Background: an optimization exercise with open tools, aiming at small area and a short achievable clock period. Do not read the settings as production practice.
At most, simulation tests tie the RTL to the original design; equivalence was not proved.
The series may have gaps, and a smaller design here may also do less where the tests do not look.
The RTL of runs 7 and 8 was laid out without a check of its function.
Power figures rest on the tool's default switching activity, not on a simulated workload.

==> design.v <==
module top(
    input  wire        clk,
    input  wire        rst,       
    output wire [31:0] pc,
    input  wire [31:0] inst,
    output wire        ram_we,
    output wire        ram_re,
    output wire [1:0]  ram_size,
    output wire [31:0] ram_addr,
    output wire [31:0] ram_wdata,
    input  wire [31:0] ram_rdata,
    output wire        ebreak
);
    wire b2 = inst[2], b3 = inst[3], b4 = inst[4], b5 = inst[5], b6 = inst[6];
    wire [2:0] f3 = inst[14:12];
    wire [3:0] rs1a = inst[18:15];
    wire [3:0] rs2a = inst[23:20];
    wire [3:0] rda  = inst[10:7];
    wire is_load   = ~b6 & ~b5 & ~b4;
    wire is_store  = ~b6 &  b5 & ~b4;
    wire is_lui    = ~b6 &  b5 &  b4 &  b2;
    wire is_branch =  b6 & ~b4 & ~b2;
    wire is_jal    =  b6 &  b3;
    wire is_jalr   =  b6 & ~b3 &  b2;
    wire is_sys    =  b6 &  b4;
    wire sys0      = is_sys & ~f3[0] & ~f3[1];
    wire is_ecall  = sys0 & ~inst[20] & ~inst[21];
    wire is_mret   = sys0 & inst[21];
    wire is_ebreak = sys0 & inst[20];
    wire csr_wen   = is_sys & (f3[0] | (f3[1] & (rs1a != 4'd0)));
    wire rd_wen = (rda != 4'd0) &
                  ((~b6 & (b4 | ~b5)) | (b6 & b2) | (is_sys & (f3[0] | f3[1])));
    reg [31:0] pc_r;
    reg [31:0] mstatus, mepc, mcause, mtvec;
    assign pc = pc_r;
    wire [31:0] wb_data;
    wire [31:0] wd = rst ? wb_data : 32'd0;
    wire [511:0] rf_all;
    assign rf_all[31:0] = 32'd0;
    genvar gi;
    generate
        for (gi = 1; gi < 16; gi = gi + 1) begin : g_rf
            reg [31:0] r;
            always @(posedge clk)
                if (~rst | (rd_wen & (rda == gi))) r <= wd;
            assign rf_all[gi*32 +: 32] = r;
        end
    endgenerate
    wire [31:0] rs1, rs2;
    wire [15:0] oh2;
    generate
        for (gi = 0; gi < 16; gi = gi + 1) begin : g_dec
            assign oh2[gi] = (rs2a == gi);
        end
    endgenerate
    rf_read_mux u_rd1(.rf(rf_all), .sel(rs1a), .q(rs1));
    rf_read u_rd2(.rf(rf_all), .oh(oh2), .q(rs2));
    wire [11:0] imm_m = {inst[31:25], (b5 & ~b2) ? inst[11:7] : inst[24:20]};
    agu_add u_agu(.a(rs1), .imm(imm_m), .s(ram_addr));
    assign ram_wdata = rs2;
    assign ram_re    = is_load;
    assign ram_we    = is_store;
    assign ram_size  = f3[1:0];
    assign ebreak    = is_ebreak;
    wire [31:0] alu;
    wire lt, ltu, eq;
    alu u_alu(.a(rs1), .rs2(rs2), .inst(inst), .y(alu), .lt(lt), .ltu(ltu), .eq(eq));
    wire [11:0] csra = inst[31:20];
    wire sel_mstatus = csra == 12'h300;
    wire sel_mepc    = csra == 12'h341;
    wire sel_mcause  = csra == 12'h342;
    wire sel_mtvec   = csra == 12'h305;
    wire [31:0] csr_rdata = ({32{sel_mstatus}} & mstatus) | ({32{sel_mepc}} & mepc) |
                            ({32{sel_mcause}} & mcause) | ({32{sel_mtvec}} & mtvec);
    always @(posedge clk) begin
        if (~rst) begin
            mstatus <= 32'h1800;
            mepc    <= 32'h0;
            mcause  <= 32'h0;
            mtvec   <= 32'h80000004;
        end else if (is_ecall) begin
            mepc   <= pc_r;
            mcause <= 32'd11;
        end else if (csr_wen) begin
            if (sel_mstatus) mstatus <= rs1;
            if (sel_mepc)    mepc    <= rs1;
            if (sel_mcause)  mcause  <= rs1;
            if (sel_mtvec)   mtvec   <= rs1;
        end
    end
    wire [31:0] pc4, pcadd;
    pc_add u_pca(.pc(pc_r), .inst(inst), .pc4(pc4), .pcadd(pcadd));
    wire cond  = (f3[2] ? (f3[1] ? ltu : lt) : eq) ^ f3[0];
    wire taken = is_jal | (is_branch & cond);
    wire [31:0] npc = is_mret  ? mepc :
                      is_ecall ? mtvec :
                      is_jalr  ? {ram_addr[31:1], 1'b0} :
                      taken    ? pcadd : pc4;
    always @(posedge clk)
        if (~rst) pc_r <= 32'h80000000;
        else      pc_r <= npc;
    wire [31:0] ld = {(f3[2] | f3[1]) ? ram_rdata[31:16] : {16{f3[0] ? ram_rdata[15] : ram_rdata[7]}},
                      (f3[2] | f3[1] | f3[0]) ? ram_rdata[15:8] : {8{ram_rdata[7]}},
                      ram_rdata[7:0]};
    assign wb_data = b6 ? (b2 ? pc4 : csr_rdata) :
                     ~b4 ? ld :
                     b2 ? pcadd : alu;
endmodule
module rf_read_mux(
    input  wire [511:0] rf,
    input  wire [3:0]   sel,
    output wire [31:0]  q
);
    assign q = rf[sel*32 +: 32];
endmodule
module rf_read(
    input  wire [511:0] rf,
    input  wire [15:0]  oh,
    output reg  [31:0]  q
);
    integer k;
    always @(*) begin
        q = 32'd0;
        for (k = 1; k < 16; k = k + 1)
            q = q | ({32{oh[k]}} & rf[k*32 +: 32]);
    end
endmodule
module pc_add(
    input  wire [31:0] pc,
    input  wire [31:0] inst,
    output wire [31:0] pc4,
    output wire [31:0] pcadd
);
    wire b2 = inst[2], b3 = inst[3], b4 = inst[4], b5 = inst[5], b6 = inst[6];
    wire [31:0] imm_b = {{20{inst[31]}}, inst[7], inst[30:25], inst[11:8], 1'b0};
    wire [31:0] imm_j = {{12{inst[31]}}, inst[19:12], inst[20], inst[30:21], 1'b0};
    wire [31:0] imm_u = {inst[31:12], 12'b0};
    wire is_lui = ~b6 & b5 & b4 & b2;
    wire [31:0] pcimm = b6 ? (b3 ? imm_j : imm_b) : imm_u;
    assign pcadd = (is_lui ? 32'd0 : pc) + pcimm;
    assign pc4 = {pc[31:2] + 30'd1, pc[1:0]};
endmodule
module alu(
    input  wire [31:0] a,
    input  wire [31:0] rs2,
    input  wire [31:0] inst,
    output reg  [31:0] y,
    output wire        lt,
    output wire        ltu,
    output wire        eq
);
    wire [2:0] f3 = inst[14:12];
    wire is_op = inst[5];
    wire b6 = inst[6];
    wire [31:0] imm_i = {{20{inst[31]}}, inst[31:20]};
    wire [31:0] opb = is_op ? rs2 : imm_i;
    wire sub = b6 | (~f3[2] & f3[1]) | (is_op & inst[30] & ~f3[2] & ~f3[1] & ~f3[0]);
    wire [31:0] bx = opb ^ {32{sub}};
    wire [31:0] p = a ^ bx;
    wire [31:0] g = a & bx;
    wire [31:0] G [0:5];
    wire [31:0] P [0:5];
    assign G[0] = {g[31:1], g[0] | (p[0] & sub)};
    assign P[0] = p;
    genvar l, i;
    generate
        for (l = 0; l < 5; l = l + 1) begin : lv
            for (i = 0; i < 32; i = i + 1) begin : b
                if (i & (1 << l)) begin : x
                    localparam integer j = (i & ~((1 << l) - 1)) - 1;   
                    assign G[l+1][i] = G[l][i] | (P[l][i] & G[l][j]);
                    assign P[l+1][i] = P[l][i] & P[l][j];
                end else begin : y
                    assign G[l+1][i] = G[l][i];
                    assign P[l+1][i] = P[l][i];
                end
            end
        end
    endgenerate
    wire [32:0] c = {G[5], sub};
    wire [31:0] sum = p ^ c[31:0];
    assign ltu = ~c[32];
    assign lt  = (a[31] ^ opb[31]) ? a[31] : sum[31];
    assign eq  = &p;
    wire sltu_r = ltu | (~is_op & eq & (inst[31:20] == 12'd0));
    wire [4:0] shamt = opb[4:0];
    wire [31:0] a_rev, shr_rev, shr;
    genvar gi;
    generate
        for (gi = 0; gi < 32; gi = gi + 1) begin : g_rev
            assign a_rev[gi]   = a[31-gi];
            assign shr_rev[gi] = shr[31-gi];
        end
    endgenerate
    wire [31:0] shin = f3[2] ? a : a_rev;
    wire fill = f3[2] & inst[30] & a[31];
    wire [63:0] shx = {{32{fill}}, shin} >> shamt;
    assign shr = shx[31:0];
    always @(*) begin
        case (f3)
            3'b000: y = sum;
            3'b001: y = shr_rev;
            3'b010: y = {31'd0, lt};
            3'b011: y = {31'd0, sltu_r};
            3'b100: y = p;
            3'b101: y = shr;
            3'b110: y = p | g;
            default: y = g;
        endcase
    end
endmodule
module agu_add(
    input  wire [31:0] a,
    input  wire [11:0] imm,
    output wire [31:0] s
);
    wire [11:0] g0 = a[11:0] & imm;
    wire [11:0] p0 = a[11:0] ^ imm;
    wire [11:0] g1, p1, g2, p2, g3, p3, g4;
    genvar i;
    generate
        for (i = 0; i < 12; i = i + 1) begin : l1
            if (i >= 1) begin : x
                assign g1[i] = g0[i] | (p0[i] & g0[i-1]);
                assign p1[i] = p0[i] & p0[i-1];
            end else begin : y
                assign g1[i] = g0[i];
                assign p1[i] = p0[i];
            end
        end
        for (i = 0; i < 12; i = i + 1) begin : l2
            if (i >= 2) begin : x
                assign g2[i] = g1[i] | (p1[i] & g1[i-2]);
                assign p2[i] = p1[i] & p1[i-2];
            end else begin : y
                assign g2[i] = g1[i];
                assign p2[i] = p1[i];
            end
        end
        for (i = 0; i < 12; i = i + 1) begin : l3
            if (i >= 4) begin : x
                assign g3[i] = g2[i] | (p2[i] & g2[i-4]);
                assign p3[i] = p2[i] & p2[i-4];
            end else begin : y
                assign g3[i] = g2[i];
                assign p3[i] = p2[i];
            end
        end
        for (i = 0; i < 12; i = i + 1) begin : l4
            if (i >= 8) begin : x
                assign g4[i] = g3[i] | (p3[i] & g3[i-8]);
            end else begin : y
                assign g4[i] = g3[i];
            end
        end
    endgenerate
    assign s[0] = p0[0];
    assign s[11:1] = p0[11:1] ^ g4[10:0];
    wire c12 = g4[11];
    wire sg = imm[11];
    wire [19:0] ah = a[31:12];
    wire [19:0] all1, all0;    
    assign all1[0] = 1'b1;
    assign all0[0] = 1'b1;
    generate
        for (i = 1; i < 20; i = i + 1) begin : hp
            assign all1[i] = &ah[i-1:0];
            assign all0[i] = ~|ah[i-1:0];
        end
    endgenerate
    wire [19:0] inc = ah ^ all1;
    wire [19:0] dec = ah ^ all0;
    assign s[31:12] = (sg == c12) ? ah : (c12 ? inc : dec);
endmodule
==> run.sh <==
#!/bin/bash
# synth_recipe.tcl (not shown) runs the flow's synth.tcl, then flattens the netlist and writes it again
# the make line also repeats each setting of config.mk as NAME=value (left out here)
make -C /OpenROAD-flow-scripts/flow DESIGN_CONFIG=/design/flow/config.mk WORK_HOME=/design/flow/orfs CLKGATE_MAP_FILE= SYNTH_SCRIPT=/design/flow/synth_recipe.tcl finish
==> config.mk <==
export PLATFORM = sky130hd
export DESIGN_NAME = top
export DESIGN_NICKNAME = top
export VERILOG_FILES = /design/flow/design.v
export SDC_FILE = /design/flow/constraint.sdc
export NUM_CORES = 4
export LEC_CHECK = 0
export CAP_MARGIN = 30
export CORE_MARGIN = 2
export CORE_UTILIZATION = 60
export CTS_BUF_LIST = sky130_fd_sc_hd__clkbuf_8
export SETUP_SLACK_MARGIN = 4
export SLEW_MARGIN = 20
export SYNTH_HIERARCHICAL = 1
export SYNTH_MINIMUM_KEEP_SIZE = 0
==> constraint.sdc <==
create_clock -name core_clock -period 12.0 [get_ports {clk}]
set_input_delay 2.4000 -clock core_clock [delete_from_list [all_inputs] [get_ports {clk}]]
set_output_delay 2.4000 -clock core_clock [all_outputs]
set_load 0.01 [all_outputs]
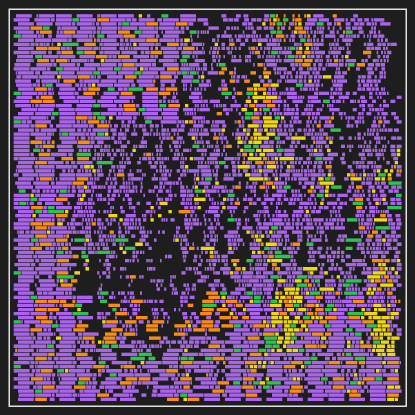
(run_1/sizes.png)
(1.5 px per um)
_6 and larger -> green  # cells 176, share 4.2%, most used clkbuf_8
_3 and _4 cells -> yellow  # cells 309, share 7.4%, most used buf_4
_2 cells -> orange  # cells 334, share 8.0%, most used mux4_2
_0 and _1 cells -> purple  # cells 3339, share 80%, most used edfxtp_1

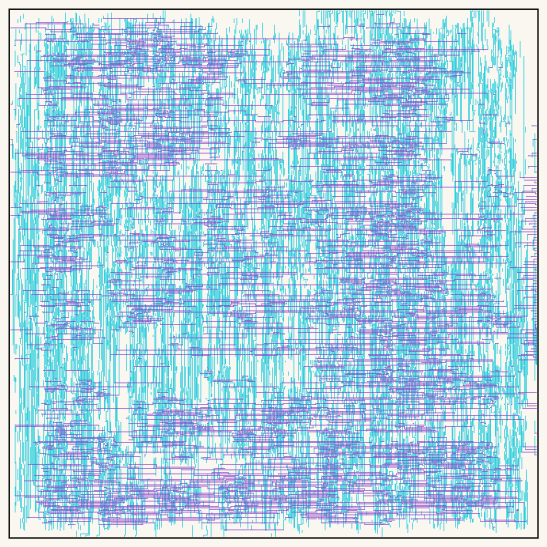
(run_1/wires.png)
(2 px per um) Only two layers are drawn.
metal 3 -> purple  # wire length 30.9 mm
metal 2 -> cyan  # wire length 72.4 mm
number of vias after detailed routing: 38500
routed wire length: 173 mm
Overall Global Routing Usage: 48.5%
routed wirelength normalized by instance count: 34.4 um

==> report_table.html, run 1 <==
<table>
<tr><th>Metric</th><th>Value</th></tr>
<tr><th colspan="2">Routing</th></tr>
<tr><td>DR DRC count</td><td>0</td></tr>
<tr><td>Wire length the detailed router placed on met1</td><td>57.3 mm</td></tr>
<tr><td>DR top layer</td><td>met5</td></tr>
<tr><td>Post-route ant nets</td><td>0</td></tr>
<tr><td>Amount of wire on met2 after detailed routing</td><td>72.4 mm</td></tr>
<tr><td>Violation count after the first detailed-route iteration</td><td>7453</td></tr>
<tr><td>Met3 Wirelength</td><td>30.9 mm</td></tr>
<tr><th colspan="2">Worst setup path</th></tr>
<tr><td>Cell depth of the worst setup path</td><td>20</td></tr>
<tr><td>Crit path capture type</td><td>primary output</td></tr>
<tr><td>Critical path buffers and inverters</td><td>10</td></tr>
<tr><td>Critical path data required time</td><td>9600 ps</td></tr>
<tr><td>Critical path origin</td><td>inst[15]</td></tr>
<tr><td>FF-to-FF path depth</td><td>18</td></tr>
<tr><td>Cell family with most CP delay</td><td>buffers and inverters</td></tr>
<tr><td>Startpoint kind of the worst setup timing path</td><td>primary input</td></tr>
<tr><td>Critical Path AT</td><td>5880 ps</td></tr>
<tr><th colspan="2">CTS</th></tr>
<tr><td>H-tree depth reported by CTS</td><td>3</td></tr>
<tr><td>Clock transition at path regs</td><td>60 ps</td></tr>
<tr><td>Count of hold-fix buffers inserted at cts</td><td>0</td></tr>
<tr><th colspan="2">Timing</th></tr>
<tr><td>Final Hold Fails</td><td>0</td></tr>
<tr><td>Highest attainable clock frequency</td><td>0.121 GHz</td></tr>
<tr><td>Number of slew-limit violations in the final report</td><td>0</td></tr>
<tr><td>Minimum period implied by the final worst setup slack</td><td>8280 ps</td></tr>
<tr><th colspan="2">Finish</th></tr>
<tr><td># fillers</td><td>4626</td></tr>
<tr><td>FF/Latch Area</td><td>0.0176 mm2</td></tr>
<tr><td>Ratio of cells with drive above 1 in the final layout</td><td>19.7%</td></tr>
<tr><td>Multi-input combinational cell count</td><td>2820</td></tr>
<tr><td>Area growth, synth to finish</td><td>17.3%</td></tr>
<tr><td>Antenna cell count</td><td>6</td></tr>
<tr><td>Dominant kind of cell by area</td><td>multi-input gates</td></tr>
<tr><th colspan="2">Place</th></tr>
<tr><td>Port bufs</td><td>164</td></tr>
<tr><td>Cell Area, Placed</td><td>0.0433 mm2</td></tr>
<tr><td>Routability congestion estimate</td><td>1.05</td></tr>
<tr><td>Post-DP HPWL</td><td>112 mm</td></tr>
<tr><th colspan="2">Global routing</th></tr>
<tr><td>Number of antenna violations at the first check in global routing</td><td>14</td></tr>
<tr><td>First-pass GRT wire length</td><td>247 mm</td></tr>
<tr><td>Via count of the first global-routing pass</td><td>36700</td></tr>
<tr><th colspan="2">Hold path</th></tr>
<tr><td>Beginning of the worst hold path</td><td>mcause[12]</td></tr>
<tr><th colspan="2">Run</th></tr>
<tr><td>Maximum Capacitance Violations</td><td>0</td></tr>
<tr><th colspan="2">Status</th></tr>
<tr><td>Outcome</td><td>complete, no violations</td></tr>
<tr><th colspan="2">Synthesis</th></tr>
<tr><td>Mapped cell area</td><td>0.0404 mm2</td></tr>
<tr><td>Gate count after technology mapping</td><td>3838</td></tr>
<tr><td>Count of warnings emitted by yosys</td><td>9</td></tr>
<tr><th colspan="2">Floorplan</th></tr>
<tr><td>Die outline width</td><td>264 um</td></tr>
<tr><td>Die area</td><td>0.0695 mm2</td></tr>
<tr><th colspan="2">Pwr</th></tr>
<tr><td>Worst vdd rail ir drop</td><td>0.136 mV</td></tr>
</table>
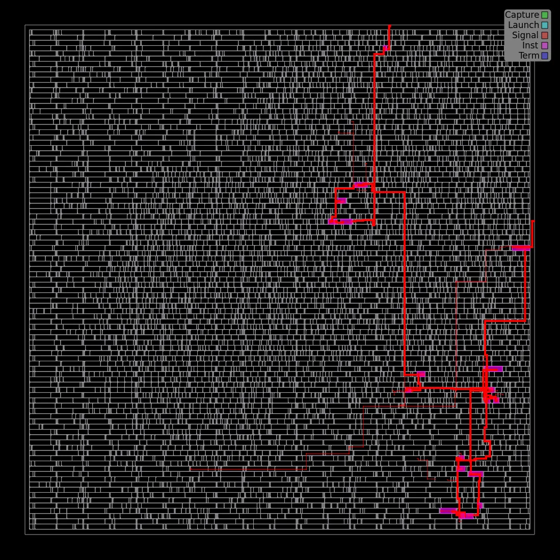
(run_1/worst_path.png)
Final Instance Count excl. Fillers: 5037
fraction of the core area covered by cells at the end of the flow: 70.9%
PnR worst setup slack: 3720 ps
total negative setup slack: 0 ps

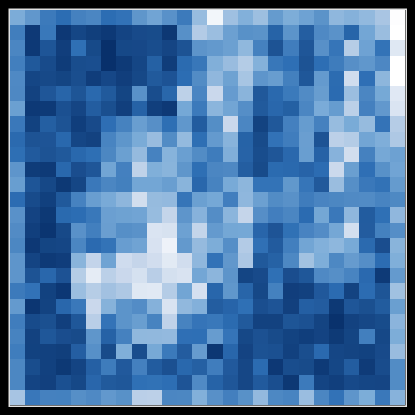
(run_1/cell_density.png)
(1.5 px per um) The die is cut into 26 by 26 equal tiles; white is low, dark blue is high, 0 to 100% covered.
mean over tiles = 67%
tiles over 75% full = 40%
nearly empty tiles = 0.60%
fullest tile = 100%
starting density of the core: 60.4%
Core ar.: 0.0669 mm2

## run 1: flip-flops by register name, summed over array words and instances, names as in the netlist
name,flops
g_rf.r,480
mcause,32
mepc,32
mstatus,32
mtvec,32
pc_r,32
## run 1: per-layer routing
metal  up-vias  GRT usage, %
li1      15500             -
met1     18200          62.2
met2      3968          69.8
met3       911          18.4
met4        14          29.3
met5         -             0
## run 1: metrics by stage
| stage | setup slack [ps] | instances | power, mW |
|---|---|---|---|
| 3_3_place_gp | 1430 | 4726 | 4.67 |
| 3_5_place_dp | 1130 | 4732 | 4.72 |
| 6_report | 3720 | 5037 | 6.98 |
| 2_1_floorplan | 3930 | 3869 | 3.91 |
| 5_1_grt | 3670 | 5033 | 7.13 |
| 4_1_cts | 3740 | 4979 | 6.75 |
## run 1: repair_timing
action / 4_1_cts / 5_1_grt
hold endpoints to repair: 0 / 0
buffers inserted: 48 / 43
resized for setup: 246 / 102
gates cloned: 11 / 2
setup endpoints to repair: 575 / 339
pin swaps: 45 / 44
## run 1: report_power, final
group / switching, mW / total [mW] / internal, mW
combinational: 1.44 / 2.31 / 0.872
clock: 0.953 / 1.97 / 1.01
sequential: 0.117 / 2.70 / 2.58
total: 2.51 / 6.98 / 4.47
==> run_1/io_placement.png <==
(2 px per um) Pins as bars across the die edge, other pins in grey.
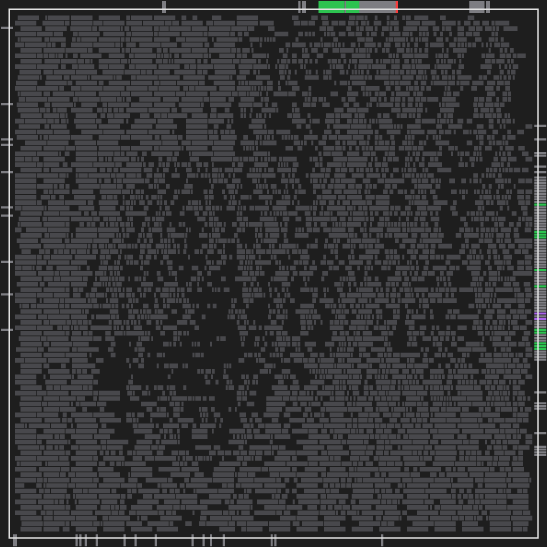

==> inputs of run 2 (changes only) <==
==> flow/run.sh (new file) <==
#!/bin/bash
# The standard layout, except that the port buffers inserted before global
# placement are the smallest buffer; timing repair resizes those that need it.
set -euo pipefail
export BUFFER_PORTS_ARGS="-buffer_cell sky130_fd_sc_hd__buf_1"
bash standard.sh > standard_flow.log 2>&1
==> standard.sh (new file) <==
#!/bin/bash
# synth_recipe.tcl (not shown) runs the flow's synth.tcl, then flattens the netlist and writes it again
# the make line also repeats each setting of config.mk as NAME=value (left out here)
make -C /OpenROAD-flow-scripts/flow DESIGN_CONFIG=/design/flow/config.mk WORK_HOME=/design/flow/orfs CLKGATE_MAP_FILE= SYNTH_SCRIPT=/design/flow/synth_recipe.tcl "${@:-finish}"
--- a/config.mk
+++ b/config.mk
@@ -9,6 +9,8 @@
 export CORE_MARGIN = 2
 export CORE_UTILIZATION = 60
 export CTS_BUF_LIST = sky130_fd_sc_hd__clkbuf_8
+export CTS_CLUSTER_DIAMETER = 50
+export CTS_CLUSTER_SIZE = 20
 export SETUP_SLACK_MARGIN = 4
 export SLEW_MARGIN = 20
 export SYNTH_HIERARCHICAL = 1
removed: run.sh
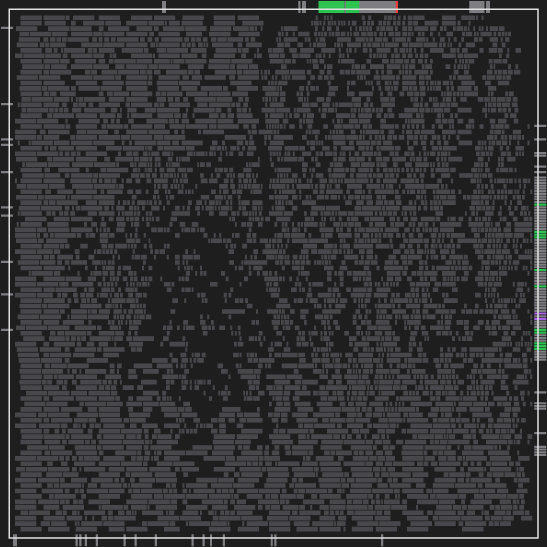
(run_2/io_placement.png)
(2 px per um) Pins as bars across the die edge, other pins in grey.
ram_size -> purple  # pins 2, direction output, edge right
ram_rdata -> green  # pins 32, direction input, edge 21 top, 11 right
ebreak -> red  # pins 1, direction output, edge top
all pins by edge = 83 right, 58 top, 16 bottom, 10 left

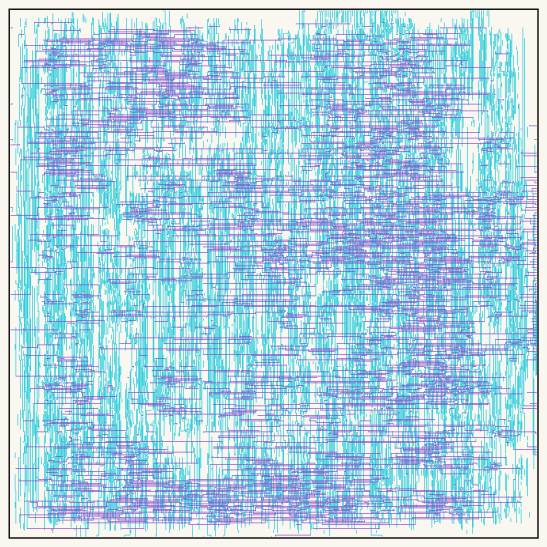
(run_2/wires.png)
(2 px per um) Only two layers are drawn.
metal 3 -> purple  # wire length 29.9 mm
metal 2 -> cyan  # wire length 72.5 mm

==> report_table.html, run 2 <==
<table>
<tr><th>Metric</th><th>Value</th></tr>
<tr><th colspan="2">Status</th></tr>
<tr><td>Outcome</td><td>complete, no violations</td></tr>
<tr><th colspan="2">Worst setup path</th></tr>
<tr><td>Critical Path AT</td><td>5900 ps (+20 ps)</td></tr>
<tr><td>Crit path capture type</td><td>primary output</td></tr>
<tr><td>Critical path buffers and inverters</td><td>4 (-6)</td></tr>
<tr><td>Startpoint kind of the worst setup timing path</td><td>primary input</td></tr>
<tr><td>Cell family with most CP delay</td><td>buffers and inverters</td></tr>
<tr><td>FF-to-FF path depth</td><td>20 (+2)</td></tr>
<tr><td>Critical path origin</td><td>inst[5]</td></tr>
<tr><th colspan="2">Finish</th></tr>
<tr><td># fillers</td><td>4927 (+6.5%)</td></tr>
<tr><td>Flip-flop count of the largest register, all copies and words added</td><td>480 (unchanged)</td></tr>
<tr><td>Register ranked first by flip-flop count</td><td>g_rf.r</td></tr>
<tr><th colspan="2">Timing</th></tr>
<tr><td>Final Hold Fails</td><td>0 (unchanged)</td></tr>
<tr><th colspan="2">Routing</th></tr>
<tr><td>Routed wire length</td><td>174 mm (+0.41%)</td></tr>
<tr><td>Post-route ant nets</td><td>0 (unchanged)</td></tr>
<tr><td>Violation count after the first detailed-route iteration</td><td>7413 (-0.54%)</td></tr>
<tr><td>Number of vias after detailed routing</td><td>38200 (-0.79%)</td></tr>
<tr><th colspan="2">Global routing</th></tr>
<tr><td>Number of antenna violations at the first check in global routing</td><td>14 (unchanged)</td></tr>
<tr><td>Overall Global Routing Usage</td><td>48.6% (+0.10 points)</td></tr>
<tr><th colspan="2">Run</th></tr>
<tr><td>Maximum Capacitance Violations</td><td>0 (unchanged)</td></tr>
<tr><th colspan="2">Pwr</th></tr>
<tr><td>Worst vdd rail ir drop</td><td>0.150 mV (+10%)</td></tr>
<tr><td>Switching Fraction</td><td>37.9% (+2.0 points)</td></tr>
<tr><td>Total net switching power</td><td>2.49 mW (-0.78%)</td></tr>
<tr><td>Clock group total power</td><td>1.64 mW (-17%)</td></tr>
<tr><td>Power share of the combinational group</td><td>34.1% (+1.0 points)</td></tr>
<tr><td>Power group with the largest share</td><td>registers</td></tr>
<tr><th colspan="2">Place</th></tr>
<tr><td>Port bufs</td><td>164 (unchanged)</td></tr>
<tr><td>Worst Setup Slack post-DPL</td><td>1850 ps (+719 ps)</td></tr>
<tr><td>Post-DP HPWL</td><td>112 mm (-0.36%)</td></tr>
<tr><th colspan="2">Synthesis</th></tr>
<tr><td>Gate count after technology mapping</td><td>3838 (unchanged)</td></tr>
<tr><td>Mapped cell area</td><td>0.0404 mm2 (unchanged)</td></tr>
</table>
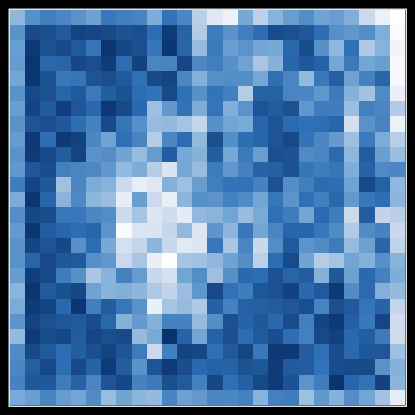
(run_2/cell_density.png)
(1.5 px per um) The die is cut into 26 by 26 equal tiles; white is low, dark blue is high, 0 to 100% covered.
mean over tiles = 65%
emptiest ninth of the die = centre
tiles over 75% full = 38%
fullest tile = 99%
fraction of the core area covered by cells at the end of the flow: 68.8%

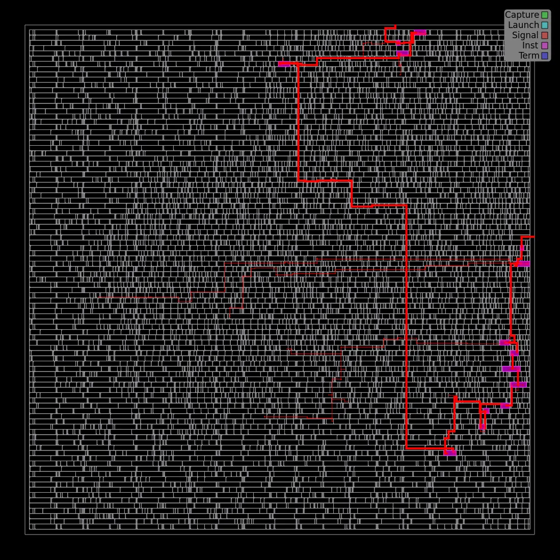
(run_2/worst_path.png)
minimum period implied by the final worst setup slack: 8300 ps
Final Instance Count excl. Fillers: 4976
PnR worst setup slack: 3700 ps

-- run 2: what timing repair did --
action | in CTS | in global routing
resized for setup | 161 | 69
gates cloned | 12 | 4
setup endpoints to repair | 452 | 295
setup buffers | 48 | 34
pin swaps | 44 | 28
-- run 2: layout make-up --
cell class | instances | area (um2) | share of cell area, %
clock buffer | 67 | 922 | 2.00
timing repair buffer | 406 | 3080 | 6.69
clock inverter | 56 | 638 | 1.39
antenna | 8 | 20.0 | 0.0435
tap | 873 | 1090 | 2.37
multi-input combinational | 2820 | 22300 | 48.4
sequential | 640 | 17600 | 38.2
inverter | 106 | 398 | 0.864
-- run 2: metal layers --
metal | GRT usage (%) | up-vias | share of wire, % | wire [um]
met3 | 17.3 | 873 | 17 | 29900
met2 | 69.9 | 3848 | 42 | 72500
met1 | 62.9 | 18100 | 34 | 58500
li1 | - | 15400 | - | -
met4 | 30.1 | 16 | 7.5 | 13100
met5 | 0.139 | - | 0.068 | 118
-- run 2: stage by stage --
step | std cells | util [%]
6_report | 4976 | 68.8
5_1_grt | 4970 | 68.8
4_1_cts | 4926 | 67.7
3_5_place_dp | 4743 | 63.3
3_3_place_gp | 4734 | 63.1
2_1_floorplan | 3869 | -
==> run_2/sizes.png <==
(1.5 px per um)
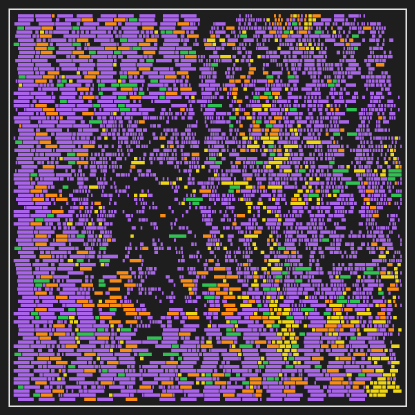

==> inputs of run 3 (changes only) <==
--- a/design.v
+++ b/design.v
@@ -34,7 +34,7 @@
     reg [31:0] mstatus, mepc, mcause, mtvec;
     assign pc = pc_r;
     wire [31:0] wb_data;
-    wire [31:0] wd = rst ? wb_data : 32'd0;
+    wire [31:0] wd = wb_data;    
     wire [511:0] rf_all;
     assign rf_all[31:0] = 32'd0;
     genvar gi;
@@ -62,16 +62,15 @@
     assign ram_we    = is_store;
     assign ram_size  = f3[1:0];
     assign ebreak    = is_ebreak;
-    wire [31:0] alu;
-    wire lt, ltu, eq;
-    alu u_alu(.a(rs1), .rs2(rs2), .inst(inst), .y(alu), .lt(lt), .ltu(ltu), .eq(eq));
+    wire [31:0] a_sum, a_shr, a_p, a_g;
+    wire lt, ltu, eq, sltu_r;
+    alu u_alu(.a(rs1), .rs2(rs2), .inst(inst), .sum(a_sum), .shr(a_shr), .p(a_p), .g(a_g),
+              .lt(lt), .ltu(ltu), .sltu_r(sltu_r), .eq(eq));
     wire [11:0] csra = inst[31:20];
     wire sel_mstatus = csra == 12'h300;
     wire sel_mepc    = csra == 12'h341;
     wire sel_mcause  = csra == 12'h342;
     wire sel_mtvec   = csra == 12'h305;
-    wire [31:0] csr_rdata = ({32{sel_mstatus}} & mstatus) | ({32{sel_mepc}} & mepc) |
-                            ({32{sel_mcause}} & mcause) | ({32{sel_mtvec}} & mtvec);
     always @(posedge clk) begin
         if (~rst) begin
             mstatus <= 32'h1800;
@@ -102,9 +101,15 @@
     wire [31:0] ld = {(f3[2] | f3[1]) ? ram_rdata[31:16] : {16{f3[0] ? ram_rdata[15] : ram_rdata[7]}},
                       (f3[2] | f3[1] | f3[0]) ? ram_rdata[15:8] : {8{ram_rdata[7]}},
                       ram_rdata[7:0]};
-    assign wb_data = b6 ? (b2 ? pc4 : csr_rdata) :
-                     ~b4 ? ld :
-                     b2 ? pcadd : alu;
+    wire is_alu = ~b6 & b4 & ~b2;
+    wire [7:0] f3d = 8'd1 << f3;
+    wire is_csr = b6 & ~b2;
+    wire [14:0] wsel = {15{rst}} & {is_csr & sel_mtvec, is_csr & sel_mcause, is_csr & sel_mepc,
+                                    is_csr & sel_mstatus, ~b6 & ~b4, ~b6 & b4 & b2, b6 & b2,
+                                    {8{is_alu}} & f3d};
+    wb_sel u_wb(.sel(wsel), .sum(a_sum), .shr(a_shr), .p(a_p), .g(a_g), .lt(lt), .sltu_r(sltu_r),
+                .pc4(pc4), .pcadd(pcadd), .ld(ld), .mstatus(mstatus), .mepc(mepc),
+                .mcause(mcause), .mtvec(mtvec), .y(wb_data));
 endmodule
 module rf_read_mux(
     input  wire [511:0] rf,
@@ -144,9 +149,13 @@
     input  wire [31:0] a,
     input  wire [31:0] rs2,
     input  wire [31:0] inst,
-    output reg  [31:0] y,
+    output wire [31:0] sum,
+    output wire [31:0] shr,
+    output wire [31:0] p,
+    output wire [31:0] g,
     output wire        lt,
     output wire        ltu,
+    output wire        sltu_r,
     output wire        eq
 );
     wire [2:0] f3 = inst[14:12];
@@ -156,8 +165,8 @@
     wire [31:0] opb = is_op ? rs2 : imm_i;
     wire sub = b6 | (~f3[2] & f3[1]) | (is_op & inst[30] & ~f3[2] & ~f3[1] & ~f3[0]);
     wire [31:0] bx = opb ^ {32{sub}};
-    wire [31:0] p = a ^ bx;
-    wire [31:0] g = a & bx;
+    assign p = a ^ bx;
+    assign g = a & bx;
     wire [31:0] G [0:5];
     wire [31:0] P [0:5];
     assign G[0] = {g[31:1], g[0] | (p[0] & sub)};
@@ -178,36 +187,54 @@
         end
     endgenerate
     wire [32:0] c = {G[5], sub};
-    wire [31:0] sum = p ^ c[31:0];
+    assign sum = p ^ c[31:0];
     assign ltu = ~c[32];
     assign lt  = (a[31] ^ opb[31]) ? a[31] : sum[31];
     assign eq  = &p;
-    wire sltu_r = ltu | (~is_op & eq & (inst[31:20] == 12'd0));
+    assign sltu_r = ltu | (~is_op & eq & (inst[31:20] == 12'd0));
     wire [4:0] shamt = opb[4:0];
-    wire [31:0] a_rev, shr_rev, shr;
-    genvar gi;
-    generate
-        for (gi = 0; gi < 32; gi = gi + 1) begin : g_rev
-            assign a_rev[gi]   = a[31-gi];
-            assign shr_rev[gi] = shr[31-gi];
+    wire [31:0] a_rev;
+    generate
+        for (i = 0; i < 32; i = i + 1) begin : g_rev
+            assign a_rev[i] = a[31-i];
         end
     endgenerate
     wire [31:0] shin = f3[2] ? a : a_rev;
     wire fill = f3[2] & inst[30] & a[31];
     wire [63:0] shx = {{32{fill}}, shin} >> shamt;
     assign shr = shx[31:0];
-    always @(*) begin
-        case (f3)
-            3'b000: y = sum;
-            3'b001: y = shr_rev;
-            3'b010: y = {31'd0, lt};
-            3'b011: y = {31'd0, sltu_r};
-            3'b100: y = p;
-            3'b101: y = shr;
-            3'b110: y = p | g;
-            default: y = g;
-        endcase
-    end
+endmodule
+module wb_sel(
+    input  wire [14:0] sel,
+    input  wire [31:0] sum,
+    input  wire [31:0] shr,
+    input  wire [31:0] p,
+    input  wire [31:0] g,
+    input  wire        lt,
+    input  wire        sltu_r,
+    input  wire [31:0] pc4,
+    input  wire [31:0] pcadd,
+    input  wire [31:0] ld,
+    input  wire [31:0] mstatus,
+    input  wire [31:0] mepc,
+    input  wire [31:0] mcause,
+    input  wire [31:0] mtvec,
+    output wire [31:0] y
+);
+    wire [31:0] shl;
+    genvar i;
+    generate
+        for (i = 0; i < 32; i = i + 1) begin : g_rev
+            assign shl[i] = shr[31-i];
+        end
+    endgenerate
+    assign y = ({32{sel[0]}} & sum) | ({32{sel[1]}} & shl) |
+               {31'd0, (sel[2] & lt) | (sel[3] & sltu_r)} |
+               ({32{sel[4]}} & p) | ({32{sel[5]}} & shr) |
+               ({32{sel[6]}} & (p | g)) | ({32{sel[7]}} & g) |
+               ({32{sel[8]}} & pc4) | ({32{sel[9]}} & pcadd) | ({32{sel[10]}} & ld) |
+               ({32{sel[11]}} & mstatus) | ({32{sel[12]}} & mepc) |
+               ({32{sel[13]}} & mcause) | ({32{sel[14]}} & mtvec);
 endmodule
 module agu_add(
     input  wire [31:0] a,
@@ -220,7 +247,10 @@
     genvar i;
     generate
         for (i = 0; i < 12; i = i + 1) begin : l1
-            if (i >= 1) begin : x
+            if (i == 1) begin : z
+                assign g1[i] = g0[i] | ((p0[i] & a[0]) & imm[0]);
+                assign p1[i] = p0[i] & p0[i-1];
+            end else if (i >= 1) begin : x
                 assign g1[i] = g0[i] | (p0[i] & g0[i-1]);
                 assign p1[i] = p0[i] & p0[i-1];
             end else begin : y
--- a/config.mk
+++ b/config.mk
@@ -7,7 +7,7 @@
 export LEC_CHECK = 0
 export CAP_MARGIN = 30
 export CORE_MARGIN = 2
-export CORE_UTILIZATION = 60
+export CORE_UTILIZATION = 50
 export CTS_BUF_LIST = sky130_fd_sc_hd__clkbuf_8
 export CTS_CLUSTER_DIAMETER = 50
 export CTS_CLUSTER_SIZE = 20
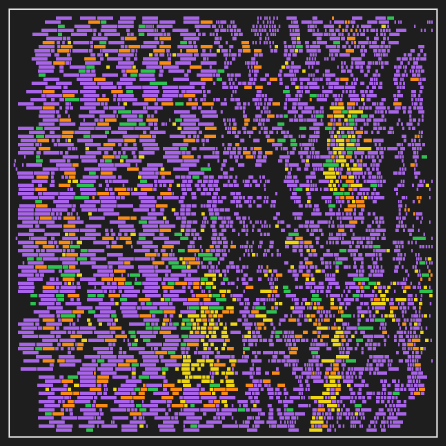
(run_3/sizes.png)
(1.5 px per um)
_3 and _4 cells -> yellow  # cells 278, share 7.4%, most used buf_4
_2 cells -> orange  # cells 315, share 8.4%, most used mux4_2
_6 and larger -> green  # cells 173, share 4.6%, most used clkbuf_8
_0 and _1 cells -> purple  # cells 2977, share 80%, most used edfxtp_1

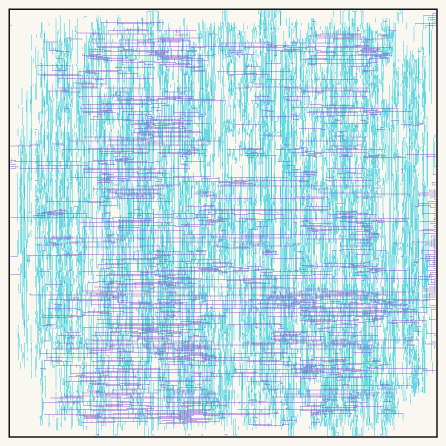
(run_3/wires.png)
(1.5 px per um) Only two layers are drawn.
metal 3 -> purple  # wire length 20.7 mm
metal 2 -> cyan  # wire length 73.1 mm
Overall Global Routing Usage: 39.3%
number of vias after detailed routing: 34400

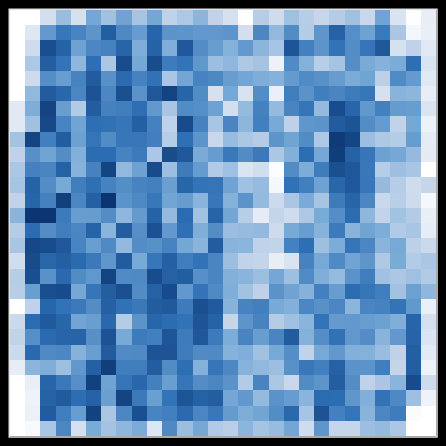
(run_3/cell_density.png)
(1.5 px per um) The die is cut into 28 by 28 equal tiles; white is low, dark blue is high, 0 to 100% covered.
nearly empty tiles = 2.4%
mean over tiles = 54%
densest ninth of the die = middle left
tiles over 75% full = 18%
fullest tile = 98%
fraction of the core area covered by cells at the end of the flow: 58.1%
Core ar.: 0.0776 mm2

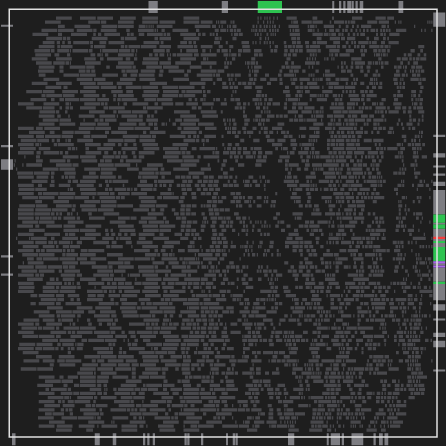
(run_3/io_placement.png)
(1.5 px per um) Pins as bars across the die edge, other pins in grey.
overall die height: 284 um
die outline width: 284 um
port bufs: 164

==> report_table.html, run 3 <==
<table>
<tr><th>Metric</th><th>Value</th></tr>
<tr><th colspan="2">Status</th></tr>
<tr><td>Outcome</td><td>complete, no violations</td></tr>
<tr><th colspan="2">Global routing</th></tr>
<tr><td>Number of antenna violations at the first check in global routing</td><td>5 (-9)</td></tr>
<tr><th colspan="2">Pwr</th></tr>
<tr><td>Switching Fraction</td><td>37.0% (-0.90 points)</td></tr>
<tr><td>Power group with the largest share</td><td>registers</td></tr>
<tr><td>Combinational logic power</td><td>2.02 mW</td></tr>
<tr><td>Power share of the combinational group</td><td>31.6% (-2.5 points)</td></tr>
<tr><td>Clock group total power</td><td>1.66 mW (about the same)</td></tr>
<tr><td>Worst vdd rail ir drop</td><td>0.113 mV (-25%)</td></tr>
<tr><td>Total net switching power</td><td>2.36 mW (-5.2%)</td></tr>
<tr><th colspan="2">Finish</th></tr>
<tr><td>FF/Latch Area</td><td>0.0176 mm2 (unchanged)</td></tr>
<tr><td>Footprint of the multi-input gates</td><td>0.0212 mm2 (-4.9%)</td></tr>
<tr><td>Register ranked first by flip-flop count</td><td>g_rf.r</td></tr>
<tr><td>Final Instance Count excl. Fillers</td><td>4790 (-3.7%)</td></tr>
<tr><td>Flip-flop count of the largest register, all copies and words added</td><td>480 (unchanged)</td></tr>
<tr><td># fillers</td><td>6566 (+33%)</td></tr>
<tr><td>Area growth, synth to finish</td><td>14.9%</td></tr>
<tr><th colspan="2">Timing</th></tr>
<tr><td>Final Hold Fails</td><td>0 (unchanged)</td></tr>
<tr><td>Setup repair after global routing missed its margin</td><td>true</td></tr>
<tr><th colspan="2">Worst setup path</th></tr>
<tr><td>Crit path capture type</td><td>primary output</td></tr>
<tr><td>FF-to-FF path depth</td><td>15 (-25%)</td></tr>
<tr><td>Critical path buffers and inverters</td><td>9 (+5)</td></tr>
<tr><td>Startpoint kind of the worst setup timing path</td><td>primary input</td></tr>
<tr><td>Critical Path AT</td><td>5860 ps (-40 ps)</td></tr>
<tr><th colspan="2">CTS</th></tr>
<tr><td># resized after CTS</td><td>169 (+5.0%)</td></tr>
<tr><td>Post-CTS Repair Setup Buffers</td><td>77 (+60%)</td></tr>
<tr><th colspan="2">Run</th></tr>
<tr><td>Maximum Capacitance Violations</td><td>0 (unchanged)</td></tr>
<tr><th colspan="2">Synthesis</th></tr>
<tr><td>Mapped cell area</td><td>0.0393 mm2 (-2.9%)</td></tr>
<tr><td>Mean instance size in the synthesized netlist</td><td>11.3 um2</td></tr>
<tr><th colspan="2">Routing</th></tr>
<tr><td>Routed wire length</td><td>164 mm (-5.9%)</td></tr>
<tr><td>Total iterations of the first detailed-routing run</td><td>9</td></tr>
<tr><td>Violation count after the first detailed-route iteration</td><td>5217 (-30%)</td></tr>
<tr><th colspan="2">Place</th></tr>
<tr><td>Cell count after placement</td><td>4523 (-4.6%)</td></tr>
<tr><td>Post-DP HPWL</td><td>105 mm (-6.0%)</td></tr>
</table>
[run 3: worst max-delay path by stage]
| stage | start | end | slack (ps) | cells past startpoint |
|---|---|---|---|---|
| after floorplan | inst[15] | ram_addr[27] | 4100 | 12 |
| after global placement | inst[20] | pc_r[27] | 1950 | 21 |
| after detailed placement | inst[20] | pc_r[26] | 1790 | 22 |
| after CTS | inst[15] | ram_addr[23] | 3800 | 15 |
| after global routing | inst[15] | ram_addr[23] | 3690 | 18 |
| final | inst[15] | ram_addr[23] | 3740 | 18 |
[run 3: through the flow]
stage	worst slack [ps]	power, mW	hold slack [ps]
after floorplan	4100	3.86	432
after global placement	1950	4.48	437
after detailed placement	1790	4.52	445
after CTS	3800	6.26	452
after global routing	3690	6.58	465
final	3740	6.38	451
[run 3: per-layer routing]
metal | part of all wire, % | track usage (%)
met1 | 37 | 51.7
met2 | 45 | 60.4
met3 | 13 | 9.37
met4 | 5.8 | 21.1
met5 | 0.0092 | 0
[run 3: final cells by class]
type	count	area share (%)
sequential	640	39.1
tap	1040	2.89
inverter	44	0.375
antenna	7	0.0388
clock buffer	73	2.23
timing repair buffer	402	7.08
clock inverter	60	1.33
multi-input combinational	2524	47.0
==> run_3/worst_path.png <==
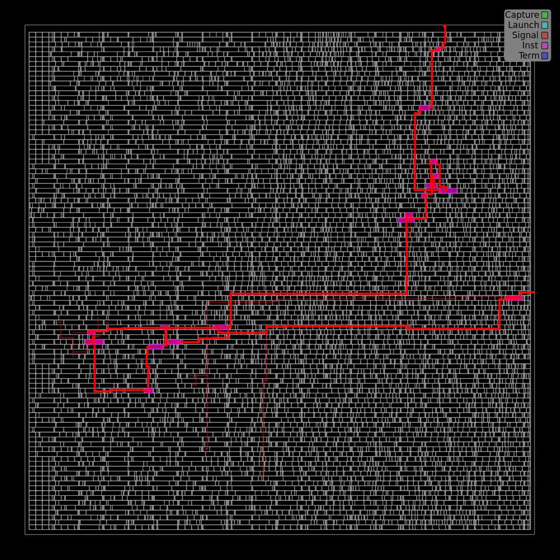

==> inputs of run 4 (changes only) <==
--- a/design.v
+++ b/design.v
@@ -241,64 +241,133 @@
     input  wire [11:0] imm,
     output wire [31:0] s
 );
-    wire [11:0] g0 = a[11:0] & imm;
-    wire [11:0] p0 = a[11:0] ^ imm;
-    wire [11:0] g1, p1, g2, p2, g3, p3, g4;
     genvar i;
+    wire [11:0] gn, tn, hs;           
+    wire [11:0] g1, t1;               
+    wire [11:0] g2n, t2n;             
+    wire [11:0] g3, t3;               
+    wire [11:0] g4n;                  
     generate
-        for (i = 0; i < 12; i = i + 1) begin : l1
-            if (i == 1) begin : z
-                assign g1[i] = g0[i] | ((p0[i] & a[0]) & imm[0]);
-                assign p1[i] = p0[i] & p0[i-1];
-            end else if (i >= 1) begin : x
-                assign g1[i] = g0[i] | (p0[i] & g0[i-1]);
-                assign p1[i] = p0[i] & p0[i-1];
+        for (i = 0; i < 12; i = i + 1) begin : lo0
+            hm_nand2 u_g(.a(a[i]), .b(imm[i]), .y(gn[i]));
+            hm_nor2  u_t(.a(a[i]), .b(imm[i]), .y(tn[i]));
+            hm_xor2  u_h(.a(a[i]), .b(imm[i]), .y(hs[i]));
+        end
+        for (i = 0; i < 12; i = i + 1) begin : lo1
+            if (i >= 1) begin : x
+                hm_oai21 u_g(.a1(tn[i]), .a2(gn[i-1]), .b1(gn[i]), .y(g1[i]));
+                hm_nor2  u_t(.a(tn[i]), .b(tn[i-1]), .y(t1[i]));
             end else begin : y
-                assign g1[i] = g0[i];
-                assign p1[i] = p0[i];
+                hm_inv u_g(.a(gn[i]), .y(g1[i]));
+                hm_inv u_t(.a(tn[i]), .y(t1[i]));
             end
         end
-        for (i = 0; i < 12; i = i + 1) begin : l2
+        for (i = 0; i < 12; i = i + 1) begin : lo2
             if (i >= 2) begin : x
-                assign g2[i] = g1[i] | (p1[i] & g1[i-2]);
-                assign p2[i] = p1[i] & p1[i-2];
+                hm_aoi21 u_g(.a1(t1[i]), .a2(g1[i-2]), .b1(g1[i]), .y(g2n[i]));
+                hm_nand2 u_t(.a(t1[i]), .b(t1[i-2]), .y(t2n[i]));
             end else begin : y
-                assign g2[i] = g1[i];
-                assign p2[i] = p1[i];
+                hm_inv u_g(.a(g1[i]), .y(g2n[i]));
+                hm_inv u_t(.a(t1[i]), .y(t2n[i]));
             end
         end
-        for (i = 0; i < 12; i = i + 1) begin : l3
+        for (i = 0; i < 12; i = i + 1) begin : lo3
             if (i >= 4) begin : x
-                assign g3[i] = g2[i] | (p2[i] & g2[i-4]);
-                assign p3[i] = p2[i] & p2[i-4];
+                hm_oai21 u_g(.a1(t2n[i]), .a2(g2n[i-4]), .b1(g2n[i]), .y(g3[i]));
+                hm_nor2  u_t(.a(t2n[i]), .b(t2n[i-4]), .y(t3[i]));
             end else begin : y
-                assign g3[i] = g2[i];
-                assign p3[i] = p2[i];
+                hm_inv u_g(.a(g2n[i]), .y(g3[i]));
+                hm_inv u_t(.a(t2n[i]), .y(t3[i]));
             end
         end
-        for (i = 0; i < 12; i = i + 1) begin : l4
+        for (i = 0; i < 12; i = i + 1) begin : lo4
             if (i >= 8) begin : x
-                assign g4[i] = g3[i] | (p3[i] & g3[i-8]);
+                hm_aoi21 u_g(.a1(t3[i]), .a2(g3[i-8]), .b1(g3[i]), .y(g4n[i]));
             end else begin : y
-                assign g4[i] = g3[i];
+                hm_inv u_g(.a(g3[i]), .y(g4n[i]));
             end
         end
     endgenerate
-    assign s[0] = p0[0];
-    assign s[11:1] = p0[11:1] ^ g4[10:0];
-    wire c12 = g4[11];
+    assign s[0] = hs[0];
+    generate
+        for (i = 1; i < 12; i = i + 1) begin : los
+            hm_xnor2 u_s(.a(hs[i]), .b(g4n[i-1]), .y(s[i]));
+        end
+    endgenerate
+    wire c12n = g4n[11];
     wire sg = imm[11];
     wire [19:0] ah = a[31:12];
-    wire [19:0] all1, all0;    
-    assign all1[0] = 1'b1;
-    assign all0[0] = 1'b1;
+    wire [19:0] a1n, z1, a2, z2n, a3n, z3, a4, z4n, a5n, z5;
+    generate
+        for (i = 0; i < 20; i = i + 1) begin : hp1
+            if (i >= 1) begin : x
+                hm_nand2 u_a(.a(ah[i]), .b(ah[i-1]), .y(a1n[i]));
+                hm_nor2  u_z(.a(ah[i]), .b(ah[i-1]), .y(z1[i]));
+            end else begin : y
+                hm_inv u_a(.a(ah[i]), .y(a1n[i]));
+                hm_inv u_z(.a(ah[i]), .y(z1[i]));
+            end
+        end
+        for (i = 0; i < 20; i = i + 1) begin : hp2
+            if (i >= 2) begin : x
+                hm_nor2  u_a(.a(a1n[i]), .b(a1n[i-2]), .y(a2[i]));
+                hm_nand2 u_z(.a(z1[i]), .b(z1[i-2]), .y(z2n[i]));
+            end else begin : y
+                hm_inv u_a(.a(a1n[i]), .y(a2[i]));
+                hm_inv u_z(.a(z1[i]), .y(z2n[i]));
+            end
+        end
+        for (i = 0; i < 20; i = i + 1) begin : hp3
+            if (i >= 4) begin : x
+                hm_nand2 u_a(.a(a2[i]), .b(a2[i-4]), .y(a3n[i]));
+                hm_nor2  u_z(.a(z2n[i]), .b(z2n[i-4]), .y(z3[i]));
+            end else begin : y
+                hm_inv u_a(.a(a2[i]), .y(a3n[i]));
+                hm_inv u_z(.a(z2n[i]), .y(z3[i]));
+            end
+        end
+        for (i = 0; i < 20; i = i + 1) begin : hp4
+            if (i >= 8) begin : x
+                hm_nor2  u_a(.a(a3n[i]), .b(a3n[i-8]), .y(a4[i]));
+                hm_nand2 u_z(.a(z3[i]), .b(z3[i-8]), .y(z4n[i]));
+            end else begin : y
+                hm_inv u_a(.a(a3n[i]), .y(a4[i]));
+                hm_inv u_z(.a(z3[i]), .y(z4n[i]));
+            end
+        end
+        for (i = 0; i < 20; i = i + 1) begin : hp5
+            if (i >= 16) begin : x
+                hm_nand2 u_a(.a(a4[i]), .b(a4[i-16]), .y(a5n[i]));
+                hm_nor2  u_z(.a(z4n[i]), .b(z4n[i-16]), .y(z5[i]));
+            end else begin : y
+                hm_inv u_a(.a(a4[i]), .y(a5n[i]));
+                hm_inv u_z(.a(z4n[i]), .y(z5[i]));
+            end
+        end
+    endgenerate
+    wire sgn;
+    hm_inv u_sgn(.a(sg), .y(sgn));
+    wire [19:0] f1, f0n, x1, x0;
     generate
-        for (i = 1; i < 20; i = i + 1) begin : hp
-            assign all1[i] = &ah[i-1:0];
-            assign all0[i] = ~|ah[i-1:0];
+        for (i = 0; i < 20; i = i + 1) begin : hs_
+            if (i >= 1) begin : x
+                hm_nor2  u_f1(.a(sg), .b(a5n[i-1]), .y(f1[i]));
+                hm_nand2 u_f0(.a(sg), .b(z5[i-1]), .y(f0n[i]));
+            end else begin : y
+                assign f1[i] = sgn;
+                hm_inv u_f0(.a(sg), .y(f0n[i]));
+            end
+            hm_xor2  u_x1(.a(ah[i]), .b(f1[i]), .y(x1[i]));
+            hm_xnor2 u_x0(.a(ah[i]), .b(f0n[i]), .y(x0[i]));
+            hm_mux2  u_m(.a0(x1[i]), .a1(x0[i]), .s(c12n), .y(s[12+i]));
         end
     endgenerate
-    wire [19:0] inc = ah ^ all1;
-    wire [19:0] dec = ah ^ all0;
-    assign s[31:12] = (sg == c12) ? ah : (c12 ? inc : dec);
 endmodule
+module hm_inv  (input wire a, output wire y); assign y = ~a; endmodule
+module hm_nand2(input wire a, input wire b, output wire y); assign y = ~(a & b); endmodule
+module hm_nor2 (input wire a, input wire b, output wire y); assign y = ~(a | b); endmodule
+module hm_xor2 (input wire a, input wire b, output wire y); assign y = a ^ b; endmodule
+module hm_xnor2(input wire a, input wire b, output wire y); assign y = ~(a ^ b); endmodule
+module hm_oai21(input wire a1, input wire a2, input wire b1, output wire y); assign y = ~((a1 | a2) & b1); endmodule
+module hm_aoi21(input wire a1, input wire a2, input wire b1, output wire y); assign y = ~((a1 & a2) | b1); endmodule
+module hm_mux2 (input wire a0, input wire a1, input wire s, output wire y); assign y = s ? a1 : a0; endmodule
--- a/config.mk
+++ b/config.mk
@@ -11,7 +11,7 @@
 export CTS_BUF_LIST = sky130_fd_sc_hd__clkbuf_8
 export CTS_CLUSTER_DIAMETER = 50
 export CTS_CLUSTER_SIZE = 20
-export SETUP_SLACK_MARGIN = 4
+export SETUP_SLACK_MARGIN = 4.5
 export SLEW_MARGIN = 20
 export SYNTH_HIERARCHICAL = 1
 export SYNTH_MINIMUM_KEEP_SIZE = 0
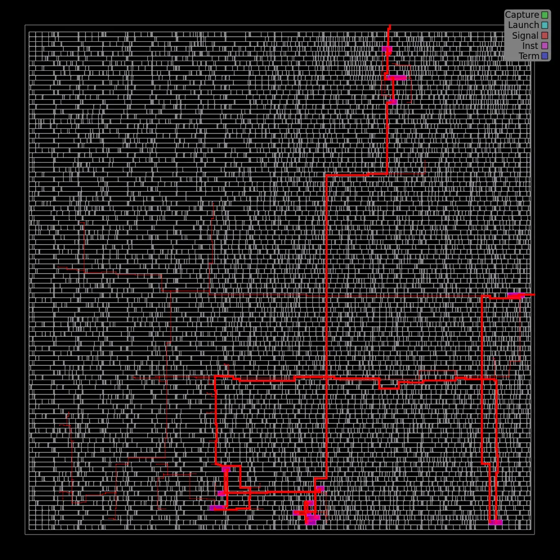
(run_4/worst_path.png)
PnR worst setup slack: 4400 ps
fraction of the core area covered by cells at the end of the flow: 59.5%
Final Instance Count excl. Fillers: 5105

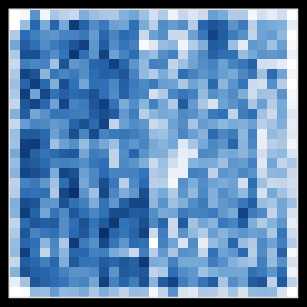
(run_4/cell_density.png)
(1 px per um) The die is cut into 29 by 29 equal tiles; white is low, dark blue is high, 0 to 100% covered.
Core ar.: 0.0791 mm2
starting density of the core: 50.5%

==> report_table.html, run 4 <==
<table>
<tr><th>Metric</th><th>Value</th></tr>
<tr><th colspan="2">Global routing</th></tr>
<tr><td>Top Usage Layer GRT</td><td>met2</td></tr>
<tr><td>Met2 usage in global routing</td><td>61.5% (+1.1 points)</td></tr>
<tr><td>Overall Global Routing Usage</td><td>40.7% (+1.4 points)</td></tr>
<tr><td>Number of antenna violations at the first check in global routing</td><td>3 (-2)</td></tr>
<tr><td>Met1 layer usage reported by global route</td><td>53.6% (+1.9 points)</td></tr>
<tr><td>Met3 global-route usage</td><td>9.12% (-0.25 points)</td></tr>
<tr><th colspan="2">Finish</th></tr>
<tr><td>Dominant kind of cell by area</td><td>multi-input gates</td></tr>
<tr><td>Fraction of area in multi-input gates</td><td>46.3% (-0.72 points)</td></tr>
<tr><td>Multi-input combinational cell count</td><td>2683 (+6.3%)</td></tr>
<tr><td>Non-clock buffer count</td><td>481 (+20%)</td></tr>
<tr><td>Number of clock buffers in the layout</td><td>73 (unchanged)</td></tr>
<tr><td>Area growth, synth to finish</td><td>17.7%</td></tr>
<tr><td>Antenna cell count</td><td>2 (-5)</td></tr>
<tr><td>Footprint of the multi-input gates</td><td>0.0218 mm2 (+2.8%)</td></tr>
<tr><td>Signal inverters</td><td>119 (+170%)</td></tr>
<tr><td>Flip-flop count of the largest register, all copies and words added</td><td>480 (unchanged)</td></tr>
<tr><td># fillers</td><td>6597 (+0.47%)</td></tr>
<tr><td>Fraction of area in clock buffers and inverters</td><td>3.52% (-0.034 points)</td></tr>
<tr><td>Register ranked first by flip-flop count</td><td>g_rf.r</td></tr>
<tr><td>Net total in the final layout</td><td>4133</td></tr>
<tr><td>Num sequential</td><td>640 (unchanged)</td></tr>
<tr><td>Proportion of cell area occupied by registers</td><td>37.4% (-1.6 points)</td></tr>
<tr><td>Non-clock buffering overhead</td><td>9.00% (+1.9 points)</td></tr>
<tr><th colspan="2">Synthesis</th></tr>
<tr><td>Mapped cell area</td><td>0.0400 mm2 (+1.8%)</td></tr>
<tr><td>Mean instance size in the synthesized netlist</td><td>10.8 um2 (-4.2%)</td></tr>
<tr><th colspan="2">Timing</th></tr>
<tr><td>Minimum hold slack</td><td>454 ps (+3.24 ps)</td></tr>
<tr><td>Final Hold Fails</td><td>0 (unchanged)</td></tr>
<tr><td>Setup repair after global routing missed its margin</td><td>true</td></tr>
<tr><th colspan="2">Routing</th></tr>
<tr><td>Number of vias after detailed routing</td><td>36000 (+4.8%)</td></tr>
<tr><td>Routed wire length</td><td>173 mm (+5.9%)</td></tr>
<tr><td>DR top layer</td><td>met5</td></tr>
<tr><td>Total iterations of the first detailed-routing run</td><td>6 (-3)</td></tr>
<tr><td>Amount of wire on met2 after detailed routing</td><td>76.1 mm (+4.2%)</td></tr>
<tr><td>Violation count after the first detailed-route iteration</td><td>5030 (-3.6%)</td></tr>
<tr><td>Met3 Wirelength</td><td>22.4 mm (+8.1%)</td></tr>
<tr><td>Wire length the detailed router placed on met1</td><td>63.0 mm (+4.1%)</td></tr>
<tr><th colspan="2">Worst setup path</th></tr>
<tr><td>Startpoint kind of the worst setup timing path</td><td>primary input</td></tr>
<tr><td>Critical path buffers and inverters</td><td>6 (-3)</td></tr>
<tr><td>Critical Path AT</td><td>5200 ps (-660 ps)</td></tr>
<tr><td>Crit path capture type</td><td>primary output</td></tr>
<tr><td>Crit-path slowest cell</td><td>sky130_fd_sc_hd__mux4_2</td></tr>
<tr><td>Critical path start-end classification</td><td>primary input to primary output</td></tr>
<tr><td>FF-to-FF path depth</td><td>19 (+4)</td></tr>
<tr><td>CP most frequent cell</td><td>sky130_fd_sc_hd__buf_12</td></tr>
<tr><td>Sequence of cells on the critical path</td><td>clkbuf_16 -&gt; buf_12 -&gt; mux4_2 -&gt; a22oi_2 -&gt; nand2_4 -&gt; nor2_4 -&gt; nor2_2 -&gt; a21oi_2 -&gt; o21ai_2 -&gt; a21oi_4 -&gt; buf_12 -&gt; buf_6 -&gt; buf_16 -&gt; mux2_4 -&gt; buf_2</td></tr>
<tr><th colspan="2">CTS</th></tr>
<tr><td># resized after CTS</td><td>247 (+46%)</td></tr>
<tr><td>Post-CTS Repair Setup Buffers</td><td>126 (+64%)</td></tr>
<tr><th colspan="2">Status</th></tr>
<tr><td>Outcome</td><td>complete, no violations</td></tr>
<tr><th colspan="2">Hold path</th></tr>
<tr><td>Destination of the worst hold path</td><td>mcause[20]</td></tr>
<tr><td>Hold Path Depth</td><td>2</td></tr>
<tr><th colspan="2">Pwr</th></tr>
<tr><td>Total net switching power</td><td>2.49 mW (+5.2%)</td></tr>
<tr><td>Power Dens Cells</td><td>143 mW/mm2</td></tr>
<tr><td>Worst vdd rail ir drop</td><td>0.117 mV (+3.8%)</td></tr>
<tr><td>Switching Fraction</td><td>37.1% (about the same)</td></tr>
<tr><td>Power share of the combinational group</td><td>34.1% (+2.5 points)</td></tr>
<tr><th colspan="2">Place</th></tr>
<tr><td>Worst Setup Slack post-DPL</td><td>1890 ps (+104 ps)</td></tr>
<tr><td>Post-DP HPWL</td><td>108 mm (+2.5%)</td></tr>
<tr><td>Port bufs</td><td>164 (unchanged)</td></tr>
<tr><td>Cell count after placement</td><td>4759 (+5.2%)</td></tr>
<tr><th colspan="2">Run</th></tr>
<tr><td>Maximum Capacitance Violations</td><td>0 (unchanged)</td></tr>
</table>
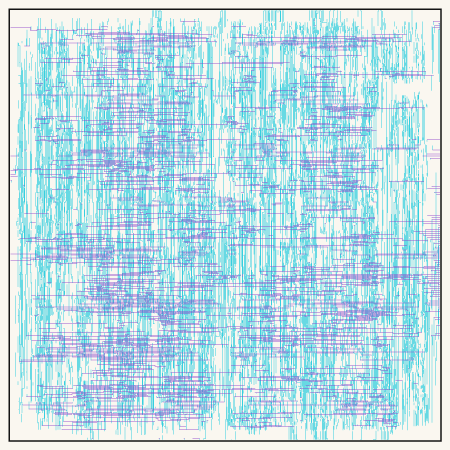
(run_4/wires.png)
(1.5 px per um) Only two layers are drawn.
metal 3 -> purple  # wire length 22.4 mm
metal 2 -> cyan  # wire length 76.1 mm

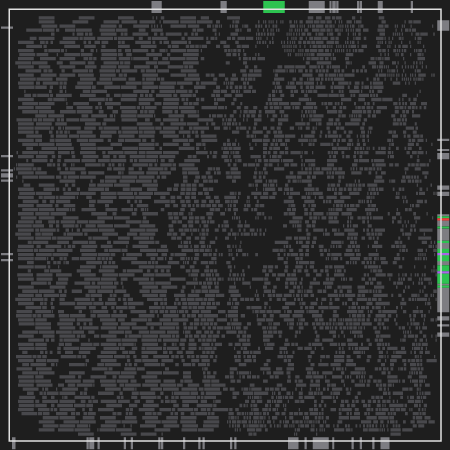
(run_4/io_placement.png)
(1.5 px per um) Pins as bars across the die edge, other pins in grey.
ebreak -> red  # pins 1, direction output, edge right
ram_size -> purple  # pins 2, direction output, edge right
ram_rdata -> green  # pins 32, direction input, edge 17 right, 15 top
all pins by edge = 67 right, 47 top, 45 bottom, 8 left
overall die height: 287 um
die outline width: 287 um

-- run 4: worst min-delay path, stage by stage (launching register included) --
cell and delay, ps:
sky130_fd_sc_hd__dfxtp_1 310, sky130_fd_sc_hd__nand2_1 50, sky130_fd_sc_hd__a21oi_1 50
-- run 4: worst max path at each step --
stage	start	slack, ps	to	cells after the start
after floorplan	inst[20]	4530	pc_r[30]	27
after global placement	inst[20]	1940	pc_r[23]	23
after detailed placement	inst[20]	1890	pc_r[23]	24
after CTS	inst[15]	4430	ram_addr[29]	16
after global routing	inst[15]	4340	ram_addr[31]	17
final	inst[16]	4400	ram_addr[29]	15
-- run 4: power by group through the flow --
stage / registers (mW) / logic, mW / clock network [mW]
2_1_floorplan: 2.72 / 1.21 / 0
3_3_place_gp: 2.75 / 1.84 / 0
3_5_place_dp: 2.76 / 1.86 / 0
4_1_cts: 2.71 / 2.12 / 1.71
5_1_grt: 2.73 / 2.37 / 1.80
6_report: 2.71 / 2.29 / 1.71
-- run 4: per-stage QoR --
step                util, %  power (mW)
global route           59.5        6.89
floorplan                 -        3.93
detailed placement     53.0        4.62
global placement       52.8        4.59
finish                 59.5        6.71
CTS                    58.2        6.53
==> inputs of run 5 (changes only) <==
--- a/config.mk
+++ b/config.mk
@@ -9,8 +9,8 @@
 export CORE_MARGIN = 2
 export CORE_UTILIZATION = 50
 export CTS_BUF_LIST = sky130_fd_sc_hd__clkbuf_8
-export CTS_CLUSTER_DIAMETER = 50
-export CTS_CLUSTER_SIZE = 20
+export CTS_CLUSTER_DIAMETER = 40
+export CTS_CLUSTER_SIZE = 16
 export SETUP_SLACK_MARGIN = 4.5
 export SLEW_MARGIN = 20
 export SYNTH_HIERARCHICAL = 1
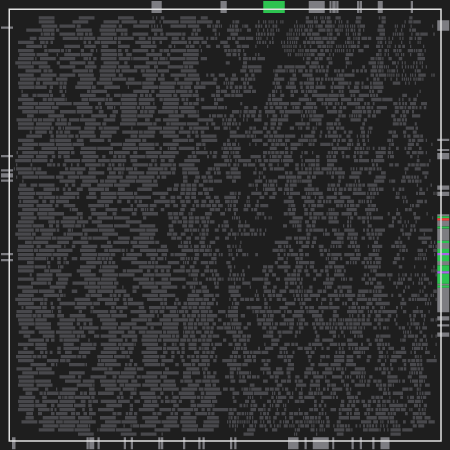
(run_5/io_placement.png)
(1.5 px per um) Pins as bars across the die edge, other pins in grey.

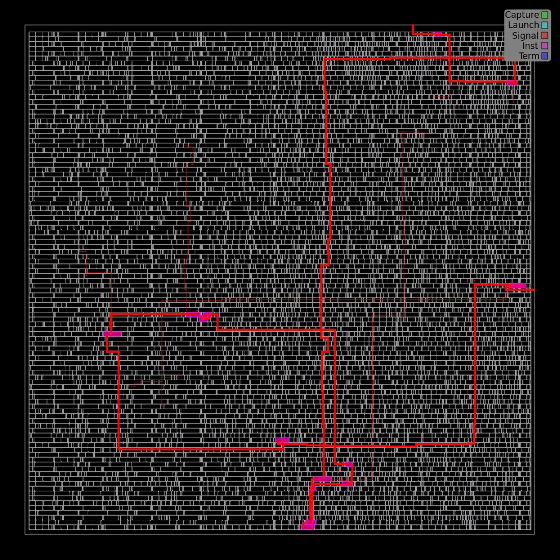
(run_5/worst_path.png)
Final Instance Count excl. Fillers: 5118
fraction of the core area covered by cells at the end of the flow: 59.2%
PnR worst setup slack: 4360 ps
minimum period implied by the final worst setup slack: 7640 ps

==> report_table.html, run 5 <==
<table>
<tr><th>Metric</th><th>Value</th></tr>
<tr><th colspan="2">Worst setup path</th></tr>
<tr><td>Crit-path slowest cell</td><td>sky130_fd_sc_hd__mux4_2</td></tr>
<tr><td>Crit path capture type</td><td>primary output</td></tr>
<tr><td>Critical path start-end classification</td><td>primary input to primary output</td></tr>
<tr><td>Setup crit end</td><td>ram_addr[18]</td></tr>
<tr><td>Critical Path AT</td><td>5240 ps (+40 ps)</td></tr>
<tr><td>Sequence of cells on the critical path</td><td>clkbuf_16 -&gt; buf_12 -&gt; buf_16 -&gt; mux4_2 -&gt; a22oi_2 -&gt; nand2_4 -&gt; nor2_4 -&gt; o21ai_4 -&gt; a21oi_2 -&gt; inv_2 -&gt; a21oi_4 -&gt; buf_12 -&gt; buf_16 -&gt; mux2_4 -&gt; buf_6</td></tr>
<tr><td>Startpoint kind of the worst setup timing path</td><td>primary input</td></tr>
<tr><th colspan="2">Pwr</th></tr>
<tr><td>Power share of the combinational group</td><td>32.7% (-1.4 points)</td></tr>
<tr><td>Final Power</td><td>6.83 mW (+1.7%)</td></tr>
<tr><td>Power Dens Cells</td><td>146 mW/mm2 (+2.2%)</td></tr>
<tr><td>Total net switching power</td><td>2.49 mW (about the same)</td></tr>
<tr><td>Worst vdd rail ir drop</td><td>0.151 mV (+29%)</td></tr>
<tr><th colspan="2">Floorplan</th></tr>
<tr><td>Core ar.</td><td>0.0791 mm2 (unchanged)</td></tr>
<tr><td>Overall die height</td><td>287 um (unchanged)</td></tr>
<tr><th colspan="2">Status</th></tr>
<tr><td>Outcome</td><td>complete, no violations</td></tr>
<tr><th colspan="2">Finish</th></tr>
<tr><td>Flip-flop count of the largest register, all copies and words added</td><td>480 (unchanged)</td></tr>
<tr><td>Register ranked first by flip-flop count</td><td>g_rf.r</td></tr>
<tr><td>Net total in the final layout</td><td>4129 (-0.097%)</td></tr>
<tr><th colspan="2">Hold path</th></tr>
<tr><td>Hold Path Depth</td><td>2 (unchanged)</td></tr>
<tr><th colspan="2">Run</th></tr>
<tr><td>Maximum Capacitance Violations</td><td>0 (unchanged)</td></tr>
<tr><th colspan="2">Place</th></tr>
<tr><td>Cell count after placement</td><td>4759 (unchanged)</td></tr>
<tr><td>Worst Setup Slack post-DPL</td><td>1890 ps (unchanged)</td></tr>
<tr><th colspan="2">Routing</th></tr>
<tr><td>Total iterations of the first detailed-routing run</td><td>6 (unchanged)</td></tr>
<tr><th colspan="2">Timing</th></tr>
<tr><td>Final Hold Fails</td><td>0 (unchanged)</td></tr>
<tr><th colspan="2">Global routing</th></tr>
<tr><td>Overall Global Routing Usage</td><td>40.0% (-0.66 points)</td></tr>
<tr><th colspan="2">Synthesis</th></tr>
<tr><td>Mean instance size in the synthesized netlist</td><td>10.8 um2 (unchanged)</td></tr>
</table>
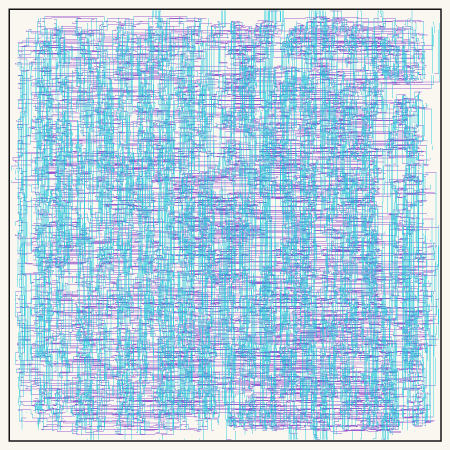
(run_5/wires.png)
(1.5 px per um) Only two layers are drawn.
metal 2 -> cyan  # wire length 76.2 mm
metal 1 -> purple  # wire length 63.6 mm
routed wirelength normalized by instance count: 33.6 um
number of vias after detailed routing: 35900
routed wire length: 172 mm

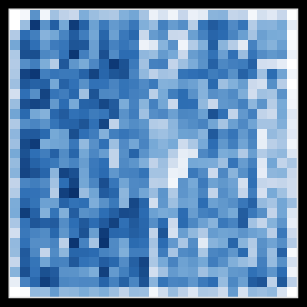
(run_5/cell_density.png)
(1 px per um) The die is cut into 29 by 29 equal tiles; white is low, dark blue is high, 0 to 100% covered.
fullest tile = 100%
mean over tiles = 55%
nearly empty tiles = 1.0%

==> run 5: cell type report <==
| cell class | instances | area (um2) |
|---|---|---|
| fillers | 6682 | 32300 |
| multi-input cells | 2683 | 21700 |
| flip-flops and latches | 640 | 17600 |
| repair buffers | 459 | 3750 |
| well taps | 1050 | 1310 |
| clock buffers | 92 | 1270 |
| clock inverters | 72 | 693 |
| inverters | 119 | 450 |
| diodes | 3 | 7.51 |
==> run 5: power groups by stage <==
stage / Combinational [mW] / Clock [mW] / Sequential (mW)
CTS: 1.97 / 1.89 / 2.71
detailed placement: 1.86 / 0 / 2.76
finish: 2.23 / 1.88 / 2.71
global route: 2.31 / 1.99 / 2.73
global placement: 1.84 / 0 / 2.75
floorplan: 1.21 / 0 / 2.72
==> run 5: per-layer routing <==
metal  track usage (%)  vias up  wire length [um]
li1                  -    15000                 -
met1              52.9    17500             63600
met5                 0        -                 0
met2              60.7     2796             76200
met3              9.39      509             22200
met4              22.7        0              9940
==> run 5: tightest hold or removal path: stages (launching register included) <==
cell	delay [ps]
sky130_fd_sc_hd__dfxtp_1	310
sky130_fd_sc_hd__nand2_1	50
sky130_fd_sc_hd__a21oi_1	50
==> inputs of run 6 (changes only) <==
--- a/design.v
+++ b/design.v
@@ -295,6 +295,8 @@
         end
     endgenerate
     wire c12n = g4n[11];
+    wire c12p;
+    hm_inv u_c12p(.a(c12n), .y(c12p));
     wire sg = imm[11];
     wire [19:0] ah = a[31:12];
     wire [19:0] a1n, z1, a2, z2n, a3n, z3, a4, z4n, a5n, z5;
@@ -359,7 +361,10 @@
             end
             hm_xor2  u_x1(.a(ah[i]), .b(f1[i]), .y(x1[i]));
             hm_xnor2 u_x0(.a(ah[i]), .b(f0n[i]), .y(x0[i]));
-            hm_mux2  u_m(.a0(x1[i]), .a1(x0[i]), .s(c12n), .y(s[12+i]));
+            wire n1, n0;
+            hm_nand2 u_n1(.a(c12p), .b(x1[i]), .y(n1));
+            hm_nand2 u_n0(.a(c12n), .b(x0[i]), .y(n0));
+            hm_nand2 u_o (.a(n1), .b(n0), .y(s[12+i]));
         end
     endgenerate
 endmodule
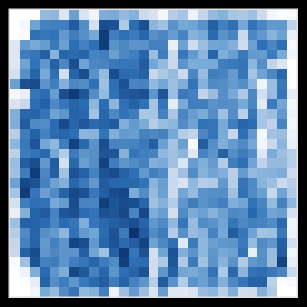
(run_6/cell_density.png)
(1 px per um) The die is cut into 29 by 29 equal tiles; white is low, dark blue is high, 0 to 100% covered.
Core ar.: 0.0790 mm2
fraction of the core area covered by cells at the end of the flow: 59.5%
starting density of the core: 50.5%

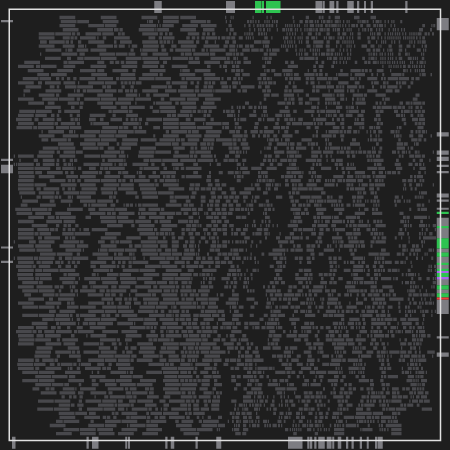
(run_6/io_placement.png)
(1.5 px per um) Pins as bars across the die edge, other pins in grey.
ram_rdata -> green  # pins 32, direction input, edge 17 right, 15 top
ram_size -> purple  # pins 2, direction output, edge right
ebreak -> red  # pins 1, direction output, edge right

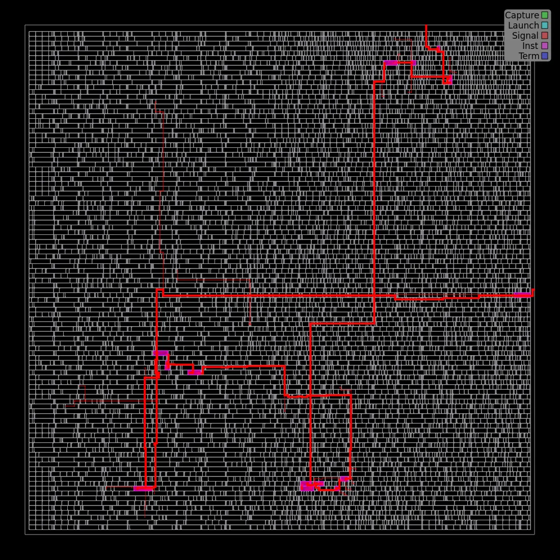
(run_6/worst_path.png)
Final Instance Count excl. Fillers: 5174
PnR worst setup slack: 4450 ps

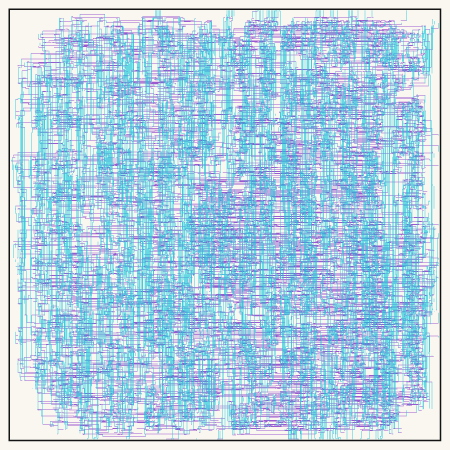
(run_6/wires.png)
(1.5 px per um) Only two layers are drawn.
routed wirelength normalized by instance count: 33.1 um
number of vias after detailed routing: 36400
routed wire length: 171 mm
Overall Global Routing Usage: 40.3%

==> report_table.html, run 6 <==
<table>
<tr><th>Metric</th><th>Value</th></tr>
<tr><th colspan="2">Worst setup path</th></tr>
<tr><td>Crit path capture type</td><td>primary output</td></tr>
<tr><td>Sequence of cells on the critical path</td><td>clkbuf_16 -&gt; buf_16 -&gt; mux4_2 -&gt; a22oi_1 -&gt; nand2_1 -&gt; buf_12 -&gt; nor2_4 -&gt; nor2_2 -&gt; a21oi_2 -&gt; inv_2 -&gt; a21oi_4 -&gt; buf_12 -&gt; buf_12 -&gt; clkinvlp_4 -&gt; nand2_1 -&gt; nand2_1 -&gt; buf_1</td></tr>
<tr><td>Setup crit end</td><td>ram_addr[31]</td></tr>
<tr><td>Crit-path slowest cell</td><td>sky130_fd_sc_hd__mux4_2</td></tr>
<tr><td>Critical Path AT</td><td>5150 ps (-90 ps)</td></tr>
<tr><td>Startpoint kind of the worst setup timing path</td><td>primary input</td></tr>
<tr><th colspan="2">Timing</th></tr>
<tr><td>Minimum period implied by the final worst setup slack</td><td>7550 ps (-85.8 ps)</td></tr>
<tr><td>Final Hold Fails</td><td>0 (unchanged)</td></tr>
<tr><th colspan="2">Run</th></tr>
<tr><td>Maximum Capacitance Violations</td><td>0 (unchanged)</td></tr>
<tr><th colspan="2">Floorplan</th></tr>
<tr><td>Number of core rows</td><td>103</td></tr>
<tr><td>Die area</td><td>0.0821 mm2</td></tr>
<tr><th colspan="2">Place</th></tr>
<tr><td>Cell count after placement</td><td>4811 (+1.1%)</td></tr>
<tr><td>Worst Setup Slack post-DPL</td><td>1960 ps (+72.7 ps)</td></tr>
<tr><td>Port bufs</td><td>164</td></tr>
<tr><th colspan="2">Pwr</th></tr>
<tr><td>Final Power</td><td>6.85 mW (+0.41%)</td></tr>
<tr><td>Worst vdd rail ir drop</td><td>0.133 mV (-12%)</td></tr>
<tr><th colspan="2">Synthesis</th></tr>
<tr><td>Mean instance size in the synthesized netlist</td><td>10.7 um2 (-1.3%)</td></tr>
<tr><th colspan="2">Finish</th></tr>
<tr><td>Net total in the final layout</td><td>4178 (+1.2%)</td></tr>
<tr><td># fillers</td><td>6604 (-1.2%)</td></tr>
<tr><td>Flip-flop count of the largest register, all copies and words added</td><td>480 (unchanged)</td></tr>
<tr><td>Register ranked first by flip-flop count</td><td>g_rf.r</td></tr>
<tr><td>Footprint of the multi-input gates</td><td>0.0217 mm2 (-0.25%)</td></tr>
<tr><th colspan="2">CTS</th></tr>
<tr><td>Master cell of the clock root buffer</td><td>sky130_fd_sc_hd__clkbuf_8</td></tr>
<tr><th colspan="2">Hold path</th></tr>
<tr><td>Hold Path Depth</td><td>2 (unchanged)</td></tr>
<tr><th colspan="2">Status</th></tr>
<tr><td>Outcome</td><td>complete, no violations</td></tr>
</table>
-- run 6: routing by layer --
layer	wire, um	GRT usage (%)	share of wire (%)	vias up
li1	-	-	-	15100
met1	61900	51.9	36	17800
met2	77000	62.5	45	2799
met3	20700	8.38	12	590
met4	11600	25.0	6.8	0
met5	0	0	0	-
-- run 6: layout make-up --
type,count,area share [%]
clock buffers,100,2.93
flip-flops and latches,640,37.5
inverters,120,0.974
clock inverters,78,1.52
diodes,1,0.00532
repair buffers,456,8.13
multi-input cells,2727,46.1
repair inverters,2,0.0319
well taps,1050,2.80
-- run 6: power by group --
part	switching, mW	internal (mW)	leakage [nW]
Clock	0.989	0.971	1.09
Sequential	0.114	2.60	6.25
Combinational	1.39	0.788	10.6
-- run 6: repair_timing --
item | in CTS | in global routing
hold buffers | 0 | 0
pin swaps | 29 | 48
gates resized for setup | 157 | 179
gates cloned | 20 | 5
endpoints found under the setup margin | 576 | 262
buffers inserted | 89 | 67
-- run 6: worst max-delay path, delay by kind of cell --
| family | cells | cell delay [ps] |
|---|---|---|
| buffers and inverters | 8 | 1220 |
| multiplexers | 1 | 500 |
| AND/OR/NAND/NOR | 5 | 500 |
| AO/OA/AOI/OAI | 3 | 500 |
==> run 7: a larger rewrite; changed files in full <==
removed: flow/run.sh
removed: standard.sh
==> design.v <==
module top(
    input  wire        clk,
    input  wire        rst,       
    output wire [31:0] pc,
    input  wire [31:0] inst,
    output wire        ram_we,
    output wire        ram_re,
    output wire [1:0]  ram_size,
    output wire [31:0] ram_addr,
    output wire [31:0] ram_wdata,
    input  wire [31:0] ram_rdata,
    output wire        ebreak
);
    wire b2 = inst[2], b3 = inst[3], b4 = inst[4], b5 = inst[5], b6 = inst[6];
    wire [2:0] f3 = inst[14:12];
    wire [3:0] rs1a = inst[18:15];
    wire [3:0] rs2a = inst[23:20];
    wire [3:0] rda  = inst[10:7];
    wire is_load   = ~b6 & ~b5 & ~b4;
    wire is_store  = ~b6 &  b5 & ~b4;
    wire is_op     = b5;                 
    wire is_lui    = ~b6 &  b5 &  b4 &  b2;
    wire is_branch =  b6 & ~b4 & ~b2;
    wire is_jal    =  b6 &  b3;
    wire is_jalr   =  b6 & ~b3 &  b2;
    wire is_sys    =  b6 &  b4;
    wire sys0      = is_sys & ~f3[0] & ~f3[1];
    wire is_ecall  = sys0 & ~inst[20] & ~inst[21];
    wire is_mret   = sys0 & inst[21];
    wire is_ebreak = sys0 & inst[20];
    wire csr_wen   = is_sys & (f3[0] | (f3[1] & (rs1a != 4'd0)));
    wire rd_wen = (rda != 4'd0) &
                  ((~b6 & (b4 | ~b5)) | (b6 & b2) | (is_sys & (f3[0] | f3[1])));
    wire [31:0] imm_i = {{20{inst[31]}}, inst[31:20]};
    wire [31:0] imm_m = {{20{inst[31]}}, inst[31:25], (b5 & ~b2) ? inst[11:7] : inst[24:20]};
    wire [31:0] imm_b = {{20{inst[31]}}, inst[7], inst[30:25], inst[11:8], 1'b0};
    wire [31:0] imm_j = {{12{inst[31]}}, inst[19:12], inst[20], inst[30:21], 1'b0};
    wire [31:0] imm_u = {inst[31:12], 12'b0};
    reg [31:0] pc_r;
    reg [31:0] mstatus, mepc, mcause, mtvec;
    assign pc = pc_r;
    wire [31:0] wb_data;
    wire [31:0] wd = rst ? wb_data : 32'd0;
    wire [31:0] rfv [0:15];
    assign rfv[0] = 32'd0;
    genvar gi;
    generate
        for (gi = 1; gi < 16; gi = gi + 1) begin : g_rf
            reg [31:0] r;
            always @(posedge clk)
                if (~rst | (rd_wen & (rda == gi))) r <= wd;
            assign rfv[gi] = r;
        end
    endgenerate
    wire [31:0] rs1 = rfv[rs1a];
    wire [31:0] rs2 = rfv[rs2a];
    wire [31:0] agu = rs1 + imm_m;
    assign ram_addr  = agu;
    assign ram_wdata = rs2;
    assign ram_re    = is_load;
    assign ram_we    = is_store;
    assign ram_size  = f3[1:0];
    assign ebreak    = is_ebreak;
    wire [31:0] opb = is_op ? rs2 : imm_i;
    wire sub = b6 | (~f3[2] & f3[1]) | (is_op & inst[30] & ~f3[2] & ~f3[1] & ~f3[0]);
    wire [31:0] opbx = opb ^ {32{sub}};
    wire [33:0] sum34 = {1'b0, rs1, 1'b1} + {1'b0, opbx, sub};
    wire [31:0] sum = sum34[32:1];
    wire cout = sum34[33];
    wire ltu = ~cout;
    wire lt  = (rs1[31] ^ opb[31]) ? rs1[31] : sum[31];
    wire eq  = (rs1 == opb);
    wire sltu_r = ltu | (~is_op & eq & (inst[31:20] == 12'd0));
    wire [4:0] shamt = opb[4:0];
    wire [31:0] rs1_rev;
    wire [31:0] shr_rev;
    generate
        for (gi = 0; gi < 32; gi = gi + 1) begin : g_rev
            assign rs1_rev[gi] = rs1[31-gi];
            assign shr_rev[gi] = shr[31-gi];
        end
    endgenerate
    wire [31:0] shin = f3[2] ? rs1 : rs1_rev;
    wire fill = f3[2] & inst[30] & rs1[31];
    wire [63:0] shx = {{32{fill}}, shin} >> shamt;
    wire [31:0] shr = shx[31:0];
    reg [31:0] alu;
    always @(*) begin
        case (f3)
            3'b000: alu = sum;
            3'b001: alu = shr_rev;
            3'b010: alu = {31'd0, lt};
            3'b011: alu = {31'd0, sltu_r};
            3'b100: alu = rs1 ^ opb;
            3'b101: alu = shr;
            3'b110: alu = rs1 | opb;
            default: alu = rs1 & opb;
        endcase
    end
    wire [11:0] csra = inst[31:20];
    wire sel_mstatus = csra == 12'h300;
    wire sel_mepc    = csra == 12'h341;
    wire sel_mcause  = csra == 12'h342;
    wire sel_mtvec   = csra == 12'h305;
    wire [31:0] csr_rdata = ({32{sel_mstatus}} & mstatus) | ({32{sel_mepc}} & mepc) |
                            ({32{sel_mcause}} & mcause) | ({32{sel_mtvec}} & mtvec);
    always @(posedge clk) begin
        if (~rst) begin
            mstatus <= 32'h1800;
            mepc    <= 32'h0;
            mcause  <= 32'h0;
            mtvec   <= 32'h80000004;
        end else if (is_ecall) begin
            mepc   <= pc_r;
            mcause <= 32'd11;
        end else if (csr_wen) begin
            if (sel_mstatus) mstatus <= rs1;
            if (sel_mepc)    mepc    <= rs1;
            if (sel_mcause)  mcause  <= rs1;
            if (sel_mtvec)   mtvec   <= rs1;
        end
    end
    wire [31:0] pc4   = {pc_r[31:2] + 30'd1, pc_r[1:0]};
    wire [31:0] pcimm = b6 ? (b3 ? imm_j : imm_b) : imm_u;
    wire [31:0] pcadd = (is_lui ? 32'd0 : pc_r) + pcimm;
    wire cond  = (f3[2] ? (f3[1] ? ltu : lt) : eq) ^ f3[0];
    wire taken = is_jal | (is_branch & cond);
    wire [31:0] npc = is_mret  ? mepc :
                      is_ecall ? mtvec :
                      is_jalr  ? {agu[31:1], 1'b0} :
                      taken    ? pcadd : pc4;
    always @(posedge clk)
        if (~rst) pc_r <= 32'h80000000;
        else      pc_r <= npc;
    wire [31:0] ld = {(f3[2] | f3[1]) ? ram_rdata[31:16] : {16{f3[0] ? ram_rdata[15] : ram_rdata[7]}},
                      (f3[2] | f3[1] | f3[0]) ? ram_rdata[15:8] : {8{ram_rdata[7]}},
                      ram_rdata[7:0]};
    assign wb_data = b6 ? (b2 ? pc4 : csr_rdata) :
                     ~b4 ? ld :
                     b2 ? pcadd : alu;
endmodule
==> run.sh <==
#!/bin/bash
# synth_recipe.tcl (not shown) runs the flow's synth.tcl, then flattens the netlist and writes it again
# the make line also repeats each setting of config.mk as NAME=value (left out here)
make -C /OpenROAD-flow-scripts/flow DESIGN_CONFIG=/design/flow/config.mk WORK_HOME=/design/flow/orfs CLKGATE_MAP_FILE= SYNTH_SCRIPT=/design/flow/synth_recipe.tcl finish
==> config.mk <==
export PLATFORM = sky130hd
export DESIGN_NAME = top
export DESIGN_NICKNAME = top
export VERILOG_FILES = /design/flow/design.v
export SDC_FILE = /design/flow/constraint.sdc
export NUM_CORES = 4
export LEC_CHECK = 0
export CAP_MARGIN = 30
export CORE_MARGIN = 2
export CORE_UTILIZATION = 40
export SLEW_MARGIN = 20
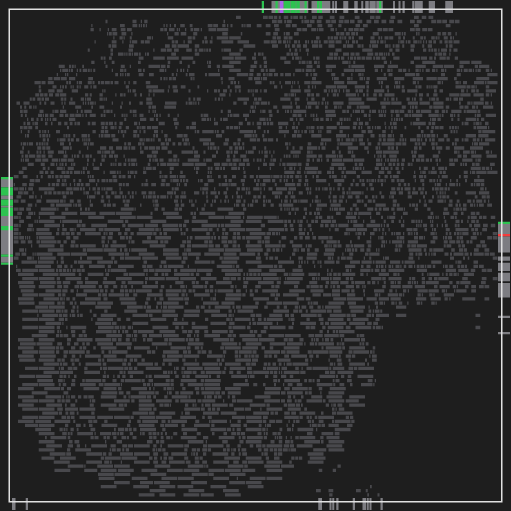
(run_7/io_placement.png)
(1.5 px per um) Pins as bars across the die edge, other pins in grey.
ram_rdata -> green  # pins 32, direction input, edge 16 left, 15 top, 1 right
ram_size -> purple  # pins 2, direction output, edge top
ebreak -> red  # pins 1, direction output, edge right

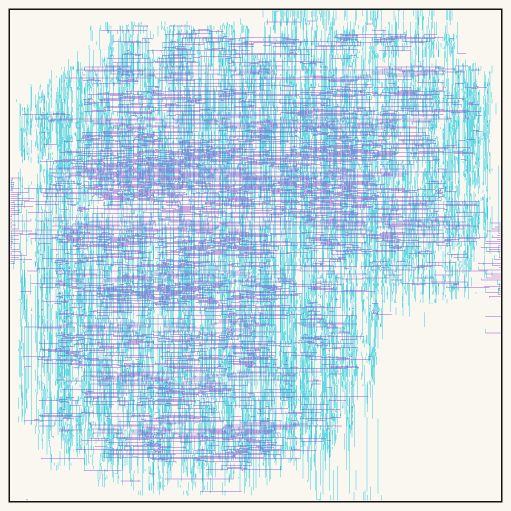
(run_7/wires.png)
(1.5 px per um) Only two layers are drawn.
metal 3 -> purple  # wire length 36.7 mm
metal 2 -> cyan  # wire length 86.5 mm
routed wire length: 223 mm
Overall Global Routing Usage: 40.3%
routed wirelength normalized by instance count: 38.0 um

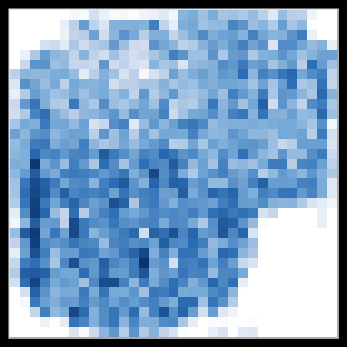
(run_7/cell_density.png)
(1 px per um) The die is cut into 33 by 33 equal tiles; white is low, dark blue is high, 0 to 100% covered.
emptiest ninth of the die = lower right
nearly empty tiles = 14%
tiles over 75% full = 7.3%
Core ar.: 0.104 mm2
starting density of the core: 40.3%
fraction of the core area covered by cells at the end of the flow: 46.8%

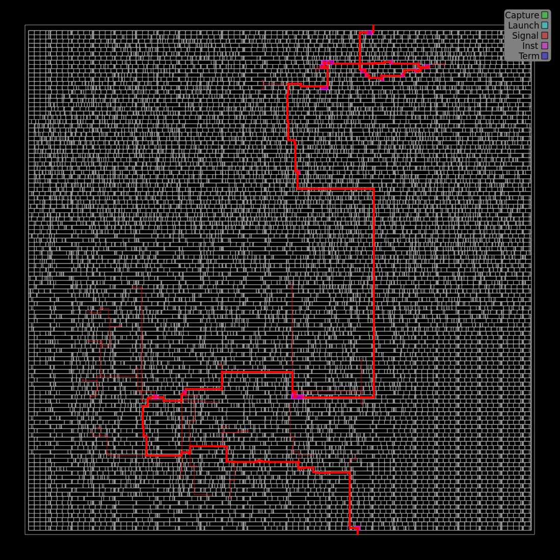
(run_7/worst_path.png)
PnR worst setup slack: 943 ps
minimum period implied by the final worst setup slack: 11060 ps
Final Instance Count excl. Fillers: 5873

==> report_table.html, run 7 <==
<table>
<tr><th>Metric</th><th>Value</th></tr>
<tr><th colspan="2">Finish</th></tr>
<tr><td>Net total in the final layout</td><td>4643 (+11%)</td></tr>
<tr><td># fillers</td><td>9786 (+48%)</td></tr>
<tr><td>Flip-flop count of the largest register, all copies and words added</td><td>480 (unchanged)</td></tr>
<tr><td>Register ranked first by flip-flop count</td><td>g_rf.r</td></tr>
<tr><th colspan="2">Worst setup path</th></tr>
<tr><td>Critical Path AT</td><td>8660 ps (+3510 ps)</td></tr>
<tr><td>Startpoint kind of the worst setup timing path</td><td>primary input</td></tr>
<tr><td>Cell depth of the worst setup path</td><td>18 (+1)</td></tr>
<tr><td>Worst flop-to-flop path startpoint</td><td>g_rf[4].r[4]</td></tr>
<tr><td>Crit-path slowest cell</td><td>sky130_fd_sc_hd__nand2b_1</td></tr>
<tr><td>Setup crit end</td><td>ram_addr[31]</td></tr>
<tr><td>Cell family with most CP delay</td><td>compound AO/OA/AOI/OAI gates</td></tr>
<tr><td>FF-to-FF path depth</td><td>20</td></tr>
<tr><td>Sequence of cells on the critical path</td><td>buf_4 -&gt; buf_4 -&gt; nand2b_1 -&gt; o22ai_1 -&gt; nor4_4 -&gt; inv_1 -&gt; ha_1 -&gt; or3_1 -&gt; a2111oi_0 -&gt; a22o_1 -&gt; o21ai_0 -&gt; a2111oi_0 -&gt; nor2_1 -&gt; a21oi_1 -&gt; o21ai_0 -&gt; a21oi_1 -&gt; xnor2_1 -&gt; clkdlybuf4s50_1</td></tr>
<tr><td>Critical path buffers and inverters</td><td>4 (-4)</td></tr>
<tr><td>Worst reg-to-reg setup slack</td><td>5270 ps</td></tr>
<tr><th colspan="2">Synthesis</th></tr>
<tr><td>Share of async-settable or async-resettable flops after synthesis</td><td>0%</td></tr>
<tr><td>Mean instance size in the synthesized netlist</td><td>9.81 um2 (-8.3%)</td></tr>
<tr><th colspan="2">CTS</th></tr>
<tr><td># resized after CTS</td><td>0 (-100%)</td></tr>
<tr><td>H-tree depth reported by CTS</td><td>3</td></tr>
<tr><td>Count of hold-fix buffers inserted at cts</td><td>0 (unchanged)</td></tr>
<tr><td>Master cell of the clock root buffer</td><td>sky130_fd_sc_hd__clkbuf_16</td></tr>
<tr><td>Latest clock arrival within the worst-skew pair</td><td>660 ps</td></tr>
<tr><td>Post-CTS Repair Setup Buffers</td><td>0 (-100%)</td></tr>
<tr><th colspan="2">Global routing</th></tr>
<tr><td>Top Usage Layer GRT</td><td>met2</td></tr>
<tr><td>Met2 usage in global routing</td><td>54.8% (-7.7 points)</td></tr>
<tr><td>Met3 global-route usage</td><td>14.9% (+6.5 points)</td></tr>
<tr><td>Met1 layer usage reported by global route</td><td>53.9% (+2.0 points)</td></tr>
<tr><th colspan="2">Pwr</th></tr>
<tr><td>Total net switching power</td><td>2.94 mW (+18%)</td></tr>
<tr><td>Part of the total power dissipated in the clock network</td><td>30.5% (+1.9 points)</td></tr>
<tr><td>Power share of the combinational group</td><td>34.2% (+2.4 points)</td></tr>
<tr><td>Switching Fraction</td><td>37.8% (+1.4 points)</td></tr>
<tr><td>Worst vdd rail ir drop</td><td>0.126 mV (-5.2%)</td></tr>
<tr><td>Int Power</td><td>4.84 mW (+11%)</td></tr>
<tr><td>Sequential group share of total power</td><td>35.2% (-4.4 points)</td></tr>
<tr><th colspan="2">Floorplan</th></tr>
<tr><td>Number of core rows</td><td>118 (+15%)</td></tr>
<tr><td>Die area</td><td>0.107 mm2 (+30%)</td></tr>
<tr><th colspan="2">Routing</th></tr>
<tr><td>Met3 Wirelength</td><td>36.7 mm (+77%)</td></tr>
<tr><td>Post-route ant nets</td><td>0</td></tr>
<tr><td>Amount of wire on met2 after detailed routing</td><td>86.5 mm (+12%)</td></tr>
<tr><td>Number of vias after detailed routing</td><td>42000 (+16%)</td></tr>
<tr><td>DR top layer</td><td>met5</td></tr>
<tr><td>Wire length the detailed router placed on met1</td><td>82.3 mm (+33%)</td></tr>
<tr><th colspan="2">Hold path</th></tr>
<tr><td>Hold Path Depth</td><td>2 (unchanged)</td></tr>
<tr><th colspan="2">Place</th></tr>
<tr><td>Port bufs</td><td>164 (unchanged)</td></tr>
<tr><td>Cell count after placement</td><td>5714 (+19%)</td></tr>
<tr><th colspan="2">Timing</th></tr>
<tr><td>Normalized max-slew margin</td><td>15.1%</td></tr>
<tr><td>Final Hold Fails</td><td>0 (unchanged)</td></tr>
<tr><th colspan="2">Status</th></tr>
<tr><td>Outcome</td><td>complete, no violations</td></tr>
<tr><th colspan="2">Run</th></tr>
<tr><td>Maximum Capacitance Violations</td><td>0 (unchanged)</td></tr>
</table>
[run 7: through the flow]
| step | power (mW) | utilization (%) | setup WS, ps | instance area, um2 |
|---|---|---|---|---|
| final | 7.78 | 46.8 | 943 | 48500 |
| after global routing | 7.92 | 46.7 | 736 | 48400 |
| after CTS | 7.61 | 46.7 | 1330 | 48400 |
| after detailed placement | 5.27 | 44.2 | 1350 | 45800 |
| after global placement | 5.27 | 44.1 | 1270 | 45700 |
| after floorplan | 4.07 | - | 3300 | 41800 |
[run 7: layout make-up]
cell class              count  area (um2)  share of cell area (%)
multi-input cells        3143       22500                    46.5
flip-flops and latches    640       17600                    36.4
repair buffers            409        3490                    7.20
clock buffers              88        1940                    3.99
well taps                1380        1730                    3.56
clock inverters            49         586                    1.21
inverters                 149         559                    1.15
diodes                     15        37.5                  0.0775
[run 7: power by group through the flow]
stage / clock network (mW) / registers (mW) / logic (mW)
2_1_floorplan: 0 / 2.73 / 1.34
6_report: 2.37 / 2.74 / 2.66
3_3_place_gp: 0 / 2.78 / 2.49
5_1_grt: 2.46 / 2.75 / 2.70
3_5_place_dp: 0 / 2.78 / 2.49
4_1_cts: 2.37 / 2.73 / 2.51
==> run 8: too many edits to list; what changed since run 7 <==
design.v: 141 -> 563 lines; modules unchanged: 0
  IFU: new, 36 lines
  IDU: new, 176 lines
  REG: new, 32 lines
  EXU: new, 111 lines
  LSU: new, 60 lines
  WBU: new, 19 lines
  top: edited, 141 -> 129 lines
==> module IFU as of run 8 <==
module IFU(
    input wire clk,
    input wire rst,
    input wire mret_taken,  
    input wire [31:0] mret_target,  
    input wire ecall_taken,
    input wire [31:0] ecall_target,
    input wire branch_taken,
    input wire [31:0] branch_target,
    output reg [31:0] pc,
    output reg [31:0] snpc,  
    input wire [31:0] inst_in,  
    output reg [31:0] inst  
);
    reg [31:0] dnpc;  
    always @(*) begin
        snpc = pc + 32'd4;
    end
    always @(*) begin
        dnpc = mret_taken ? mret_target :   
                    ecall_taken ? ecall_target : 
                    branch_taken ? branch_target : 
                    snpc;
    end
    always @(*) begin
        inst = inst_in;
    end
    always @(posedge clk) begin
        if (!rst) begin
            pc <= 32'h80000000;
        end 
        else begin
            pc <= dnpc;
        end
    end
endmodule
==> module top as of run 8 <==
module top(
    input wire clk,
    input wire rst,
    output wire [31:0] pc,
    input  wire [31:0] inst,
    output wire ram_we,
    output wire ram_re,
    output wire [1:0] ram_size,
    output wire [31:0] ram_addr,
    output wire [31:0] ram_wdata,
    input  wire [31:0] ram_rdata,
    output wire ebreak
);
    wire [31:0] inst_out;
    wire [31:0] snpc;   
    wire [4:0] rs1_addr, rs2_addr, rd_addr;
    wire [31:0] rs1_data, rs2_data, wb_data;
    wire reg_write;
    wire [31:0] imm;
    wire [3:0] alu_op;
    wire mem_read, mem_write, alu_src, mem_to_reg, branch, jal_en, jalr_en, ebreak_en, ecall_en, mret_en, auipc_flag, is_csr_op;
    wire [31:0] alu_result;
    wire branch_taken;
    wire [31:0] branch_target;
    wire ecall_taken;
    wire [31:0] ecall_target;
    wire mret_taken;
    wire [31:0] mret_target;
    wire [31:0] load_data;
    wire [2:0] funct3;
    IFU ifu(
        .clk(clk),
        .rst(rst),
        .mret_taken(mret_taken),
        .mret_target(mret_target),
        .ecall_taken(ecall_taken),
        .ecall_target(ecall_target),
        .branch_taken(branch_taken),
        .branch_target(branch_target),
        .pc(pc),
        .snpc(snpc),
        .inst_in(inst),
        .inst(inst_out)
    );
    IDU idu(
        .pc(pc),
        .rst(rst),
        .inst(inst_out),
        .rs1_addr(rs1_addr),
        .rs2_addr(rs2_addr),
        .rd_addr(rd_addr),
        .imm(imm),
        .alu_op(alu_op),
        .ebreak_en(ebreak_en),
        .ecall_en(ecall_en),
        .mret_en(mret_en),
        .mem_read(mem_read),
        .mem_write(mem_write),
        .reg_write(reg_write),
        .alu_src(alu_src),
        .mem_to_reg(mem_to_reg),
        .funct3(funct3),
        .branch(branch),
        .jal_en(jal_en),
        .jalr_en(jalr_en),
        .auipc_flag(auipc_flag),
        .is_csr_op(is_csr_op)
    );
    REG reg_file(
        .clk(clk),
        .rst(rst),
        .rs1_addr(rs1_addr),
        .rs2_addr(rs2_addr),
        .rd_addr(rd_addr),
        .rd_data(wb_data),
        .rd_wen(reg_write),
        .rs1_data(rs1_data),
        .rs2_data(rs2_data)
    );
    EXU exu(
        .clk(clk),
        .rst(rst),
        .alu_op(alu_op),
        .rs1_data(rs1_data),
        .rs2_data(rs2_data),
        .imm(imm),
        .alu_src(alu_src),
        .pc(pc),
        .branch(branch),
        .jal_en(jal_en),
        .jalr_en(jalr_en),
        .ebreak_en(ebreak_en),
        .ecall_en(ecall_en),
        .mret_en(mret_en),
        .mret_taken(mret_taken),
        .mret_target(mret_target),
        .ecall_taken(ecall_taken),
        .ecall_target(ecall_target),
        .auipc_flag(auipc_flag),
        .is_csr_op(is_csr_op),
        .alu_result(alu_result),
        .branch_taken(branch_taken),
        .branch_target(branch_target)
    );
    LSU lsu(
        .mem_read(mem_read),
        .mem_write(mem_write),
        .addr(alu_result),
        .funct3(funct3),
        .store_data(rs2_data),
        .load_data(load_data),
        .ram_rdata(ram_rdata),
        .ram_re(ram_re),
        .ram_size(ram_size),
        .ram_we(ram_we),
        .ram_addr(ram_addr),
        .ram_wdata(ram_wdata)
    );
    WBU wbu(
        .alu_result(alu_result),
        .load_data(load_data),
        .snpc(snpc),            
        .mem_to_reg(mem_to_reg),
        .jal_en(jal_en),
        .jalr_en(jalr_en),
        .wb_data(wb_data)
    );
    assign ebreak = ebreak_en;
endmodule
==> module WBU as of run 8 <==
module WBU(
    input wire [31:0] alu_result,
    input wire [31:0] load_data,
    input wire [31:0] snpc,      
    input wire mem_to_reg,
    input wire jal_en,
    input wire jalr_en,
    output reg [31:0] wb_data
);
    always @(*) begin
        if (jal_en || jalr_en) begin
            wb_data = snpc;      
        end else if (mem_to_reg) begin
            wb_data = load_data;  
        end else begin
            wb_data = alu_result;  
        end
    end
endmodule
==> module REG as of run 8 <==
module REG(
    input wire clk,
    input wire rst,
    input wire [4:0] rs1_addr,
    input wire [4:0] rs2_addr,
    input wire [4:0] rd_addr,
    input wire [31:0] rd_data,
    input wire rd_wen,   
    output reg [31:0] rs1_data,
    output reg [31:0] rs2_data
);
  reg [31:0] registers [0:31];
  integer i;
  always @(*) begin
      if (!rst) begin
          rs1_data = 32'h0;
          rs2_data = 32'h0;
      end else begin
          rs1_data = (rs1_addr == 5'h0) ? 32'h0 : registers[rs1_addr];
          rs2_data = (rs2_addr == 5'h0) ? 32'h0 : registers[rs2_addr];
      end
  end
  always @(posedge clk) begin
      if (!rst) begin
          for (i = 0; i < 16; i = i + 1) begin
              registers[i] <= 32'h0;
          end
      end else if (rd_wen && rd_addr != 5'h0) begin
          registers[rd_addr] <= rd_data;
      end
  end
endmodule
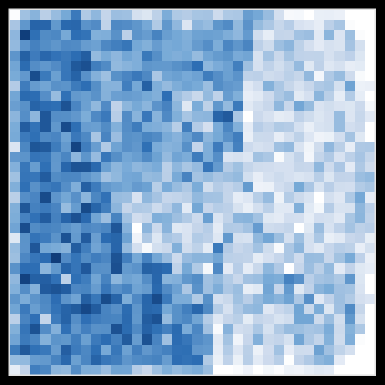
(run_8/cell_density.png)
(1 px per um) The die is cut into 36 by 36 equal tiles; white is low, dark blue is high, 0 to 100% covered.
fullest tile = 95%
tiles over 75% full = 8.0%
nearly empty tiles = 3.3%
mean over tiles = 43%

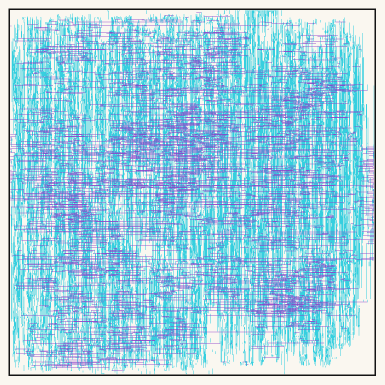
(run_8/wires.png)
(1 px per um) Only two layers are drawn.
routed wirelength normalized by instance count: 43.4 um
routed wire length: 327 mm
Overall Global Routing Usage: 48.5%
number of vias after detailed routing: 53900

==> report_table.html, run 8 <==
<table>
<tr><th>Metric</th><th>Value</th></tr>
<tr><th colspan="2">Synthesis</th></tr>
<tr><td>Top cells by area in the synthesized netlist</td><td>sky130_fd_sc_hd__edfxtp_1 (30%), sky130_fd_sc_hd__mux4_2 (9.5%), sky130_fd_sc_hd__dfxtp_1 (6.2%)</td></tr>
<tr><td>Share of async-settable or async-resettable flops after synthesis</td><td>0% (unchanged)</td></tr>
<tr><td>Mean instance size in the synthesized netlist</td><td>9.58 um2 (-2.4%)</td></tr>
<tr><th colspan="2">Floorplan</th></tr>
<tr><td>Number of core rows</td><td>132 (+12%)</td></tr>
<tr><td>Core ar.</td><td>0.129 mm2 (+25%)</td></tr>
<tr><td>Die area</td><td>0.133 mm2 (+24%)</td></tr>
<tr><td>Starting density of the core</td><td>40.2% (-0.13 points)</td></tr>
<tr><th colspan="2">Timing</th></tr>
<tr><td>Normalized max-slew margin</td><td>17.8% (+2.7 points)</td></tr>
<tr><td>Final Hold Fails</td><td>0 (unchanged)</td></tr>
<tr><th colspan="2">Pwr</th></tr>
<tr><td>Total net switching power</td><td>2.63 mW (-11%)</td></tr>
<tr><td>Worst vdd rail ir drop</td><td>0.129 mV (+2.2%)</td></tr>
<tr><td>Int Power</td><td>4.48 mW (-7.3%)</td></tr>
<tr><td>Power share of the combinational group</td><td>32.3% (-1.9 points)</td></tr>
<tr><td>Part of the total power dissipated in the clock network</td><td>31.0% (+0.5 points)</td></tr>
<tr><td>Final Power</td><td>7.11 mW (-8.7%)</td></tr>
<tr><td>Sequential group share of total power</td><td>36.7% (+1.5 points)</td></tr>
<tr><td>Combinational logic power</td><td>2.30 mW (-14%)</td></tr>
<tr><td>Power Dens Cells</td><td>119 mW/mm2</td></tr>
<tr><td>Sequential power</td><td>2.61 mW (-5%)</td></tr>
<tr><td>Switching Fraction</td><td>36.9% (-0.89 points)</td></tr>
<tr><td>Clock group total power</td><td>2.20 mW (-7%)</td></tr>
<tr><td>Power group with the largest share</td><td>registers</td></tr>
<tr><th colspan="2">CTS</th></tr>
<tr><td># resized after CTS</td><td>0 (unchanged)</td></tr>
<tr><td>Cts bufs inserted</td><td>69</td></tr>
<tr><td>Post-CTS Repair Setup Buffers</td><td>0 (unchanged)</td></tr>
<tr><td>Master cell of the clock root buffer</td><td>sky130_fd_sc_hd__clkbuf_16</td></tr>
<tr><td>H-tree depth reported by CTS</td><td>3 (unchanged)</td></tr>
<tr><td>TritonCTS clock tree</td><td>yes</td></tr>
<tr><td>Count of hold-fix buffers inserted at cts</td><td>0 (unchanged)</td></tr>
<tr><th colspan="2">Place</th></tr>
<tr><td>Cell Area, Placed</td><td>0.0575 mm2 (+25%)</td></tr>
<tr><td>Port bufs</td><td>166 (+1.2%)</td></tr>
<tr><td>Cell count after placement</td><td>7372 (+29%)</td></tr>
<tr><td>Worst Setup Slack post-DPL</td><td>649 ps (-697 ps)</td></tr>
<tr><th colspan="2">Worst setup path</th></tr>
<tr><td>Startpoint kind of the worst setup timing path</td><td>primary input</td></tr>
<tr><td>Critical Path AT</td><td>9240 ps (+580 ps)</td></tr>
<tr><td>Worst flop-to-flop path startpoint</td><td>reg_file.registers[7][7]</td></tr>
<tr><td>FF-to-FF path depth</td><td>18 (-10%)</td></tr>
<tr><td>Sequence of cells on the critical path</td><td>clkdlybuf4s50_1 -&gt; nor2_1 -&gt; o211ai_1 -&gt; a21o_1 -&gt; buf_4 -&gt; mux2i_1 -&gt; inv_1 -&gt; ha_1 -&gt; buf_4 -&gt; nand4_1 -&gt; nor3_1 -&gt; o2111ai_1 -&gt; a31oi_1 -&gt; xnor2_1 -&gt; nor2_1 -&gt; a211oi_1 -&gt; nand4_1 -&gt; or2_1 -&gt; clkdlybuf4s50_1</td></tr>
<tr><td>Crit-path slowest cell</td><td>sky130_fd_sc_hd__clkdlybuf4s50_1</td></tr>
<tr><td>Setup crit end</td><td>ram_addr[25]</td></tr>
<tr><td>Worst reg-to-reg setup slack</td><td>4490 ps (-780 ps)</td></tr>
<tr><th colspan="2">Status</th></tr>
<tr><td>Outcome</td><td>complete, no violations</td></tr>
<tr><th colspan="2">Finish</th></tr>
<tr><td>Final instance area</td><td>0.0599 mm2 (+24%)</td></tr>
<tr><td>Net total in the final layout</td><td>5983 (+29%)</td></tr>
<tr><td>Flip-flop count of the largest register, all copies and words added</td><td>512 (+6.7%)</td></tr>
<tr><td>Final Instance Count excl. Fillers</td><td>7533 (+28%)</td></tr>
<tr><td># fillers</td><td>12500 (+27%)</td></tr>
<tr><th colspan="2">Routing</th></tr>
<tr><td>Post-route ant nets</td><td>0 (unchanged)</td></tr>
<tr><th colspan="2">Hold path</th></tr>
<tr><td>Hold Path Depth</td><td>2 (unchanged)</td></tr>
</table>
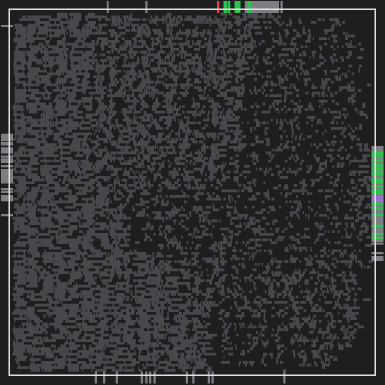
(run_8/io_placement.png)
(1 px per um) Pins as bars across the die edge, other pins in grey.
ebreak -> red  # pins 1, direction output, edge top
ram_size -> purple  # pins 2, direction output, edge right
ram_rdata -> green  # pins 32, direction input, edge 23 right, 9 top
all pins by edge = 75 right, 46 top, 34 left, 12 bottom

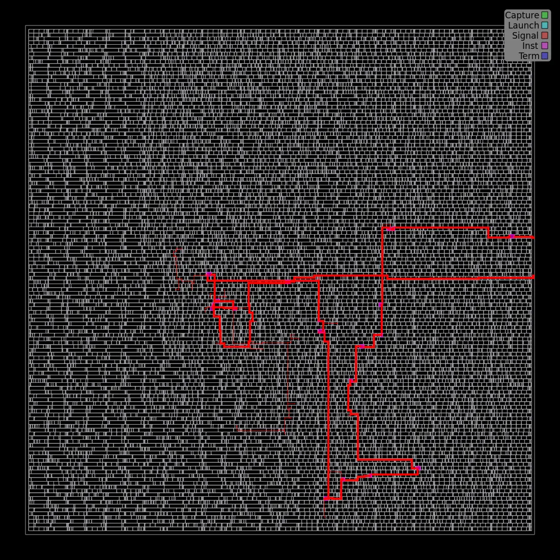
(run_8/worst_path.png)
fraction of the core area covered by cells at the end of the flow: 46.3%
minimum period implied by the final worst setup slack: 11640 ps

[run 8: routing by layer]
layer	up-vias	track usage (%)	share of wire [%]	wire, um
met3	1219	16.1	13	41000
met1	26800	57.7	35	114000
li1	21200	-	-	-
met4	24	39.4	10	33300
met5	-	0	0.050	164
met2	4620	71.4	42	138000
[run 8: cell type report]
type | instances | area (um2) | area share (%)
antenna | 26 | 65.1 | 0.109
multi-input combinational | 4179 | 31000 | 51.7
inverter | 172 | 648 | 1.08
clock buffer | 89 | 1910 | 3.18
tap | 1742 | 2180 | 3.64
clock inverter | 34 | 328 | 0.547
timing repair buffer | 619 | 5200 | 8.69
sequential | 672 | 18600 | 31.0
[run 8: logic make-up after synthesis]
group                    synth area share, %
AO/OA/AOI/OAI                           20.8
XOR/XNOR                                1.75
adder cells (fa/ha/maj)                 4.97
buffers and inverters                   5.57
flip-flops                              35.7
multiplexers                            14.1
other                                0.00721
AND/OR/NAND/NOR                         17.1
[run 8: worst max-delay path: cells and delay by family]
family / cells / cell delay [ps]
multiplexers: 1 / 620
XOR/XNOR: 1 / 190
AO/OA/AOI/OAI: 5 / 2120
AND/OR/NAND/NOR: 6 / 1220
buffers and inverters: 5 / 2180
adder cells (fa/ha/maj): 1 / 490

-- separate check: timing with driven ports --
How much do the figures lean on ideal ports? The routed layouts below were timed once more, with nothing changed but the port constraints. Step 1 assumes that a clkbuf_16 drives the clock port and a buf_2 every other input. Step 2 times the ports against the registers' clock, not the clock port: input delays grow and output delays shrink by t, the midpoint of the rising clock arrivals with the driver on. Slacks: ideal ports / drivers / drivers and shift; pairs: ideal ports / drivers.
run | t (ns) | slack for setup (ns) | worst setup path at the end | worst data-port slew with drivers (ns)
run 1 | 0.805 | 3.719 / 3.302 / 3.070 | input to register | 0.43
run 2 | 0.775 | 3.705 / 3.283 / 3.185 | input to register | 0.48
run 3 | 0.763 | 3.740 / 3.372 / 3.347 | input to register | 0.37
run 4 | 0.776 | 4.403 / 4.021 / 3.731 | input to register | 0.40
run 5 | 0.771 | 4.364 / 3.971 / 3.720 | input to register | 0.40
run 6 | 0.783 | 4.450 / 4.098 / 3.794 | input to register | 0.35
run 7 | 0.708 | 0.943 / 0.922 / 0.922 | input to output | 0.05
run 8 | 0.734 | 0.359 / 0.165 / 0.165 | input to output | 0.29
After both steps every run listed still meets setup and hold. For run 4, which loses most, drivers alone change the setup slack by -0.382 ns; drivers and shift together by -0.672 ns.
